From an optimization exercise on the open Yosys and OpenROAD flow, aimed at small area and a short achievable clock period; shortcuts taken in it are not production practice. Where RTL was checked, it was by simulation tests only, not by an equivalence proof against the original. Not every run is shown, and edits may drop behaviour that the tests do not exercise. Function not checked in runs 2 to 4: the RTL went through the layout flow alone.

<file path="design/flow/design.v">
`timescale 1ns/1ps
module mul_pipe_single #(
  parameter XLEN    = 32,
  parameter RD_BITS = 5,
  parameter TAG_W   = 4
) (
  input  wire                 clk,
  input  wire                 rst,
  input  wire                 EX_mul,
  input  wire [XLEN-1:0]      EX_mul_a,
  input  wire [XLEN-1:0]      EX_mul_b,
  input  wire [RD_BITS-1:0]   EX_mul_rd,
  input  wire [TAG_W-1:0]     EX_mul_tag,
  input  wire                 MEM_we,     
  input  wire                 MEM_jlx,    
  output wire                 mul_result_valid,
  output wire [XLEN-1:0]      mul_result,
  output wire [RD_BITS-1:0]   mul_rd,           
  output wire [TAG_W-1:0]     mul_result_tag,   
  output wire                 mul_busy,
  output wire [RD_BITS-1:0]   mul_busy_rd,
  output wire [TAG_W-1:0]     mul_busy_tag,
  output wire                 mul_wb_conflict_stall,
  output wire                 mul_issue_stall
);
  reg  [2:0]         cnt;
  reg  [31:0]        a;
  reg  [31:0]        pbn;     
  reg  [3:0]         bo, bt;   
  reg  [23:0]        acc;
  reg  [2:0]         kc;      
  reg  [RD_BITS-1:0] rd;
  reg  [TAG_W-1:0]   tag;
  wire idle  = (cnt == 3'd0);
  wire valid = (cnt == 3'd5);
  assign mul_busy         = !idle;
  assign mul_result_valid = valid;
  assign mul_result       = valid ? ~pbn : 32'd0;
  assign mul_rd           = valid ? rd  : {RD_BITS{1'b0}};
  assign mul_result_tag   = valid ? tag : {TAG_W{1'b0}};
  assign mul_busy_rd      = mul_rd;
  assign mul_busy_tag     = mul_result_tag;
  assign mul_wb_conflict_stall = valid && (MEM_we || MEM_jlx);
  assign mul_issue_stall       = EX_mul && !idle;
  wire [8:0] nw = idle ? {EX_mul_b[7:0], 1'b0} : ~pbn[15:7];
  wire [3:0] no, nt;
  wire [3:0] bn = ~{pbn[7], pbn[5], pbn[3], pbn[1]};
  genvar gj;
  generate
    for (gj = 0; gj < 4; gj = gj + 1) begin : g_booth
      assign no[gj] = nw[2*gj] ^ nw[2*gj+1];
      assign nt[gj] = (nw[2*gj+2] & ~nw[2*gj+1] & ~nw[2*gj]) | (~nw[2*gj+2] & nw[2*gj+1] & nw[2*gj]);
    end
  endgenerate
  wire [31:0] sa, sb, x;
  wire [2:0]  kco;     
  wire pp1;
  wire pp2;
  wire pp3;
  wire pp4;
  wire pp5;
  wire pp6;
  wire pp7;
  wire pp8;
  wire pp9;
  wire pp10;
  wire pp11;
  wire pp12;
  wire pp13;
  wire pp14;
  wire pp15;
  wire pp16;
  wire pp17;
  wire pp18;
  wire pp19;
  wire pp20;
  wire pp21;
  wire pp22;
  wire pp23;
  wire pp24;
  wire pp25;
  wire pp26;
  wire pp27;
  wire pp28;
  wire pp29;
  wire pp30;
  wire pp31;
  wire pp32;
  wire pp33;
  wire pp34;
  wire pp35;
  wire pp36;
  wire pp37;
  wire pp38;
  wire pp39;
  wire pp40;
  wire pp41;
  wire pp42;
  wire pp43;
  wire pp44;
  wire pp45;
  wire pp46;
  wire pp47;
  wire pp48;
  wire pp49;
  wire pp50;
  wire pp51;
  wire pp52;
  wire pp53;
  wire pp54;
  wire pp55;
  wire pp56;
  wire pp57;
  wire pp58;
  wire pp59;
  wire pp60;
  wire pp61;
  wire pp62;
  wire pp63;
  wire pp64;
  wire pp65;
  wire pp66;
  wire pp67;
  wire pp68;
  wire pp69;
  wire pp70;
  wire pp71;
  wire pp72;
  wire pp73;
  wire pp74;
  wire pp75;
  wire pp76;
  wire pp77;
  wire pp78;
  wire pp79;
  wire pp80;
  wire pp81;
  wire pp82;
  wire pp83;
  wire pp84;
  wire pp85;
  wire pp86;
  wire pp87;
  wire pp88;
  wire pp89;
  wire pp90;
  wire pp91;
  wire pp92;
  wire pp93;
  wire pp94;
  wire pp95;
  wire pp96;
  wire pp97;
  wire pp98;
  wire pp99;
  wire pp100;
  wire pp101;
  wire pp102;
  wire pp103;
  wire pp104;
  wire pp105;
  wire pp106;
  wire pp107;
  wire pp108;
  wire pp109;
  wire pp110;
  wire pp111;
  wire pp112;
  wire pp113;
  wire pp114;
  wire pp115;
  wire pp116;
  wire s117;
  wire c118;
  wire s119;
  wire c120;
  wire s121;
  wire c122;
  wire s123;
  wire c124;
  wire s125;
  wire c126;
  wire s127;
  wire c128;
  wire s129;
  wire c130;
  wire s131;
  wire c132;
  wire s133;
  wire c134;
  wire s135;
  wire c136;
  wire s137;
  wire c138;
  wire s139;
  wire c140;
  wire s141;
  wire c142;
  wire s143;
  wire c144;
  wire s145;
  wire c146;
  wire s147;
  wire c148;
  wire s149;
  wire c150;
  wire s151;
  wire c152;
  wire s153;
  wire c154;
  wire s155;
  wire c156;
  wire s157;
  wire c158;
  wire s159;
  wire c160;
  wire s161;
  wire c162;
  wire s163;
  wire c164;
  wire s165;
  wire c166;
  wire s167;
  wire c168;
  wire s169;
  wire c170;
  wire s171;
  wire c172;
  wire s173;
  wire c174;
  wire s175;
  wire c176;
  wire s177;
  wire c178;
  wire s179;
  wire c180;
  wire s181;
  wire c182;
  wire s183;
  wire c184;
  wire s185;
  wire c186;
  wire s187;
  wire c188;
  wire s189;
  wire c190;
  wire s191;
  wire c192;
  wire s193;
  wire c194;
  wire s195;
  wire c196;
  wire s197;
  wire c198;
  wire s199;
  wire c200;
  wire s201;
  wire c202;
  wire s203;
  wire c204;
  wire s205;
  wire c206;
  wire s207;
  wire c208;
  wire s209;
  wire c210;
  wire s211;
  wire c212;
  wire s213;
  wire c214;
  wire s215;
  wire c216;
  wire s217;
  wire c218;
  wire s219;
  wire c220;
  wire s221;
  wire c222;
  wire s223;
  wire c224;
  wire s225;
  wire c226;
  wire s227;
  wire c228;
  wire s229;
  wire c230;
  wire s231;
  wire c232;
  wire s233;
  wire c234;
  wire s235;
  wire c236;
  wire s237;
  wire c238;
  wire s239;
  wire c240;
  wire s241;
  wire c242;
  wire s243;
  wire c244;
  wire s245;
  wire c246;
  wire s247;
  wire c248;
  wire s249;
  wire c250;
  wire s251;
  wire c252;
  wire s253;
  wire c254;
  wire s255;
  wire c256;
  wire s257;
  wire c258;
  wire s259;
  wire c260;
  wire s261;
  wire c262;
  wire s263;
  wire c264;
  wire s265;
  wire c266;
  wire s267;
  wire c268;
  wire s269;
  wire c270;
  wire s271;
  wire c272;
  wire s273;
  wire c274;
  wire s275;
  wire c276;
  wire s277;
  wire c278;
  wire s279;
  wire c280;
  wire s281;
  wire c282;
  wire s283;
  wire c284;
  wire s285;
  wire c286;
  wire s287;
  wire c288;
  wire s289;
  wire c290;
  wire s291;
  wire c292;
  wire s293;
  wire c294;
  wire s295;
  wire c296;
  wire s297;
  wire c298;
  wire s299;
  wire c300;
  wire s301;
  wire c302;
  wire s303;
  wire c304;
  wire s305;
  wire c306;
  wire s307;
  wire c308;
  wire s309;
  wire c310;
  wire s311;
  wire c312;
  wire s313;
  wire c314;
  wire s315;
  wire c316;
  wire s317;
  wire c318;
  wire s319;
  wire c320;
  wire s321;
  wire c322;
  wire s323;
  wire c324;
  wire s325;
  wire c326;
  wire s327;
  wire c328;
  wire s329;
  wire c330;
  wire s331;
  wire c332;
  wire g333;
  wire p334;
  wire g335;
  wire p336;
  wire g337;
  wire p338;
  wire g339;
  wire p340;
  wire g341;
  wire p342;
  wire g343;
  wire p344;
  wire g345;
  wire p346;
  wire g347;
  wire p348;
  wire g349;
  wire p350;
  wire g351;
  wire p352;
  wire g353;
  wire p354;
  wire g355;
  wire p356;
  wire g357;
  wire p358;
  wire g359;
  wire p360;
  wire g361;
  wire p362;
  wire g363;
  wire p364;
  wire g365;
  wire p366;
  wire g367;
  wire p368;
  wire g369;
  wire p370;
  wire g371;
  wire p372;
  wire g373;
  wire p374;
  wire g375;
  wire p376;
  wire g377;
  wire p378;
  wire g379;
  wire p380;
  wire g381;
  wire p382;
  wire g383;
  wire p384;
  wire g385;
  wire p386;
  wire g387;
  wire p388;
  wire g389;
  wire p390;
  wire g391;
  wire p392;
  wire g393;
  wire p394;
  wire g395;
  wire p396;
  wire g397;
  wire g398;
  wire p399;
  wire g400;
  wire p401;
  wire g402;
  wire p403;
  wire g404;
  wire p405;
  wire g406;
  wire p407;
  wire g408;
  wire p409;
  wire g410;
  wire p411;
  wire g412;
  wire p413;
  wire g414;
  wire p415;
  wire g416;
  wire p417;
  wire g418;
  wire p419;
  wire g420;
  wire p421;
  wire g422;
  wire p423;
  wire g424;
  wire p425;
  wire g426;
  wire p427;
  wire g428;
  wire p429;
  wire g430;
  wire p431;
  wire g432;
  wire p433;
  wire g434;
  wire p435;
  wire g436;
  wire p437;
  wire g438;
  wire p439;
  wire g440;
  wire p441;
  wire g442;
  wire p443;
  wire g444;
  wire p445;
  wire g446;
  wire p447;
  wire g448;
  wire p449;
  wire g450;
  wire p451;
  wire g452;
  wire p453;
  wire g454;
  wire p455;
  wire g456;
  wire p457;
  wire g458;
  wire p459;
  wire g460;
  wire p461;
  wire g462;
  wire p463;
  wire g464;
  wire p465;
  wire g466;
  wire p467;
  wire g468;
  wire p469;
  wire g470;
  wire p471;
  wire g472;
  wire p473;
  wire g474;
  wire p475;
  wire g476;
  wire p477;
  wire g478;
  wire p479;
  wire g480;
  wire p481;
  wire g482;
  wire p483;
  wire g484;
  wire p485;
  wire g486;
  wire p487;
  wire g488;
  wire p489;
  wire g490;
  wire p491;
  wire g492;
  wire p493;
  assign pp1 = (bo[0] & a[0]) ^ bn[0];
  assign pp2 = ((bo[0] & a[1]) | (bt[0] & a[0])) ^ bn[0];
  assign pp3 = ((bo[0] & a[2]) | (bt[0] & a[1])) ^ bn[0];
  assign pp4 = ((bo[0] & a[3]) | (bt[0] & a[2])) ^ bn[0];
  assign pp5 = ((bo[0] & a[4]) | (bt[0] & a[3])) ^ bn[0];
  assign pp6 = ((bo[0] & a[5]) | (bt[0] & a[4])) ^ bn[0];
  assign pp7 = ((bo[0] & a[6]) | (bt[0] & a[5])) ^ bn[0];
  assign pp8 = ((bo[0] & a[7]) | (bt[0] & a[6])) ^ bn[0];
  assign pp9 = ((bo[0] & a[8]) | (bt[0] & a[7])) ^ bn[0];
  assign pp10 = ((bo[0] & a[9]) | (bt[0] & a[8])) ^ bn[0];
  assign pp11 = ((bo[0] & a[10]) | (bt[0] & a[9])) ^ bn[0];
  assign pp12 = ((bo[0] & a[11]) | (bt[0] & a[10])) ^ bn[0];
  assign pp13 = ((bo[0] & a[12]) | (bt[0] & a[11])) ^ bn[0];
  assign pp14 = ((bo[0] & a[13]) | (bt[0] & a[12])) ^ bn[0];
  assign pp15 = ((bo[0] & a[14]) | (bt[0] & a[13])) ^ bn[0];
  assign pp16 = ((bo[0] & a[15]) | (bt[0] & a[14])) ^ bn[0];
  assign pp17 = ((bo[0] & a[16]) | (bt[0] & a[15])) ^ bn[0];
  assign pp18 = ((bo[0] & a[17]) | (bt[0] & a[16])) ^ bn[0];
  assign pp19 = ((bo[0] & a[18]) | (bt[0] & a[17])) ^ bn[0];
  assign pp20 = ((bo[0] & a[19]) | (bt[0] & a[18])) ^ bn[0];
  assign pp21 = ((bo[0] & a[20]) | (bt[0] & a[19])) ^ bn[0];
  assign pp22 = ((bo[0] & a[21]) | (bt[0] & a[20])) ^ bn[0];
  assign pp23 = ((bo[0] & a[22]) | (bt[0] & a[21])) ^ bn[0];
  assign pp24 = ((bo[0] & a[23]) | (bt[0] & a[22])) ^ bn[0];
  assign pp25 = ((bo[0] & a[24]) | (bt[0] & a[23])) ^ bn[0];
  assign pp26 = ((bo[0] & a[25]) | (bt[0] & a[24])) ^ bn[0];
  assign pp27 = ((bo[0] & a[26]) | (bt[0] & a[25])) ^ bn[0];
  assign pp28 = ((bo[0] & a[27]) | (bt[0] & a[26])) ^ bn[0];
  assign pp29 = ((bo[0] & a[28]) | (bt[0] & a[27])) ^ bn[0];
  assign pp30 = ((bo[0] & a[29]) | (bt[0] & a[28])) ^ bn[0];
  assign pp31 = ((bo[0] & a[30]) | (bt[0] & a[29])) ^ bn[0];
  assign pp32 = ((bo[0] & a[31]) | (bt[0] & a[30])) ^ bn[0];
  assign pp33 = (bo[1] & a[0]) ^ bn[1];
  assign pp34 = ((bo[1] & a[1]) | (bt[1] & a[0])) ^ bn[1];
  assign pp35 = ((bo[1] & a[2]) | (bt[1] & a[1])) ^ bn[1];
  assign pp36 = ((bo[1] & a[3]) | (bt[1] & a[2])) ^ bn[1];
  assign pp37 = ((bo[1] & a[4]) | (bt[1] & a[3])) ^ bn[1];
  assign pp38 = ((bo[1] & a[5]) | (bt[1] & a[4])) ^ bn[1];
  assign pp39 = ((bo[1] & a[6]) | (bt[1] & a[5])) ^ bn[1];
  assign pp40 = ((bo[1] & a[7]) | (bt[1] & a[6])) ^ bn[1];
  assign pp41 = ((bo[1] & a[8]) | (bt[1] & a[7])) ^ bn[1];
  assign pp42 = ((bo[1] & a[9]) | (bt[1] & a[8])) ^ bn[1];
  assign pp43 = ((bo[1] & a[10]) | (bt[1] & a[9])) ^ bn[1];
  assign pp44 = ((bo[1] & a[11]) | (bt[1] & a[10])) ^ bn[1];
  assign pp45 = ((bo[1] & a[12]) | (bt[1] & a[11])) ^ bn[1];
  assign pp46 = ((bo[1] & a[13]) | (bt[1] & a[12])) ^ bn[1];
  assign pp47 = ((bo[1] & a[14]) | (bt[1] & a[13])) ^ bn[1];
  assign pp48 = ((bo[1] & a[15]) | (bt[1] & a[14])) ^ bn[1];
  assign pp49 = ((bo[1] & a[16]) | (bt[1] & a[15])) ^ bn[1];
  assign pp50 = ((bo[1] & a[17]) | (bt[1] & a[16])) ^ bn[1];
  assign pp51 = ((bo[1] & a[18]) | (bt[1] & a[17])) ^ bn[1];
  assign pp52 = ((bo[1] & a[19]) | (bt[1] & a[18])) ^ bn[1];
  assign pp53 = ((bo[1] & a[20]) | (bt[1] & a[19])) ^ bn[1];
  assign pp54 = ((bo[1] & a[21]) | (bt[1] & a[20])) ^ bn[1];
  assign pp55 = ((bo[1] & a[22]) | (bt[1] & a[21])) ^ bn[1];
  assign pp56 = ((bo[1] & a[23]) | (bt[1] & a[22])) ^ bn[1];
  assign pp57 = ((bo[1] & a[24]) | (bt[1] & a[23])) ^ bn[1];
  assign pp58 = ((bo[1] & a[25]) | (bt[1] & a[24])) ^ bn[1];
  assign pp59 = ((bo[1] & a[26]) | (bt[1] & a[25])) ^ bn[1];
  assign pp60 = ((bo[1] & a[27]) | (bt[1] & a[26])) ^ bn[1];
  assign pp61 = ((bo[1] & a[28]) | (bt[1] & a[27])) ^ bn[1];
  assign pp62 = ((bo[1] & a[29]) | (bt[1] & a[28])) ^ bn[1];
  assign pp63 = (bo[2] & a[0]) ^ bn[2];
  assign pp64 = ((bo[2] & a[1]) | (bt[2] & a[0])) ^ bn[2];
  assign pp65 = ((bo[2] & a[2]) | (bt[2] & a[1])) ^ bn[2];
  assign pp66 = ((bo[2] & a[3]) | (bt[2] & a[2])) ^ bn[2];
  assign pp67 = ((bo[2] & a[4]) | (bt[2] & a[3])) ^ bn[2];
  assign pp68 = ((bo[2] & a[5]) | (bt[2] & a[4])) ^ bn[2];
  assign pp69 = ((bo[2] & a[6]) | (bt[2] & a[5])) ^ bn[2];
  assign pp70 = ((bo[2] & a[7]) | (bt[2] & a[6])) ^ bn[2];
  assign pp71 = ((bo[2] & a[8]) | (bt[2] & a[7])) ^ bn[2];
  assign pp72 = ((bo[2] & a[9]) | (bt[2] & a[8])) ^ bn[2];
  assign pp73 = ((bo[2] & a[10]) | (bt[2] & a[9])) ^ bn[2];
  assign pp74 = ((bo[2] & a[11]) | (bt[2] & a[10])) ^ bn[2];
  assign pp75 = ((bo[2] & a[12]) | (bt[2] & a[11])) ^ bn[2];
  assign pp76 = ((bo[2] & a[13]) | (bt[2] & a[12])) ^ bn[2];
  assign pp77 = ((bo[2] & a[14]) | (bt[2] & a[13])) ^ bn[2];
  assign pp78 = ((bo[2] & a[15]) | (bt[2] & a[14])) ^ bn[2];
  assign pp79 = ((bo[2] & a[16]) | (bt[2] & a[15])) ^ bn[2];
  assign pp80 = ((bo[2] & a[17]) | (bt[2] & a[16])) ^ bn[2];
  assign pp81 = ((bo[2] & a[18]) | (bt[2] & a[17])) ^ bn[2];
  assign pp82 = ((bo[2] & a[19]) | (bt[2] & a[18])) ^ bn[2];
  assign pp83 = ((bo[2] & a[20]) | (bt[2] & a[19])) ^ bn[2];
  assign pp84 = ((bo[2] & a[21]) | (bt[2] & a[20])) ^ bn[2];
  assign pp85 = ((bo[2] & a[22]) | (bt[2] & a[21])) ^ bn[2];
  assign pp86 = ((bo[2] & a[23]) | (bt[2] & a[22])) ^ bn[2];
  assign pp87 = ((bo[2] & a[24]) | (bt[2] & a[23])) ^ bn[2];
  assign pp88 = ((bo[2] & a[25]) | (bt[2] & a[24])) ^ bn[2];
  assign pp89 = ((bo[2] & a[26]) | (bt[2] & a[25])) ^ bn[2];
  assign pp90 = ((bo[2] & a[27]) | (bt[2] & a[26])) ^ bn[2];
  assign pp91 = (bo[3] & a[0]) ^ bn[3];
  assign pp92 = ((bo[3] & a[1]) | (bt[3] & a[0])) ^ bn[3];
  assign pp93 = ((bo[3] & a[2]) | (bt[3] & a[1])) ^ bn[3];
  assign pp94 = ((bo[3] & a[3]) | (bt[3] & a[2])) ^ bn[3];
  assign pp95 = ((bo[3] & a[4]) | (bt[3] & a[3])) ^ bn[3];
  assign pp96 = ((bo[3] & a[5]) | (bt[3] & a[4])) ^ bn[3];
  assign pp97 = ((bo[3] & a[6]) | (bt[3] & a[5])) ^ bn[3];
  assign pp98 = ((bo[3] & a[7]) | (bt[3] & a[6])) ^ bn[3];
  assign pp99 = ((bo[3] & a[8]) | (bt[3] & a[7])) ^ bn[3];
  assign pp100 = ((bo[3] & a[9]) | (bt[3] & a[8])) ^ bn[3];
  assign pp101 = ((bo[3] & a[10]) | (bt[3] & a[9])) ^ bn[3];
  assign pp102 = ((bo[3] & a[11]) | (bt[3] & a[10])) ^ bn[3];
  assign pp103 = ((bo[3] & a[12]) | (bt[3] & a[11])) ^ bn[3];
  assign pp104 = ((bo[3] & a[13]) | (bt[3] & a[12])) ^ bn[3];
  assign pp105 = ((bo[3] & a[14]) | (bt[3] & a[13])) ^ bn[3];
  assign pp106 = ((bo[3] & a[15]) | (bt[3] & a[14])) ^ bn[3];
  assign pp107 = ((bo[3] & a[16]) | (bt[3] & a[15])) ^ bn[3];
  assign pp108 = ((bo[3] & a[17]) | (bt[3] & a[16])) ^ bn[3];
  assign pp109 = ((bo[3] & a[18]) | (bt[3] & a[17])) ^ bn[3];
  assign pp110 = ((bo[3] & a[19]) | (bt[3] & a[18])) ^ bn[3];
  assign pp111 = ((bo[3] & a[20]) | (bt[3] & a[19])) ^ bn[3];
  assign pp112 = ((bo[3] & a[21]) | (bt[3] & a[20])) ^ bn[3];
  assign pp113 = ((bo[3] & a[22]) | (bt[3] & a[21])) ^ bn[3];
  assign pp114 = ((bo[3] & a[23]) | (bt[3] & a[22])) ^ bn[3];
  assign pp115 = ((bo[3] & a[24]) | (bt[3] & a[23])) ^ bn[3];
  assign pp116 = ((bo[3] & a[25]) | (bt[3] & a[24])) ^ bn[3];
  assign s117 = acc[4] ^ pp5 ^ pp35;
  assign c118 = (acc[4] & pp5) | (acc[4] & pp35) | (pp5 & pp35);
  assign s119 = acc[5] ^ pp6 ^ pp36;
  assign c120 = (acc[5] & pp6) | (acc[5] & pp36) | (pp6 & pp36);
  assign s121 = acc[6] ^ pp7 ^ pp37;
  assign c122 = (acc[6] & pp7) | (acc[6] & pp37) | (pp7 & pp37);
  assign s123 = pp65 ^ pp91 ^ bn[3];
  assign c124 = (pp65 & pp91) | (pp65 & bn[3]) | (pp91 & bn[3]);
  assign s125 = acc[7] ^ pp8 ^ pp38;
  assign c126 = (acc[7] & pp8) | (acc[7] & pp38) | (pp8 & pp38);
  assign s127 = pp66 ^ pp92 ^ s125;
  assign c128 = (pp66 & pp92) | (pp66 & s125) | (pp92 & s125);
  assign s129 = acc[8] ^ pp9 ^ pp39;
  assign c130 = (acc[8] & pp9) | (acc[8] & pp39) | (pp9 & pp39);
  assign s131 = pp67 ^ pp93 ^ kc[1];
  assign c132 = (pp67 & pp93) | (pp67 & kc[1]) | (pp93 & kc[1]);
  assign s133 = acc[9] ^ pp10 ^ pp40;
  assign c134 = (acc[9] & pp10) | (acc[9] & pp40) | (pp10 & pp40);
  assign s135 = pp68 ^ pp94 ^ s133;
  assign c136 = (pp68 & pp94) | (pp68 & s133) | (pp94 & s133);
  assign s137 = acc[10] ^ pp11 ^ pp41;
  assign c138 = (acc[10] & pp11) | (acc[10] & pp41) | (pp11 & pp41);
  assign s139 = pp69 ^ pp95 ^ s137;
  assign c140 = (pp69 & pp95) | (pp69 & s137) | (pp95 & s137);
  assign s141 = acc[11] ^ pp12 ^ pp42;
  assign c142 = (acc[11] & pp12) | (acc[11] & pp42) | (pp12 & pp42);
  assign s143 = pp70 ^ pp96 ^ s141;
  assign c144 = (pp70 & pp96) | (pp70 & s141) | (pp96 & s141);
  assign s145 = acc[12] ^ pp13 ^ pp43;
  assign c146 = (acc[12] & pp13) | (acc[12] & pp43) | (pp13 & pp43);
  assign s147 = pp71 ^ pp97 ^ s145;
  assign c148 = (pp71 & pp97) | (pp71 & s145) | (pp97 & s145);
  assign s149 = acc[13] ^ pp14 ^ pp44;
  assign c150 = (acc[13] & pp14) | (acc[13] & pp44) | (pp14 & pp44);
  assign s151 = pp72 ^ pp98 ^ s149;
  assign c152 = (pp72 & pp98) | (pp72 & s149) | (pp98 & s149);
  assign s153 = acc[14] ^ pp15 ^ pp45;
  assign c154 = (acc[14] & pp15) | (acc[14] & pp45) | (pp15 & pp45);
  assign s155 = pp73 ^ pp99 ^ s153;
  assign c156 = (pp73 & pp99) | (pp73 & s153) | (pp99 & s153);
  assign s157 = acc[15] ^ pp16 ^ pp46;
  assign c158 = (acc[15] & pp16) | (acc[15] & pp46) | (pp16 & pp46);
  assign s159 = pp74 ^ pp100 ^ s157;
  assign c160 = (pp74 & pp100) | (pp74 & s157) | (pp100 & s157);
  assign s161 = acc[16] ^ pp17 ^ pp47;
  assign c162 = (acc[16] & pp17) | (acc[16] & pp47) | (pp17 & pp47);
  assign s163 = pp75 ^ pp101 ^ kc[2];
  assign c164 = (pp75 & pp101) | (pp75 & kc[2]) | (pp101 & kc[2]);
  assign s165 = acc[17] ^ pp18 ^ pp48;
  assign c166 = (acc[17] & pp18) | (acc[17] & pp48) | (pp18 & pp48);
  assign s167 = pp76 ^ pp102 ^ s165;
  assign c168 = (pp76 & pp102) | (pp76 & s165) | (pp102 & s165);
  assign s169 = acc[18] ^ pp19 ^ pp49;
  assign c170 = (acc[18] & pp19) | (acc[18] & pp49) | (pp19 & pp49);
  assign s171 = pp77 ^ pp103 ^ s169;
  assign c172 = (pp77 & pp103) | (pp77 & s169) | (pp103 & s169);
  assign s173 = acc[19] ^ pp20 ^ pp50;
  assign c174 = (acc[19] & pp20) | (acc[19] & pp50) | (pp20 & pp50);
  assign s175 = pp78 ^ pp104 ^ s173;
  assign c176 = (pp78 & pp104) | (pp78 & s173) | (pp104 & s173);
  assign s177 = acc[20] ^ pp21 ^ pp51;
  assign c178 = (acc[20] & pp21) | (acc[20] & pp51) | (pp21 & pp51);
  assign s179 = pp79 ^ pp105 ^ s177;
  assign c180 = (pp79 & pp105) | (pp79 & s177) | (pp105 & s177);
  assign s181 = acc[21] ^ pp22 ^ pp52;
  assign c182 = (acc[21] & pp22) | (acc[21] & pp52) | (pp22 & pp52);
  assign s183 = pp80 ^ pp106 ^ s181;
  assign c184 = (pp80 & pp106) | (pp80 & s181) | (pp106 & s181);
  assign s185 = acc[22] ^ pp23 ^ pp53;
  assign c186 = (acc[22] & pp23) | (acc[22] & pp53) | (pp23 & pp53);
  assign s187 = pp81 ^ pp107 ^ s185;
  assign c188 = (pp81 & pp107) | (pp81 & s185) | (pp107 & s185);
  assign s189 = acc[23] ^ pp24 ^ pp54;
  assign c190 = (acc[23] & pp24) | (acc[23] & pp54) | (pp24 & pp54);
  assign s191 = pp82 ^ pp108 ^ s189;
  assign c192 = (pp82 & pp108) | (pp82 & s189) | (pp108 & s189);
  assign s193 = pp25 ^ pp55 ^ pp83;
  assign c194 = (pp25 & pp55) | (pp25 & pp83) | (pp55 & pp83);
  assign s195 = pp26 ^ pp56 ^ pp84;
  assign c196 = (pp26 & pp56) | (pp26 & pp84) | (pp56 & pp84);
  assign s197 = pp27 ^ pp57 ^ pp85;
  assign c198 = (pp27 & pp57) | (pp27 & pp85) | (pp57 & pp85);
  assign s199 = pp28 ^ pp58 ^ pp86;
  assign c200 = (pp28 & pp58) | (pp28 & pp86) | (pp58 & pp86);
  assign s201 = pp29 ^ pp59 ^ pp87;
  assign c202 = (pp29 & pp59) | (pp29 & pp87) | (pp59 & pp87);
  assign s203 = pp30 ^ pp60 ^ pp88;
  assign c204 = (pp30 & pp60) | (pp30 & pp88) | (pp60 & pp88);
  assign s205 = pp31 ^ pp61 ^ pp89;
  assign c206 = (pp31 & pp61) | (pp31 & pp89) | (pp61 & pp89);
  assign s207 = pp32 ^ pp62 ^ pp90;
  assign c208 = (pp32 & pp62) | (pp32 & pp90) | (pp62 & pp90);
  assign s209 = acc[2] ^ pp3 ^ pp33;
  assign c210 = (acc[2] & pp3) | (acc[2] & pp33) | (pp3 & pp33);
  assign s211 = acc[3] ^ pp4 ^ pp34;
  assign c212 = (acc[3] & pp4) | (acc[3] & pp34) | (pp4 & pp34);
  assign s213 = pp63 ^ bn[2] ^ s117;
  assign c214 = (pp63 & bn[2]) | (pp63 & s117) | (bn[2] & s117);
  assign s215 = pp64 ^ s119 ^ c118;
  assign c216 = (pp64 & s119) | (pp64 & c118) | (s119 & c118);
  assign s217 = s121 ^ s123 ^ c120;
  assign c218 = (s121 & s123) | (s121 & c120) | (s123 & c120);
  assign s219 = s127 ^ c122 ^ c124;
  assign c220 = (s127 & c122) | (s127 & c124) | (c122 & c124);
  assign s221 = s129 ^ s131 ^ c126;
  assign c222 = (s129 & s131) | (s129 & c126) | (s131 & c126);
  assign s223 = s135 ^ c130 ^ c132;
  assign c224 = (s135 & c130) | (s135 & c132) | (c130 & c132);
  assign s225 = s139 ^ c134 ^ c136;
  assign c226 = (s139 & c134) | (s139 & c136) | (c134 & c136);
  assign s227 = s143 ^ c138 ^ c140;
  assign c228 = (s143 & c138) | (s143 & c140) | (c138 & c140);
  assign s229 = s147 ^ c142 ^ c144;
  assign c230 = (s147 & c142) | (s147 & c144) | (c142 & c144);
  assign s231 = s151 ^ c146 ^ c148;
  assign c232 = (s151 & c146) | (s151 & c148) | (c146 & c148);
  assign s233 = s155 ^ c150 ^ c152;
  assign c234 = (s155 & c150) | (s155 & c152) | (c150 & c152);
  assign s235 = s159 ^ c154 ^ c156;
  assign c236 = (s159 & c154) | (s159 & c156) | (c154 & c156);
  assign s237 = s161 ^ s163 ^ c158;
  assign c238 = (s161 & s163) | (s161 & c158) | (s163 & c158);
  assign s239 = s167 ^ c162 ^ c164;
  assign c240 = (s167 & c162) | (s167 & c164) | (c162 & c164);
  assign s241 = s171 ^ c166 ^ c168;
  assign c242 = (s171 & c166) | (s171 & c168) | (c166 & c168);
  assign s243 = s175 ^ c170 ^ c172;
  assign c244 = (s175 & c170) | (s175 & c172) | (c170 & c172);
  assign s245 = s179 ^ c174 ^ c176;
  assign c246 = (s179 & c174) | (s179 & c176) | (c174 & c176);
  assign s247 = s183 ^ c178 ^ c180;
  assign c248 = (s183 & c178) | (s183 & c180) | (c178 & c180);
  assign s249 = s187 ^ c182 ^ c184;
  assign c250 = (s187 & c182) | (s187 & c184) | (c182 & c184);
  assign s251 = s191 ^ c186 ^ c188;
  assign c252 = (s191 & c186) | (s191 & c188) | (c186 & c188);
  assign s253 = pp109 ^ s193 ^ c190;
  assign c254 = (pp109 & s193) | (pp109 & c190) | (s193 & c190);
  assign s255 = pp110 ^ s195 ^ c194;
  assign c256 = (pp110 & s195) | (pp110 & c194) | (s195 & c194);
  assign s257 = pp111 ^ s197 ^ c196;
  assign c258 = (pp111 & s197) | (pp111 & c196) | (s197 & c196);
  assign s259 = pp112 ^ s199 ^ c198;
  assign c260 = (pp112 & s199) | (pp112 & c198) | (s199 & c198);
  assign s261 = pp113 ^ s201 ^ c200;
  assign c262 = (pp113 & s201) | (pp113 & c200) | (s201 & c200);
  assign s263 = pp114 ^ s203 ^ c202;
  assign c264 = (pp114 & s203) | (pp114 & c202) | (s203 & c202);
  assign s265 = pp115 ^ s205 ^ c204;
  assign c266 = (pp115 & s205) | (pp115 & c204) | (s205 & c204);
  assign s267 = pp116 ^ s207 ^ c206;
  assign c268 = (pp116 & s207) | (pp116 & c206) | (s207 & c206);
  assign s269 = acc[0] ^ pp1 ^ kc[0];
  assign c270 = (acc[0] & pp1) | (acc[0] & kc[0]) | (pp1 & kc[0]);
  assign s271 = acc[1] ^ pp2;
  assign c272 = acc[1] & pp2;
  assign s273 = bn[1] ^ s209;
  assign c274 = bn[1] & s209;
  assign s275 = s211 ^ c210;
  assign c276 = s211 & c210;
  assign s277 = s213 ^ c212;
  assign c278 = s213 & c212;
  assign s279 = s215 ^ c214;
  assign c280 = s215 & c214;
  assign s281 = s217 ^ c216;
  assign c282 = s217 & c216;
  assign s283 = s219 ^ c218;
  assign c284 = s219 & c218;
  assign s285 = c128 ^ s221 ^ c220;
  assign c286 = (c128 & s221) | (c128 & c220) | (s221 & c220);
  assign s287 = s223 ^ c222;
  assign c288 = s223 & c222;
  assign s289 = s225 ^ c224;
  assign c290 = s225 & c224;
  assign s291 = s227 ^ c226;
  assign c292 = s227 & c226;
  assign s293 = s229 ^ c228;
  assign c294 = s229 & c228;
  assign s295 = s231 ^ c230;
  assign c296 = s231 & c230;
  assign s297 = s233 ^ c232;
  assign c298 = s233 & c232;
  assign s299 = s235 ^ c234;
  assign c300 = s235 & c234;
  assign s301 = c160 ^ s237 ^ c236;
  assign c302 = (c160 & s237) | (c160 & c236) | (s237 & c236);
  assign s303 = s239 ^ c238;
  assign c304 = s239 & c238;
  assign s305 = s241 ^ c240;
  assign c306 = s241 & c240;
  assign s307 = s243 ^ c242;
  assign c308 = s243 & c242;
  assign s309 = s245 ^ c244;
  assign c310 = s245 & c244;
  assign s311 = s247 ^ c246;
  assign c312 = s247 & c246;
  assign s313 = s249 ^ c248;
  assign c314 = s249 & c248;
  assign s315 = s251 ^ c250;
  assign c316 = s251 & c250;
  assign s317 = c192 ^ s253 ^ c252;
  assign c318 = (c192 & s253) | (c192 & c252) | (s253 & c252);
  assign s319 = s255 ^ c254;
  assign c320 = s255 & c254;
  assign s321 = s257 ^ c256;
  assign c322 = s257 & c256;
  assign s323 = s259 ^ c258;
  assign c324 = s259 & c258;
  assign s325 = s261 ^ c260;
  assign c326 = s261 & c260;
  assign s327 = s263 ^ c262;
  assign c328 = s263 & c262;
  assign s329 = s265 ^ c264;
  assign c330 = s265 & c264;
  assign s331 = s267 ^ c266;
  assign c332 = s267 & c266;
  assign sa = {s331, s329, s327, s325, s323, s321, s319, s317, s315, s313, s311, s309, s307, s305, s303, s301, s299, s297, s295, s293, s291, s289, s287, s285, s283, s281, s279, s277, s275, s273, s271, s269};
  assign sb = {c330, c328, c326, c324, c322, c320, c318, c316, c314, c312, c310, c308, c306, c304, c302, c300, c298, c296, c294, c292, c290, c288, c286, c284, c282, c280, c278, c276, c274, c272, c270, 1'b0};
  assign g333 = (sa[0] & sb[0]);
  assign p334 = (sa[0] ^ sb[0]);
  assign g335 = (sa[1] & sb[1]);
  assign p336 = (sa[1] ^ sb[1]);
  assign g337 = (sa[2] & sb[2]);
  assign p338 = (sa[2] ^ sb[2]);
  assign g339 = (sa[3] & sb[3]);
  assign p340 = (sa[3] ^ sb[3]);
  assign g341 = (sa[4] & sb[4]);
  assign p342 = (sa[4] ^ sb[4]);
  assign g343 = (sa[5] & sb[5]);
  assign p344 = (sa[5] ^ sb[5]);
  assign g345 = (sa[6] & sb[6]);
  assign p346 = (sa[6] ^ sb[6]);
  assign g347 = (sa[7] & sb[7]);
  assign p348 = (sa[7] ^ sb[7]);
  assign g349 = (sa[8] & sb[8]);
  assign p350 = (sa[8] ^ sb[8]);
  assign g351 = (sa[9] & sb[9]);
  assign p352 = (sa[9] ^ sb[9]);
  assign g353 = (sa[10] & sb[10]);
  assign p354 = (sa[10] ^ sb[10]);
  assign g355 = (sa[11] & sb[11]);
  assign p356 = (sa[11] ^ sb[11]);
  assign g357 = (sa[12] & sb[12]);
  assign p358 = (sa[12] ^ sb[12]);
  assign g359 = (sa[13] & sb[13]);
  assign p360 = (sa[13] ^ sb[13]);
  assign g361 = (sa[14] & sb[14]);
  assign p362 = (sa[14] ^ sb[14]);
  assign g363 = (sa[15] & sb[15]);
  assign p364 = (sa[15] ^ sb[15]);
  assign g365 = (sa[16] & sb[16]);
  assign p366 = (sa[16] ^ sb[16]);
  assign g367 = (sa[17] & sb[17]);
  assign p368 = (sa[17] ^ sb[17]);
  assign g369 = (sa[18] & sb[18]);
  assign p370 = (sa[18] ^ sb[18]);
  assign g371 = (sa[19] & sb[19]);
  assign p372 = (sa[19] ^ sb[19]);
  assign g373 = (sa[20] & sb[20]);
  assign p374 = (sa[20] ^ sb[20]);
  assign g375 = (sa[21] & sb[21]);
  assign p376 = (sa[21] ^ sb[21]);
  assign g377 = (sa[22] & sb[22]);
  assign p378 = (sa[22] ^ sb[22]);
  assign g379 = (sa[23] & sb[23]);
  assign p380 = (sa[23] ^ sb[23]);
  assign g381 = (sa[24] & sb[24]);
  assign p382 = (sa[24] ^ sb[24]);
  assign g383 = (sa[25] & sb[25]);
  assign p384 = (sa[25] ^ sb[25]);
  assign g385 = (sa[26] & sb[26]);
  assign p386 = (sa[26] ^ sb[26]);
  assign g387 = (sa[27] & sb[27]);
  assign p388 = (sa[27] ^ sb[27]);
  assign g389 = (sa[28] & sb[28]);
  assign p390 = (sa[28] ^ sb[28]);
  assign g391 = (sa[29] & sb[29]);
  assign p392 = (sa[29] ^ sb[29]);
  assign g393 = (sa[30] & sb[30]);
  assign p394 = (sa[30] ^ sb[30]);
  assign g395 = (sa[31] & sb[31]);
  assign p396 = (sa[31] ^ sb[31]);
  assign g397 = g333 | (p334 & bn[0]);
  assign g398 = g335 | (p336 & g397);
  assign p399 = p336 & p334;
  assign g400 = g339 | (p340 & g337);
  assign p401 = p340 & p338;
  assign g402 = g343 | (p344 & g341);
  assign p403 = p344 & p342;
  assign g404 = g347 | (p348 & g345);
  assign p405 = p348 & p346;
  assign g406 = g351 | (p352 & g349);
  assign p407 = p352 & p350;
  assign g408 = g355 | (p356 & g353);
  assign p409 = p356 & p354;
  assign g410 = g359 | (p360 & g357);
  assign p411 = p360 & p358;
  assign g412 = g363 | (p364 & g361);
  assign p413 = p364 & p362;
  assign g414 = g367 | (p368 & g365);
  assign p415 = p368 & p366;
  assign g416 = g371 | (p372 & g369);
  assign p417 = p372 & p370;
  assign g418 = g375 | (p376 & g373);
  assign p419 = p376 & p374;
  assign g420 = g379 | (p380 & g377);
  assign p421 = p380 & p378;
  assign g422 = g383 | (p384 & g381);
  assign p423 = p384 & p382;
  assign g424 = g387 | (p388 & g385);
  assign p425 = p388 & p386;
  assign g426 = g391 | (p392 & g389);
  assign p427 = p392 & p390;
  assign g428 = g395 | (p396 & g393);
  assign p429 = p396 & p394;
  assign g430 = g337 | (p338 & g398);
  assign p431 = p338 & p399;
  assign g432 = g400 | (p401 & g398);
  assign p433 = p401 & p399;
  assign g434 = g345 | (p346 & g402);
  assign p435 = p346 & p403;
  assign g436 = g404 | (p405 & g402);
  assign p437 = p405 & p403;
  assign g438 = g353 | (p354 & g406);
  assign p439 = p354 & p407;
  assign g440 = g408 | (p409 & g406);
  assign p441 = p409 & p407;
  assign g442 = g361 | (p362 & g410);
  assign p443 = p362 & p411;
  assign g444 = g412 | (p413 & g410);
  assign p445 = p413 & p411;
  assign g446 = g369 | (p370 & g414);
  assign p447 = p370 & p415;
  assign g448 = g416 | (p417 & g414);
  assign p449 = p417 & p415;
  assign g450 = g377 | (p378 & g418);
  assign p451 = p378 & p419;
  assign g452 = g420 | (p421 & g418);
  assign p453 = p421 & p419;
  assign g454 = g385 | (p386 & g422);
  assign p455 = p386 & p423;
  assign g456 = g424 | (p425 & g422);
  assign p457 = p425 & p423;
  assign g458 = g393 | (p394 & g426);
  assign p459 = p394 & p427;
  assign g460 = g428 | (p429 & g426);
  assign p461 = p429 & p427;
  assign g462 = g341 | (p342 & g432);
  assign p463 = p342 & p433;
  assign g464 = g402 | (p403 & g432);
  assign p465 = p403 & p433;
  assign g466 = g434 | (p435 & g432);
  assign p467 = p435 & p433;
  assign g468 = g436 | (p437 & g432);
  assign p469 = p437 & p433;
  assign g470 = g357 | (p358 & g440);
  assign p471 = p358 & p441;
  assign g472 = g410 | (p411 & g440);
  assign p473 = p411 & p441;
  assign g474 = g442 | (p443 & g440);
  assign p475 = p443 & p441;
  assign g476 = g444 | (p445 & g440);
  assign p477 = p445 & p441;
  assign g478 = g373 | (p374 & g448);
  assign p479 = p374 & p449;
  assign g480 = g418 | (p419 & g448);
  assign p481 = p419 & p449;
  assign g482 = g450 | (p451 & g448);
  assign p483 = p451 & p449;
  assign g484 = g452 | (p453 & g448);
  assign p485 = p453 & p449;
  assign g486 = g389 | (p390 & g456);
  assign p487 = p390 & p457;
  assign g488 = g426 | (p427 & g456);
  assign p489 = p427 & p457;
  assign g490 = g458 | (p459 & g456);
  assign p491 = p459 & p457;
  assign g492 = g460 | (p461 & g456);
  assign p493 = p461 & p457;
  assign x[0] = p334 ^ bn[0];
  assign x[1] = p336 ^ g397;
  assign x[2] = p338 ^ g398;
  assign x[3] = p340 ^ g430;
  assign x[4] = p342 ^ g432;
  assign x[5] = p344 ^ g462;
  assign x[6] = p346 ^ g464;
  assign x[7] = p348 ^ g466;
  assign kco[0] = g468;
  assign x[8] = p350;
  assign x[9] = p352 ^ g349;
  assign x[10] = p354 ^ g406;
  assign x[11] = p356 ^ g438;
  assign x[12] = p358 ^ g440;
  assign x[13] = p360 ^ g470;
  assign x[14] = p362 ^ g472;
  assign x[15] = p364 ^ g474;
  assign kco[1] = g476;
  assign x[16] = p366;
  assign x[17] = p368 ^ g365;
  assign x[18] = p370 ^ g414;
  assign x[19] = p372 ^ g446;
  assign x[20] = p374 ^ g448;
  assign x[21] = p376 ^ g478;
  assign x[22] = p378 ^ g480;
  assign x[23] = p380 ^ g482;
  assign kco[2] = g484;
  assign x[24] = p382;
  assign x[25] = p384 ^ g381;
  assign x[26] = p386 ^ g422;
  assign x[27] = p388 ^ g454;
  assign x[28] = p390 ^ g456;
  assign x[29] = p392 ^ g486;
  assign x[30] = p394 ^ g488;
  assign x[31] = p396 ^ g490;
  always @(posedge clk) begin
    if (rst) cnt <= 3'd0;
    else if (idle) cnt <= EX_mul ? 3'd1 : 3'd0;
    else if (valid) cnt <= 3'd0;
    else cnt <= cnt + 3'd1;
    bo <= no;
    bt <= nt;
    if (idle) begin
      a     <= EX_mul_a;
      pbn   <= ~EX_mul_b;
      rd    <= EX_mul_rd;
      tag   <= EX_mul_tag;
      acc   <= 24'd0;
      kc    <= 3'd0;
    end else begin
      pbn   <= {~x[7:0], pbn[31:8]};
      acc   <= x[31:8];
      kc    <= kco;
    end
  end
endmodule
</file>
<file path="design/flow/flow/run.sh">
#!/bin/bash
# Layout flow: the standard ORFS flow (standard.sh, unchanged synthesis), with
#  - after synthesis, flow/polarity.py flips full-adder cells (FA(~a,~b,~c) = ~FA(a,b,c))
#    so that fewer inverters are needed around them; registers are untouched
#  - port buffers made of plain buffers instead of the delay cells buffer_ports picks
set -euo pipefail
cd "$(dirname "$0")/.."
source flow/params.sh
export BUFFER_PORTS_ARGS
export SETUP_SLACK_MARGIN
R=orfs/results/sky130hd/mul_pipe_single/base
bash standard.sh synth > synth.log 2>&1
if [[ "${POLARITY:-1}" == 1 ]]; then
  cp $R/1_2_yosys.v $R/1_2_yosys.std.v
  python3 flow/polarity.py $R/1_2_yosys.std.v $R/1_2_yosys.v > polarity.log 2>&1
  rm -f $R/1_synth.odb
fi
bash standard.sh > standard.log 2>&1
</file>
<file path="design/flow/flow/params.sh">
BUFFER_PORTS_ARGS="-buffer_cell sky130_fd_sc_hd__buf_1"
SETUP_SLACK_MARGIN=5.2
POLARITY=1
</file>
<file path="design/flow/flow/polarity.py">
#!/usr/bin/env python3
"""Remove inverters around full adders in a flat gate-level netlist.

An xor2/xnor2 cell can be swapped for the other to invert its output. A full adder is self-dual: FA(~a, ~b, ~c) = (~cout, ~sum). So a full-adder cell can be
"flipped" (fed the complements of its inputs, its outputs then carry the complements of
their old values) without changing the circuit's function. This script chooses which
full adders to flip so that as few inverters as possible are needed, then rewrites the
netlist: inverters that only feed cell pins are removed and re-created where needed.
Registers, ports and all other cells are untouched.

usage: polarity.py IN.v OUT.v
"""
import random
import re
import sys
from collections import defaultdict

INV = re.compile(r'sky130_fd_sc_hd__(clk)?inv_\d+$')
FA = re.compile(r'sky130_fd_sc_hd__fa_\d+$')
XO = re.compile(r'sky130_fd_sc_hd__x(n?)or2_(\d+)$')
OUTPINS = {'X', 'Y', 'Q', 'Q_N', 'SUM', 'COUT', 'HI', 'LO'}

src = open(sys.argv[1]).read()
m = re.search(r'\bmodule\b.*?;', src, re.S)
endm = src.rindex('endmodule')
body = src[m.end():endm]

# statements of the module body
stmts = [s for s in re.split(r';', body)]
cells = []    # dict(type, name, pins: [(pin, net)], idx)
other = []    # (idx, text)
ports = set()
for i, s in enumerate(stmts):
    t = s.strip()
    if not t:
        continue
    cm = re.match(r'(sky130_fd_sc_hd__\w+)\s+(\S+)\s*\((.*)\)\s*$', t, re.S)
    if cm:
        pins = [(p, n.strip()) for p, n in re.findall(r'\.(\w+)\(([^()]*)\)', cm.group(3))]
        cells.append({'type': cm.group(1), 'name': cm.group(2), 'pins': pins})
        continue
    pm = re.match(r'(input|output|inout)\s+(\[[^\]]*\]\s*)?(\S+)', t)
    if pm:
        ports.add(pm.group(3))
    other.append(t)

def base_name(net):
    return re.sub(r'\s*\[\d+\]$', '', net.strip())

driver = {}
loads = defaultdict(list)   # net -> [(cell index, pin index)]
for ci, c in enumerate(cells):
    for pi, (p, n) in enumerate(c['pins']):
        if p in OUTPINS:
            driver[n] = ci
        else:
            loads[n].append((ci, pi))
# nets read by assign statements or ports count as fixed loads
assign_rhs = set()
for t in other:
    am = re.match(r'assign\s+(.*?)\s*=\s*(.*)$', t, re.S)
    if am:
        for tok in re.findall(r'\\\S+|[A-Za-z_][\w$]*(?:\s*\[\d+\])?', am.group(2)):
            assign_rhs.add(tok.strip())

def is_port_net(n):
    return base_name(n) in ports

# removable inverters: output feeds only cell input pins, is no port, no assign source
removable = set()
for ci, c in enumerate(cells):
    if INV.match(c['type']):
        y = dict(c['pins'])['Y']
        if not is_port_net(y) and y not in assign_rhs and y in loads:
            removable.add(ci)

def resolve(net):
    """logical source of a net: (base net, polarity) through removable inverters"""
    pol = 0
    seen = 0
    while net in driver and driver[net] in removable and seen < 100:
        net = dict(cells[driver[net]]['pins'])['A']
        pol ^= 1
        seen += 1
    return net, pol

fas = [ci for ci, c in enumerate(cells) if FA.match(c['type'])]
xos = [ci for ci, c in enumerate(cells) if XO.match(c['type'])]
flip = defaultdict(int)

# load requirements: list of (cell index, pin index, base, pol)
reqs = []
for ci, c in enumerate(cells):
    if ci in removable:
        continue
    for pi, (p, n) in enumerate(c['pins']):
        if p in OUTPINS:
            continue
        b, pol = resolve(n)
        reqs.append((ci, pi, b, pol))
by_base = defaultdict(list)
by_cell = defaultdict(list)
for r in reqs:
    by_base[r[2]].append(r)
    by_cell[r[0]].append(r)

def phys(b):
    d = driver.get(b)
    return flip[d] if d is not None and (FA.match(cells[d]['type']) or XO.match(cells[d]['type'])) else 0

def need(r):
    ci, pi, b, pol = r
    want = pol ^ (flip[ci] if FA.match(cells[ci]['type']) else 0)
    return want ^ phys(b)

def base_cost(b):
    return 1 if any(need(r) for r in by_base[b]) else 0

def fa_bases(ci):
    bs = {r[2] for r in by_cell[ci]}
    for p, n in cells[ci]['pins']:
        if p in OUTPINS:
            bs.add(n)
    return bs

total0 = sum(base_cost(b) for b in by_base)
movable = fas + xos
rng = random.Random(1)
best = None
for trial in range(30):
    if trial:
        for ci in movable:
            flip[ci] = best[ci]
        # perturb the best solution a little, then descend again
        for ci in rng.sample(movable, max(1, len(movable) // 10)):
            flip[ci] ^= 1
    for sweep in range(200):
        changed = False
        order = list(movable)
        rng.shuffle(order)
        for ci in order:
            bs = fa_bases(ci)
            before = sum(base_cost(b) for b in bs)
            flip[ci] ^= 1
            after = sum(base_cost(b) for b in bs)
            if after < before:
                changed = True
            elif after == before and rng.random() < 0.3 and sweep < 150:
                pass
            else:
                flip[ci] ^= 1
        if not changed and sweep >= 150:
            break
    cost = sum(base_cost(b) for b in by_base)
    if best is None or cost < best_cost:
        best, best_cost = {ci: flip[ci] for ci in movable}, cost
for ci in movable:
    flip[ci] = best[ci]
total1 = sum(base_cost(b) for b in by_base)

# rewrite
def esc(n):
    return n + ' ' if n.startswith('\\') else n

comp = {}
newcells = []
k = 0
for b in by_base:
    if base_cost(b):
        k += 1
        nn = f'polinv_n{k}'
        comp[b] = nn
        newcells.append(f'  sky130_fd_sc_hd__inv_1 polinv_{k} (\n    .A({esc(b)}),\n    .Y({nn})\n  );')
for r in reqs:
    ci, pi, b, pol = r
    p, _ = cells[ci]['pins'][pi]
    cells[ci]['pins'][pi] = (p, comp[b] if need(r) else b)

out = [src[:m.end()], '\n']
for t in other:
    out.append('  ' + t + ' ;\n')
for nn in comp.values():
    out.append(f'  wire {nn};\n')
for ci, c in enumerate(cells):
    if ci in removable:
        continue
    xm = XO.match(c['type'])
    if xm and flip[ci]:
        c['type'] = f"sky130_fd_sc_hd__{'xor2' if xm.group(1) else 'xnor2'}_{xm.group(2)}"
        # xor2 drives X, xnor2 drives Y
        c['pins'] = [({'X': 'Y', 'Y': 'X'}.get(p, p), n) for p, n in c['pins']]
    pins = ',\n'.join(f'    .{p}({esc(n)})' for p, n in c['pins'])
    out.append(f'  {c["type"]} {c["name"]} (\n{pins}\n  );\n')
out.append('\n'.join(newcells) + '\n')
out.append(src[endm:])
open(sys.argv[2], 'w').write(''.join(out))
print(f'polarity: {len(fas)} full adders, {sum(flip[c] for c in fas)} flipped, '
      f'{sum(flip[c] for c in xos)} of {len(xos)} xor/xnor swapped, inverters {len(removable)} removable -> {len(comp)} needed '
      f'(cost before {total0}, after {total1})', file=sys.stderr)
</file>
<file path="design/flow/standard.sh">
#!/bin/bash
# synth_recipe.tcl (not shown) runs the flow's synth.tcl, then flattens the netlist and writes it again
# the make line also repeats each setting of config.mk as NAME=value (left out here)
make -C /OpenROAD-flow-scripts/flow DESIGN_CONFIG=/design/flow/config.mk WORK_HOME=/design/flow/orfs CLKGATE_MAP_FILE= SYNTH_SCRIPT=/design/flow/synth_recipe.tcl "${@:-finish}"
</file>
<file path="design/flow/config.mk">
export PLATFORM = sky130hd
export DESIGN_NAME = mul_pipe_single
export DESIGN_NICKNAME = mul_pipe_single
export VERILOG_FILES = /design/flow/design.v
export SDC_FILE = /design/flow/constraint.sdc
export NUM_CORES = 4
export LEC_CHECK = 0
export CAP_MARGIN = 20
export CORE_MARGIN = 2
export CORE_UTILIZATION = 40
export SLEW_MARGIN = 20
</file>
<file path="design/flow/constraint.sdc">
create_clock -name core_clock -period 10.0 [get_ports {clk}]
set_input_delay 2.0000 -clock core_clock [delete_from_list [all_inputs] [get_ports {clk}]]
set_output_delay 2.0000 -clock core_clock [all_outputs]
set_load 0.01 [all_outputs]
</file>
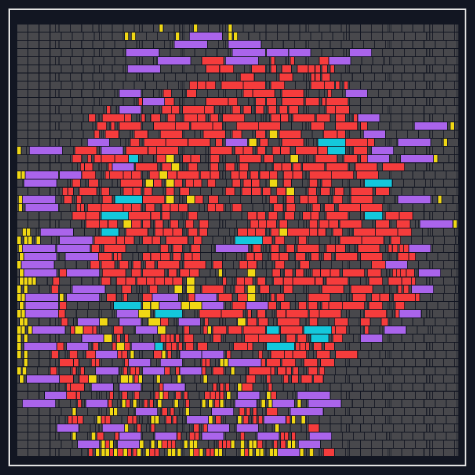
**Above:** run 1 (cell classes on the final placement).
Drawn at 3 px/um. Fill, decap, tap and diode cells in gray.
[cyan] clock drivers and dummy loads | cells: 16
[purple] registers | cells: 111
[red] remaining logic cells | cells: 622
[yellow] remaining buffers and delay cells | cells: 165

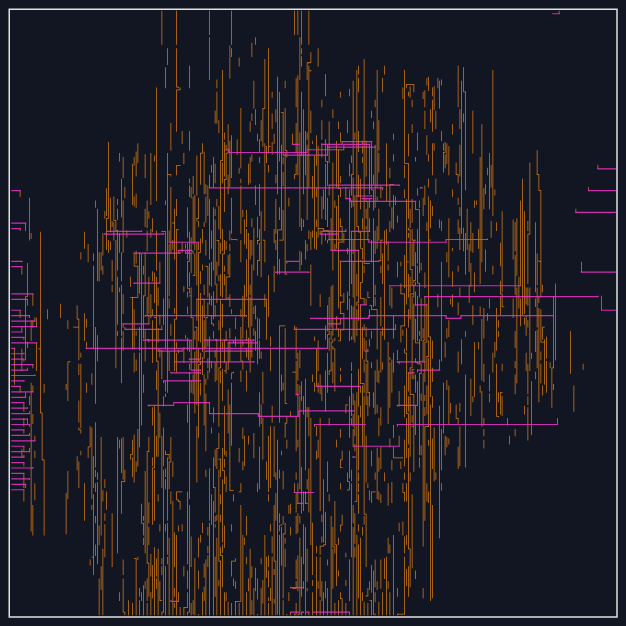
**Above:** run 1 (signal wires by layer).
Drawn at 4 px/um. Two of the layers only.
[orange] M2 | wire length: 9570 um
[magenta] M3 | wire length: 1040 um
combined global-route utilization of all metal layers: 18.8%
average wire length per cell after detail routing: 17.0 um
wire length after detailed routing: 20300 um
via count: 6167

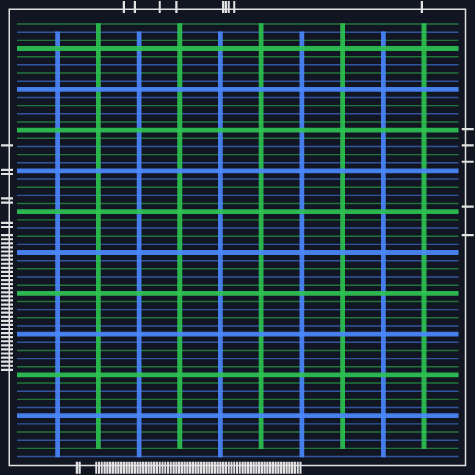
**Above:** run 1 (power grid).
Drawn at 3 px/um. Pins as bars on the die edge.
[green] VDD
[blue] VSS
met1 rails: 54
met5 straps: 10
met4 straps: 10
rows: 53
signal pins: 132

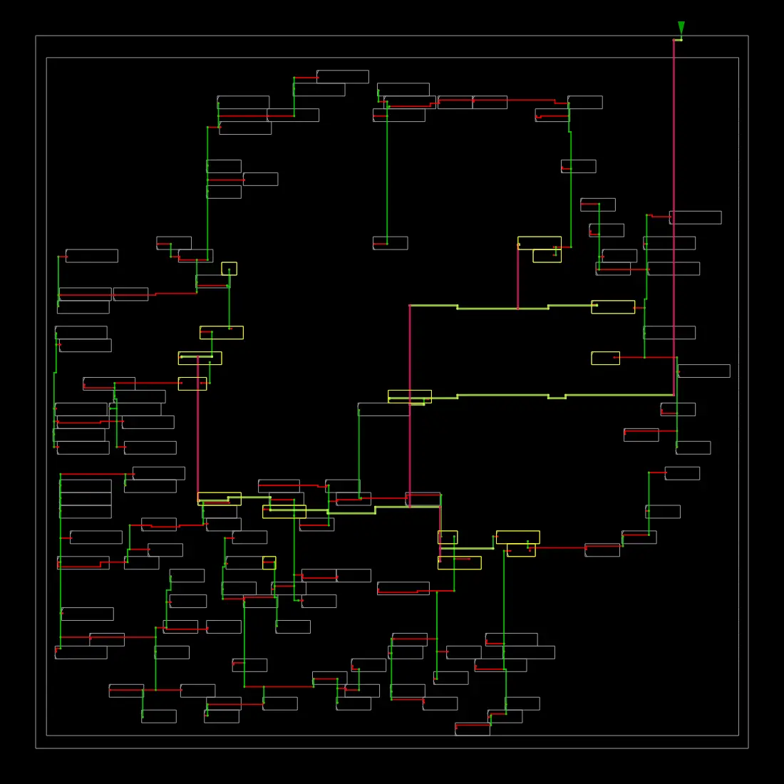
**Above:** run 1 (clock nets).
number of clock buffer instances in the layout: 9
Setup Skew: 0.0159 ns

==> run summary, run 1 <==
----------------------------------------------------
[Clocking]
  Master cell of the clock root buffer ... clkbuf_16
  CTS clock-pin slew for the worst setup and hold paths ... 0.08 ns
  Sink count of the clock tree ... 111
  Total CTS buffers ... 9
  Maximum buffer depth of the clock tree ... 2
  Clock tree from TritonCTS ... yes
  Clock latency on the worst-skew pair ... 0.37 ns
  H-tree depth ... 3

[Synthesis]
  Cell count after synthesis ... 818
  Number of warning messages in the yosys log ... 1
  Average size of a mapped cell ... 10.6 um^2
  Mapped cell area ... 8710 um^2
  Syn Nets ... 1041

[Detailed routing]
  Number of DRC violations after detailed-routing iteration 0 ... 442
  DRC errors left ... 0
  Via density per instance ... 5.18
  DR pass1 iterations ... 5
  Number of nets with antenna violations after routing ... 0

[Global route]
  Met1 global-route usage ... 26.5%
  Via count of the first global-routing pass ... 6090
  GRT Max-Usage Layer ... met2
  Total global routing overflow ... 0
  Number of antenna violations at the first check in global routing ... 1
  Largest net degree at the start of global routing ... 71
  GR met2 Demand/Resource ... 30.3%
  Global-route wire length before repair ... 33200 um
  Met3 demand-to-capacity share in global routing ... 2.93%

[Floorplan]
  Rows ... 53
  Chip height ... 152 um
  Floorplan Core Area ... 21200 um^2
  Overall die area ... 23000 um^2
  I/O pin count ... 132
  Starting utilization of the core area ... 41.0%
  Die extent in x ... 152 um

[Setup path]
  Most frequent cell on the critical path ... fa_1
  Setup crit end kind ... flip-flop
  Crit path launch type ... flip-flop
  Arr. time, crit path ... 4.79 ns
  Number of buffer and inverter instances along the worst setup path ... 0
  Required @ worst endpoint ... 10.23 ns
  Maximum single-stage delay on the critical path ... 0.56 ns
  Cell Chain, Critical Path ... a22oi_1, xnor2_1, fa_1, fa_1, fa_1, fa_1, ha_1, fa_1, a21o_1, a21oi_2, o21ai_0, o211a_1, xnor2_1, nor2_1
  Maximum fanout along the worst path ... 8
  Master of the slowest instance on the critical path ... edfxtp_1
  Delay-heaviest family, CP ... adder cells
  Category of the critical setup timing path ... flip-flop to flip-flop

[Min path]
  Class of the most critical hold timing path ... flip-flop to flip-flop

[Timing]
  Worst hold slack ... 0.470 ns
  Final hold violations ... 0
  Worst Max-Slew Pin Slew ... 0.693 ns
  Final Setup Violations ... 0
  Setup Total Neg Slack ... 0 ns
  Share of the cycle needed by the critical path after routing ... 45.6%
  Shortest period the worst path allows ... 4.56 ns
  FMAX ... 219 MHz
  Worst slew margin relative to its limit ... 53.8%
  Max-slew violation total from the final report ... 0
  Setup repair after global routing missed its margin ... false

[Cells and area]
  Ratio of cells with drive above 1 in the final layout ... 6.78%
  Finished Core Util ... 45.9%
  Area Growth Syn to Fin ... 11.8%
  Nets@finish ... 1132

[Placed design]
  Detailed placer's ending HPWL ... 15000 um
  Final weighted congestion of routability-driven global placement ... 0.803
  # port buffers ... 131

[Run status]
  Result of the run ... complete, no violations

[Flow run]
  MaxCap Viol Count ... 0

----------------------------------------------------
-- run 1: cell usage in the layout, fill, tap and decap left out, drive strengths merged, types with 4 or more instances in the layout --
cell and instances:
buf 165, a22oi 112, fa 88, xor2 87
dfxtp 70, nor2 64, ha 57, xnor2 54
edfxtp 41, nand2 38, o21ai 33, inv 21
a21oi 15, and2 10, and3 9, clkbuf 9
nor3 7, mux2i 6, a21o 4
-- run 1: flip-flops by register name, summed over array words and instances, names as in the netlist --
name and cells:
bo 4, rd 5, cnt 3, acc 24
bt 4, a 32, kc 3, tag 4
pbn 32
-- run 1: stage by stage --
step           setup slack (ns)  area [um^2]  instances
2_1_floorplan              5.27         8710        818
3_3_place_gp               4.39         9230       1153
3_5_place_dp               4.30         9230       1153
4_1_cts                    5.26         9610       1176
5_1_grt                    5.22         9740       1190
6_report                   5.44         9740       1190
-- run 1: worst min-delay path, cell delays in order (launching register included) --
cell and delay [ns]:
dfxtp_1 0.34, nand2_1 0.05, o21ai_0 0.06
-- run 1: path summary, 6_finish.rpt --
check                              from  endpoint  slack, ns  depth (start not counted)
worst max-delay path               a[7]    acc[7]       5.44                         14
worst min-delay path            pbn[30]   pbn[22]       0.47                          2
worst max register to register     a[7]    acc[7]       5.44                         14
worst min register to register  pbn[30]   pbn[22]       0.47                          2
-- run 1: area by class of cell --
cell class                      count  area, um^2
Multi-Input combinational cell    602        5590
Clock inverter                      7        92.6
Sequential cell                   111        2640
Tap cell                          275         344
Clock buffer                        9         225
Antenna cell                        1        2.50
Fill cell                        2058       11500
Timing Repair Buffer              165         758
Inverter                           20        82.6
-- run 1: what timing repair did --
item,in CTS,in global routing
buffers inserted,7,13
gates cloned,0,0
resized for setup,4,8
hold buffers,0,0
endpoints found under the setup margin,21,14
-- run 1: layer usage --
layer | vias to the layer above | wire, um
met5 | - | 0
met4 | 0 | 360
met3 | 24 | 1040
met2 | 180 | 9570
met1 | 3005 | 9310
li1 | 2958 | -
**Run 1: clock network drawn from the DEF**

Drawn at 2 px/um.
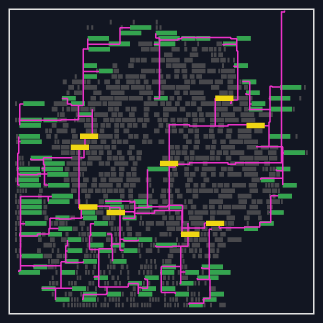

--- run 2 (diff from run 1) ---
--- a/design/flow/design.v
+++ b/design/flow/design.v
@@ -26,7 +26,7 @@
   reg  [2:0]         cnt;
   reg  [31:0]        a;
   reg  [31:0]        pbn;     
-  reg  [3:0]         bo, bt;   
+  reg  [3:0]         bo, bt, bn;   
   reg  [23:0]        acc;
   reg  [2:0]         kc;      
   reg  [RD_BITS-1:0] rd;
@@ -43,13 +43,13 @@
   assign mul_wb_conflict_stall = valid && (MEM_we || MEM_jlx);
   assign mul_issue_stall       = EX_mul && !idle;
   wire [8:0] nw = idle ? {EX_mul_b[7:0], 1'b0} : ~pbn[15:7];
-  wire [3:0] no, nt;
-  wire [3:0] bn = ~{pbn[7], pbn[5], pbn[3], pbn[1]};
+  wire [3:0] no, nt, nn;
   genvar gj;
   generate
     for (gj = 0; gj < 4; gj = gj + 1) begin : g_booth
       assign no[gj] = nw[2*gj] ^ nw[2*gj+1];
       assign nt[gj] = (nw[2*gj+2] & ~nw[2*gj+1] & ~nw[2*gj]) | (~nw[2*gj+2] & nw[2*gj+1] & nw[2*gj]);
+      assign nn[gj] = nw[2*gj+2];
     end
   endgenerate
   wire [31:0] sa, sb, x;
@@ -1084,6 +1084,7 @@
     else cnt <= cnt + 3'd1;
     bo <= no;
     bt <= nt;
+    bn <= nn;   
     if (idle) begin
       a     <= EX_mul_a;
       pbn   <= ~EX_mul_b;
==> design/flow/flow/params.sh (replaced) <==
BUFFER_PORTS_ARGS="-buffer_cell sky130_fd_sc_hd__buf_1"
SETUP_SLACK_MARGIN=5.0
POLARITY=1
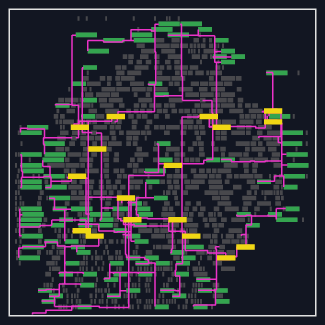
**Above:** run 2 (clock network drawn from the DEF).
Drawn at 2 px/um.
[yellow] clock-net drivers | count: 17
[green] flip-flops | count: 115
[magenta] clock wires | length: 1980 um
flops lie: all over the die
clock latency on the worst-skew pair: 0.43 ns

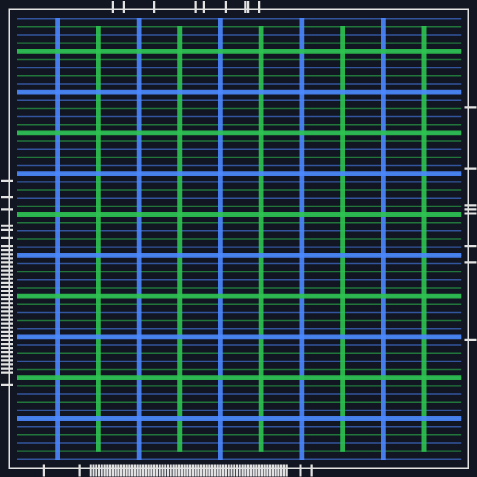
**Above:** run 2 (power grid).
Drawn at 3 px/um. Pins as bars on the die edge.
chip height: 152 um
die extent in x: 152 um
Floorplan Core Area: 21800 um^2

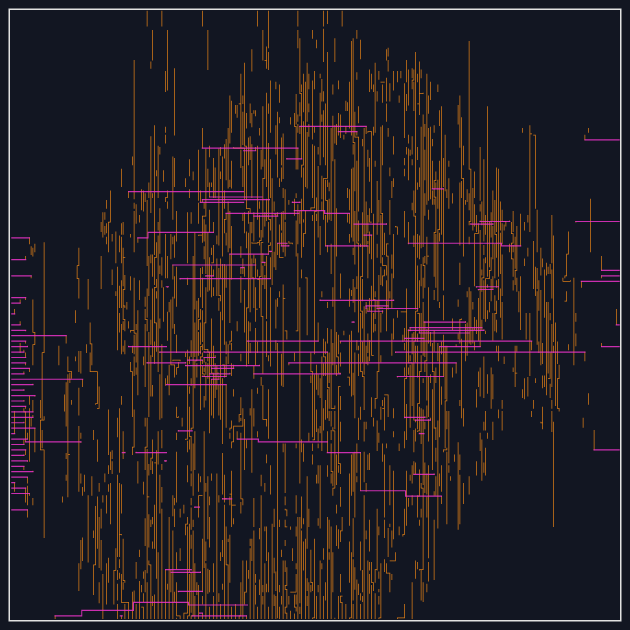
**Above:** run 2 (signal wires by layer).
Drawn at 4 px/um. Two of the layers only.
wire length after detailed routing: 20800 um
average wire length per cell after detail routing: 17.4 um
combined global-route utilization of all metal layers: 18.2%

==> run 2 against run 1 <==
Clock-buffer cell count grew 10; still clean on timing, DRC and antenna; global-route usage shrank 0.63 points; critical endpoint is now acc[12]; highest routed layer unchanged; via count grew 0.71%; first-iteration DRC count grew 3.2%; die area grew 1.2%.
==> run summary, run 2 <==
----------------------------------------------------
[Cells and area]
  Final cell count without fillers ... 1192 (+0.17%)
  Post-route cell area ... 9910 um^2 (+1.8%)
  Ratio of cells with drive above 1 in the final layout ... 5.92% (-0.86 points)
  Finished Core Util ... 45.6% (-0.33 points)
  Area Growth Syn to Fin ... 12.4%
  # fillers ... 2071 (+0.63%)
  Nets@finish ... 1122 (-0.88%)
  Most common cell after layout, fill and taps aside ... buf_1
  Leading registers by flop count ... a: 32 flops, pbn: 32 flops, acc: 24 flops
  Most frequent cells in the layout ... buf_1, xnor2_1, a22oi_1, fa_1, dfxtp_1
  Antenna cells ... 0 (-1)

[Global route]
  Largest net degree at the start of global routing ... 71 (unchanged)
  Global-route wire length before repair ... 33300 um (+0.10%)
  Total global routing overflow ... 0 (unchanged)
  Number of antenna violations at the first check in global routing ... 0 (-1)
  Via count of the first global-routing pass ... 6207 (+1.9%)

[Timing]
  Worst Max-Slew Pin Slew ... 0.723 ns (+0.0301 ns)
  Final hold violations ... 0 (unchanged)
  Setup Skew ... 0.0155 ns (-0.000416 ns)
  Shortest period the worst path allows ... 4.74 ns (+0.176 ns)
  Final Setup Violations ... 0 (unchanged)
  Setup repair after global routing missed its margin ... false
  Max-slew violation total from the final report ... 0 (unchanged)
  FMAX ... 211 MHz (-3.7%)
  Setup Total Neg Slack ... 0 ns (unchanged)
  Worst slew margin relative to its limit ... 51.8% (-2.0 points)
  Worst hold slack ... 0.460 ns (-0.0103 ns)
  Share of the cycle needed by the critical path after routing ... 47.4% (+1.8 points)

[Placed design]
  Cell Area, Placed ... 9340 um^2 (+1.2%)
  Detailed placer's ending HPWL ... 14600 um (-2.4%)
  Number of instances in the placed design ... 1160 (+0.61%)
  # port buffers ... 131 (unchanged)
  Final weighted congestion of routability-driven global placement ... 0.820 (+2.2%)

[Detailed routing]
  Via density per instance ... 5.21 (+0.54%)
  Via count ... 6211 (+0.71%)
  Number of DRC violations after detailed-routing iteration 0 ... 456 (+3.2%)
  DR pass1 iterations ... 5 (unchanged)
  DRC errors left ... 0 (unchanged)
  Number of nets with antenna violations after routing ... 0 (unchanged)

[Synthesis]
  Mapped cell area ... 8820 um^2 (+1.3%)
  Syn Nets ... 1046 (+0.48%)
  Average size of a mapped cell ... 10.7 um^2 (+0.65%)
  Number of warning messages in the yosys log ... 1 (unchanged)
  Cell count after synthesis ... 823 (+0.61%)

[Floorplan]
  Rows ... 54 (+1.9%)
  I/O pin count ... 132 (unchanged)
  Overall die area ... 23300 um^2 (+1.2%)
  Starting utilization of the core area ... 40.5% (-0.50 points)

[Run status]
  Result of the run ... complete, no violations

[Clocking]
  Maximum buffer depth of the clock tree ... 2 (unchanged)
  Post-CTS setup buffer count ... 0 (-7)
  H-tree depth ... 4 (+1)
  Sink count of the clock tree ... 115 (+3.6%)
  Master cell of the clock root buffer ... clkbuf_16
  Clock tree from TritonCTS ... yes
  Total CTS buffers ... 17 (+8)
  CTS clock-pin slew for the worst setup and hold paths ... 0.06 ns (-0.02 ns)

[Setup path]
  Delay-heaviest family, CP ... adder cells
  Worst setup startpoint ... bn[0]
  Most frequent cell on the critical path ... fa_1
  Category of the critical setup timing path ... flip-flop to flip-flop
  Crit path launch type ... flip-flop
  Required @ worst endpoint ... 10.36 ns (+0.13 ns)
  Arr. time, crit path ... 5.09 ns (+0.30 ns)
  Number of buffer and inverter instances along the worst setup path ... 1 (+1)
  Maximum fanout along the worst path ... 20 (+12)
  Beginning of the worst register-to-register path ... bn[0]
  Setup crit end kind ... flip-flop
  Master of the slowest instance on the critical path ... dfxtp_2
  Maximum single-stage delay on the critical path ... 0.59 ns (+0.03 ns)
  Cell Chain, Critical Path ... buf_4, xnor2_1, fa_1, fa_1, fa_1, fa_1, ha_1, fa_1, a21o_1, a21oi_1, fa_1, nor2_1

[Min path]
  Critical hold path startpoint ... pbn[28]
  Class of the most critical hold timing path ... flip-flop to flip-flop

[Flow run]
  MaxCap Viol Count ... 0 (unchanged)

----------------------------------------------------
-- run 2: cell count changes in the layout (fill, tap and decap cells not counted), sizes merged, moves of 3 or more --
cell | previous run | this run
inv | 21 | 31
o21ai | 33 | 30
clkbuf | 9 | 19
xnor2 | 54 | 123
buf | 165 | 143
clkinvlp | 3 | 0
nand2 | 38 | 35
xor2 | 87 | 17
dfxtp | 70 | 74
-- run 2: final timing paths --
check	endpoint	slack (ns)	depth (start not counted)
max	acc[12]	5.26	12
min	pbn[20]	0.46	2
max reg2reg	acc[12]	5.26	12
min reg2reg	pbn[20]	0.46	2
-- run 2: worst register-to-register path, cell delays in order (launching register included) --
cell and delay (ns):
dfxtp_2 0.59, buf_4 0.42, xnor2_1 0.20, fa_1 0.47, fa_1 0.46, fa_1 0.44, fa_1 0.45, ha_1 0.22
fa_1 0.40, a21o_1 0.19, a21oi_1 0.28, fa_1 0.45, nor2_1 0.10
-- run 2: metrics by stage --
step	setup slack, ns
after global routing	5.03
after detailed placement	5.14
final	5.26
after global placement	5.21
after CTS	5.11
after floorplan	5.26
-- run 2: routing by layer --
layer	share of wire (%)	vias up	global-route usage [%]
met5	0	-	0
met4	1.9	0	5.78
met3	5.4	30	4.38
met2	48	195	29.3
met1	45	3031	24.2
li1	-	2955	-
-- run 2: cell type report --
class	count	area [um^2]	share of cell area [%]
multi-input combinational	600	5610	56.6
sequential	115	2720	27.4
timing repair buffer	143	582	5.87
clock buffer	19	454	4.58
tap	280	350	3.53
clock inverter	13	111	1.12
inverter	22	82.6	0.833
-- run 2: repair_timing --
item,in CTS,in global routing
gates resized for setup,0,2
hold buffers,0,0
hold endpoints to repair,0,0
setup endpoints to repair,0,9
**Run 2: cell classes on the final placement**

Drawn at 3 px/um. Fill, decap, tap and diode cells in gray.
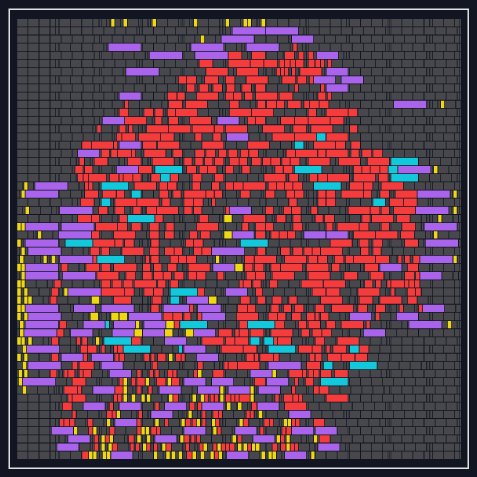

--- run 3 (diff from run 2) ---
==> design/flow/flow/params.sh (replaced) <==
BUFFER_PORTS_ARGS="-buffer_cell sky130_fd_sc_hd__buf_1"
SETUP_SLACK_MARGIN=5.5
POLARITY=1
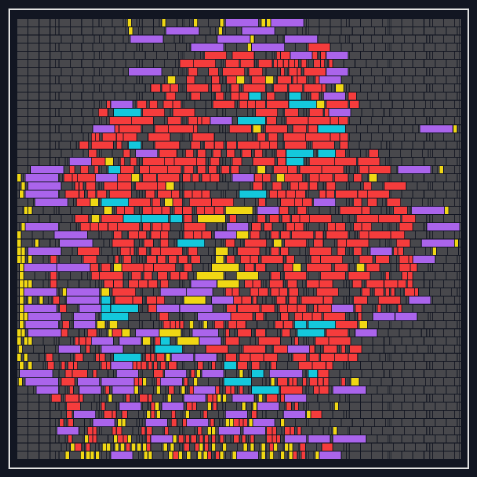
**Above:** run 3 (cell classes on the final placement).
Drawn at 3 px/um. Fill, decap, tap and diode cells in gray.
[red] remaining logic cells | cells: 622
[purple] registers | cells: 115
[yellow] remaining buffers and delay cells | cells: 170
[cyan] clock drivers and dummy loads | cells: 32
Finished Core Util: 47.8%
sequential share of cell area: 26.3%

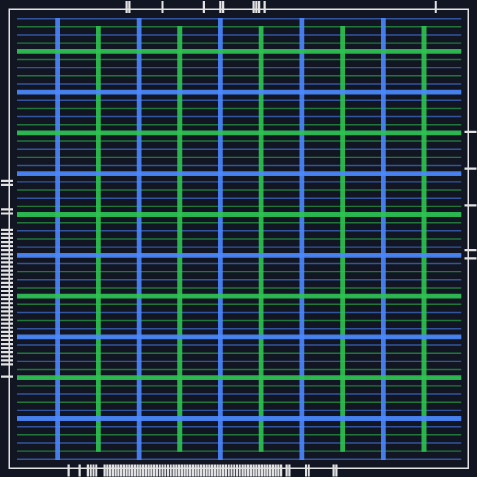
**Above:** run 3 (power grid).
Drawn at 3 px/um. Pins as bars on the die edge.
[green] VDD
[blue] VSS
met5 straps: 10
met1 rails: 55
met4 straps: 10
rows: 54

==> run 3 against run 2 <==
Via count increased by 2.7%; die area unchanged; wire length increased by 6.0%; non-clock buffer count increased by 27; register-to-register slack improved by 0.38 ns; cell count increased by 2.3%; core utilization increased by 2.2 points; synthesized cell count unchanged.
==> run summary, run 3 <==
----------------------------------------------------
[Placed design]
  # port buffers ... 131 (unchanged)
  Cell Area, Placed ... 9350 um^2 (+0.12%)
  Final weighted congestion of routability-driven global placement ... 0.821 (about the same)
  Detailed placer's ending HPWL ... 14700 um (+0.80%)
  Worst slack after detailed placement ... 5.16 ns (+0.0215 ns)

[Detailed routing]
  Wire length after detailed routing ... 22000 um (+6.0%)
  Via count ... 6380 (+2.7%)
  Number of nets with antenna violations after routing ... 0 (unchanged)
  DRC errors left ... 0 (unchanged)
  Average wire length per cell after detail routing ... 18.1 um (+3.6%)
  DR pass1 iterations ... 5 (unchanged)
  Number of DRC violations after detailed-routing iteration 0 ... 448 (-1.8%)
  Via density per instance ... 5.23 (+0.45%)

[Floorplan]
  Starting utilization of the core area ... 40.5% (unchanged)
  Floorplan Core Area ... 21800 um^2 (unchanged)
  I/O pin count ... 132 (unchanged)
  Rows ... 54 (unchanged)
  Overall die area ... 23300 um^2 (unchanged)
  Chip height ... 152 um (unchanged)
  Die extent in x ... 152 um (unchanged)

[Timing]
  Final hold violations ... 0 (unchanged)
  Final Setup Violations ... 0 (unchanged)
  Max-slew violation total from the final report ... 0 (unchanged)
  Share of the cycle needed by the critical path after routing ... 43.6% (-3.8 points)
  Fin worst setup slack ... 5.64 ns (+0.376 ns)
  Worst slew margin relative to its limit ... 45.6% (-6.2 points)
  Worst Max-Slew Pin Slew ... 0.816 ns (+0.0933 ns)
  Setup Total Neg Slack ... 0 ns (unchanged)
  Shortest period the worst path allows ... 4.36 ns (-0.376 ns)
  Setup repair after global routing missed its margin ... true
  FMAX ... 229 MHz (+8.6%)

[Clocking]
  Clock latency on the worst-skew pair ... 0.43 ns (about the same)
  Maximum buffer depth of the clock tree ... 2 (unchanged)
  Clock tree from TritonCTS ... yes
  H-tree depth ... 4 (unchanged)
  Hold-fix buffers at CTS ... 0 (unchanged)
  Total CTS buffers ... 17 (unchanged)
  CTS clock-pin slew for the worst setup and hold paths ... 0.06 ns (about the same)
  Master cell of the clock root buffer ... clkbuf_16

[Min path]
  Class of the most critical hold timing path ... flip-flop to flip-flop

[Setup path]
  Most frequent cell on the critical path ... fa_1
  Master of the slowest instance on the critical path ... fa_1
  Maximum single-stage delay on the critical path ... 0.49 ns (-0.10 ns)
  Number of buffer and inverter instances along the worst setup path ... 1 (unchanged)
  Setup crit end kind ... flip-flop
  Maximum fanout along the worst path ... 16 (-20%)
  Category of the critical setup timing path ... flip-flop to flip-flop
  Crit path launch type ... flip-flop
  Required @ worst endpoint ... 10.29 ns (-0.07 ns)
  Delay-heaviest family, CP ... adder cells
  Arr. time, crit path ... 4.65 ns (-0.44 ns)
  Cell Chain, Critical Path ... buf_12, a22oi_1, xnor2_1, fa_1, fa_1, fa_2, fa_1, ha_1, fa_2, a21o_1, a21oi_4, o21bai_1, a21oi_1, xor2_1, nor2_1

[Cells and area]
  Most common cell after layout, fill and taps aside ... buf_1
  Nets@finish ... 1149 (+2.4%)
  Ratio of cells with drive above 1 in the final layout ... 11.0% (+5.0 points)
  Most frequent cells in the layout ... buf_1, xnor2_1, a22oi_1, fa_1, dfxtp_1
  # fillers ... 2070 (-0.048%)
  Antenna cells ... 0 (unchanged)
  Post-route cell area ... 10400 um^2 (+4.8%)
  Leading registers by flop count ... a: 32 flops, pbn: 32 flops, acc: 24 flops
  Area Growth Syn to Fin ... 17.8%

[Global route]
  Global-route wire length before repair ... 34300 um (+3.2%)
  Via count of the first global-routing pass ... 6265 (+0.93%)
  Largest net degree at the start of global routing ... 71 (unchanged)
  Total global routing overflow ... 0 (unchanged)
  Combined global-route utilization of all metal layers ... 18.7% (+0.52 points)
  Number of antenna violations at the first check in global routing ... 0 (unchanged)

[Synthesis]
  Average size of a mapped cell ... 10.7 um^2 (unchanged)
  Mapped cell area ... 8820 um^2 (unchanged)
  Cell count after synthesis ... 823 (unchanged)
  Number of warning messages in the yosys log ... 1 (unchanged)
  Syn Nets ... 1046 (unchanged)

[Run status]
  Result of the run ... complete, no violations

[Flow run]
  MaxCap Viol Count ... 0 (unchanged)

----------------------------------------------------
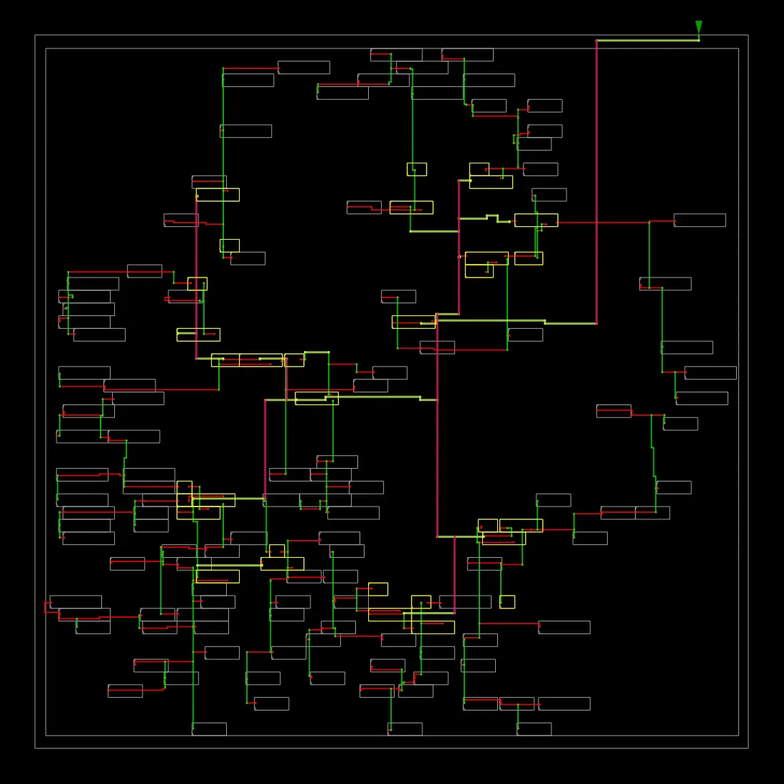
**Above:** run 3 (clock nets).
Setup Skew: 0.0112 ns
number of clock buffer instances in the layout: 17
sink count of the clock tree: 115

[run 3: worst register-to-register path, delay by kind of cell (launching register included)]
family                     cells  cell delay (ns)
xor gates and xnor gates       2             0.34
and+or+nand+nor                1             0.05
buffers and inverters          1             0.16
AOI/OAI and AO/OA              5             0.87
adders and majority gates      6             2.46
DFF                            1             0.35
[run 3: repair_timing]
item                                    in CTS  in global routing
endpoints found under the setup margin      20                 14
buffers inserted                            18                  4
cloned                                       0                  4
resized for setup                           16                 25
pin swaps                                    1                 14
[run 3: through the flow]
step                      hold WS (ns)  std cells
after floorplan                  0.426        823
after global placement           0.444       1161
after detailed placement         0.454       1161
after CTS                        0.471       1211
after global routing             0.501       1219
final                            0.468       1219
[run 3: worst paths after layout]
path | to | start | cells after the start | slack (ns)
setup reg to reg | acc[14] | bo[0] | 15 | 5.64
hold / removal | pbn[11] | pbn[19] | 2 | 0.47
hold reg to reg | pbn[11] | pbn[19] | 2 | 0.47
setup / recovery | acc[14] | bo[0] | 15 | 5.64
[run 3: routing by layer]
layer	global-route usage (%)	share of wire (%)	wire length [um]
met1	25.5	45	9890
met2	30.2	49	10700
met3	3.47	4.5	988
met4	6.13	1.9	429
met5	0	0	0
[run 3: final cells by class]
cell class	instances	area [um^2]	share of cell area [%]
Clock inverter	15	174	1.67
Timing Repair Buffer	170	925	8.90
Sequential cell	115	2730	26.3
Tap cell	280	350	3.37
Clock buffer	17	425	4.09
Inverter	22	82.6	0.795
Multi-Input combinational cell	600	5700	54.9
**Run 3: clock network drawn from the DEF**

Drawn at 2 px/um.
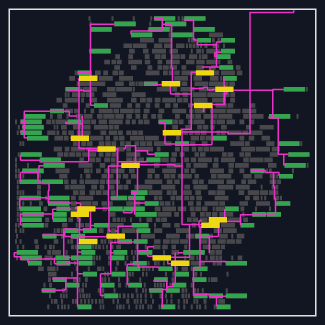

--- run 4: outline of the changes from run 3 ---
design/flow/design.v: 1101 -> 1130 lines; modules unchanged: 0
  mul_pipe_single: edited, 1100 -> 1129 lines
==> design/flow/flow/params.sh (replaced) <==
BUFFER_PORTS_ARGS="-buffer_cell sky130_fd_sc_hd__buf_1"
SETUP_SLACK_MARGIN=5.2
POLARITY=1
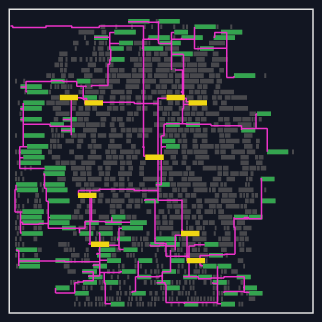
**Above:** run 4 (clock network drawn from the DEF).
Drawn at 2 px/um.
[green] flip-flops | count: 109
[magenta] clock wires | length: 1600 um
[yellow] clock-net drivers | count: 9
flops lie: all over the die
routed clock nets: 10

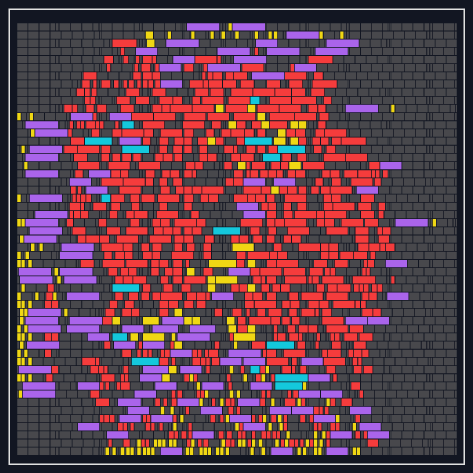
**Above:** run 4 (cell classes on the final placement).
Drawn at 3 px/um. Fill, decap, tap and diode cells in gray.
sequential share of cell area: 26.4%
post-route cell area: 9890 um^2

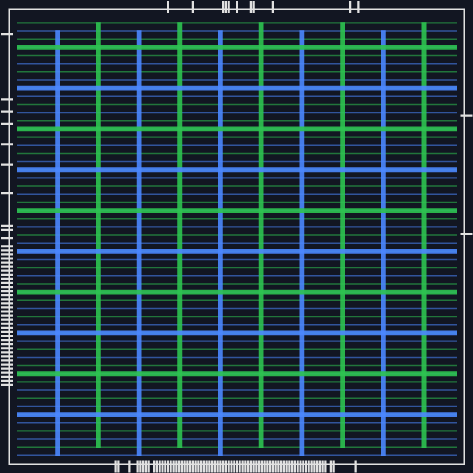
**Above:** run 4 (power grid).
Drawn at 3 px/um. Pins as bars on the die edge.
[blue] VSS
[green] VDD
met1 rails: 54
met5 straps: 10
rows: 53

==> run 4 against run 3 <==
Cell count is 0.16% higher; wire length decreased by 1.5%; synthesized cell count rose by 3.0%; maximum frequency down 6.3%; via count is 2.1% higher; synthesized area fell by 1.8%; critical path type unchanged; largest cell class unchanged; highest routed layer unchanged.
==> run summary, run 4 <==
----------------------------------------------------
[Run status]
  Result of the run ... complete, no violations

[Placed design]
  # port buffers ... 131 (unchanged)
  Final weighted congestion of routability-driven global placement ... 0.843 (+2.7%)
  Detailed placer's ending HPWL ... 15100 um (+2.3%)

[Min path]
  Worst hold stages ... 2 (unchanged)
  Class of the most critical hold timing path ... flip-flop to flip-flop

[Synthesis]
  Number of warning messages in the yosys log ... 1 (unchanged)
  Syn Nets ... 1059 (+1.2%)
  Cell count after synthesis ... 848 (+3.0%)
  Average size of a mapped cell ... 10.2 um^2 (-4.7%)
  Mapped cell area ... 8660 um^2 (-1.8%)

[Detailed routing]
  Number of DRC violations after detailed-routing iteration 0 ... 505 (+13%)
  Via density per instance ... 5.34 (+2.0%)
  Via count ... 6517 (+2.1%)
  Wire length after detailed routing ... 21700 um (-1.5%)
  Number of nets with antenna violations after routing ... 0 (unchanged)
  DR pass1 iterations ... 5 (unchanged)

[Global route]
  Global-route wire length before repair ... 35200 um (+2.5%)
  Largest net degree at the start of global routing ... 68 (-4.2%)
  Number of antenna violations at the first check in global routing ... 0 (unchanged)
  Via count of the first global-routing pass ... 6698 (+6.9%)
  Total global routing overflow ... 0 (unchanged)

[Timing]
  Share of the cycle needed by the critical path after routing ... 46.5% (+2.9 points)
  Max-slew violation total from the final report ... 0 (unchanged)
  Setup repair after global routing missed its margin ... false
  FMAX ... 215 MHz (-6.3%)
  Setup Skew ... 0.0165 ns (+0.00537 ns)
  Worst Max-Slew Pin Slew ... 0.654 ns (-0.162 ns)
  Worst slew margin relative to its limit ... 56.2% (+11 points)

[Floorplan]
  Chip height ... 151 um (-0.87%)
  I/O pin count ... 132 (unchanged)
  Rows ... 53 (-1.9%)
  Die extent in x ... 151 um (-0.87%)
  Overall die area ... 22900 um^2 (-1.7%)

[Cells and area]
  Antenna cells ... 0 (unchanged)
  Sequential standard cell area ... 2610 um^2 (-4.6%)
  Nets@finish ... 1152 (+0.26%)
  Ratio of cells with drive above 1 in the final layout ... 8.67% (-2.3 points)
  Leading registers by flop count ... a: 32 flops, pbn: 32 flops, acc: 24 flops
  # fillers ... 1958 (-5.4%)
  Combined area of the multi-input logic cells ... 5680 um^2 (-0.46%)
  Area Growth Syn to Fin ... 14.1%

[Clocking]
  Clock tree from TritonCTS ... yes
  Clock latency on the worst-skew pair ... 0.37 ns (-0.06 ns)
  CTS clock-pin slew for the worst setup and hold paths ... 0.08 ns (+0.02 ns)
  Hold-fix buffers at CTS ... 0 (unchanged)
  Maximum buffer depth of the clock tree ... 2 (unchanged)
  Total CTS buffers ... 9 (-8)
  H-tree depth ... 3 (-1)
  Sink count of the clock tree ... 109 (-5.2%)
  Master cell of the clock root buffer ... clkbuf_16

[Setup path]
  Required @ worst endpoint ... 10.28 ns (about the same)
  Number of cells on the worst reg-to-reg path ... 16 (+1)
  Worst setup startpoint ... a[12]
  Arr. time, crit path ... 4.94 ns (+0.29 ns)
  Category of the critical setup timing path ... flip-flop to flip-flop
  Maximum fanout along the worst path ... 3 (-13)
  Crit path launch type ... flip-flop
  Setup crit end kind ... flip-flop
  Flop-to-flop setup slack ... 5.35 ns (-0.29 ns)
  Endpoint of the worst setup timing path ... acc[16]
  Terminus of the critical flop-to-flop path ... acc[16]

[Flow run]
  MaxCap Viol Count ... 0 (unchanged)

----------------------------------------------------
run 4: critical path: stages (launching register included):
cell	delay (ns)
edfxtp_1	0.50
buf_6	0.17
a22oi_2	0.22
xor2_2	0.22
fa_1	0.47
fa_2	0.44
fa_1	0.39
ha_1	0.22
ha_2	0.20
fa_2	0.42
a211oi_2	0.26
o21bai_1	0.11
a21oi_2	0.18
o21ai_1	0.09
fa_2	0.53
inv_1	0.04
nor2_1	0.10
run 4: what timing repair did:
| item | CTS | global route |
|---|---|---|
| buffers inserted | 13 | 11 |
| cloned | 0 | 1 |
| setup endpoints to repair | 24 | 3 |
| resized for setup | 15 | 20 |
| hold endpoints to repair | 0 | 0 |
| pin swaps | 6 | 18 |
run 4: area by class of cell:
class,count,area share (%)
multi-input combinational,632,57.4
sequential,109,26.4
timing repair buffer,169,8.70
tap,275,3.48
clock buffer,10,2.42
clock inverter,6,0.848
inverter,20,0.797
run 4: worst min-delay path by stage:
stage / from / to
5_1_grt: pbn[24] / pbn[16]
2_1_floorplan: pbn[18] / pbn[10]
6_report: pbn[24] / pbn[16]
3_5_place_dp: pbn[24] / pbn[16]
3_3_place_gp: pbn[24] / pbn[16]
4_1_cts: pbn[29] / pbn[21]
run 4: metal layers:
layer  share of wire [%]  global-route usage (%)
met3                 4.5                    3.28
met2                  48                    32.3
met1                  46                    27.7
met4                 1.6                    5.37
met5                   0                       0
run 4: through the flow:
step	util [%]	setup WS, ns	std cells	area (um^2)
after floorplan	-	5.21	848	8700
after global placement	43.6	4.04	1180	9230
after detailed placement	43.7	3.93	1180	9230
after CTS	45.9	5.21	1209	9710
after global routing	46.7	5.18	1221	9890
final	46.7	5.35	1221	9890

[separate check: timing with driven ports]
In the flow no input, the clock included, has a driving cell. The finished layouts below were timed again as built, in two steps.
Step 1 sets driving cells, clkbuf_16 on the clock port and buf_2 on the other inputs (assumed; they add their load-dependent delay and slew).
Step 2 adds t to the input delays and takes it off the output delays; t is the mean of the earliest and latest rising clock arrival at the registers after step 1. Input paths then give back, and output paths get back, about the clock's delay inside the block.
a / b / c = ideal ports / drivers / drivers and shift; a / b = the first two.
run | t, ns | slack for setup (ns) | pins driven straight from the clock port
run 1 | 0.407 | 5.440 / 5.440 / 5.440 | 1
run 2 | 0.468 | 5.264 / 5.264 / 5.264 | 1
run 3 | 0.471 | 5.640 / 5.623 / 5.623 | 1
run 4 | 0.402 | 5.348 / 5.348 / 5.348 | 1
After both steps setup and hold are still met in every run listed. The setup slack of run 3, which loses most, moves by -0.017 ns with the drivers and by -0.017 ns with both steps.
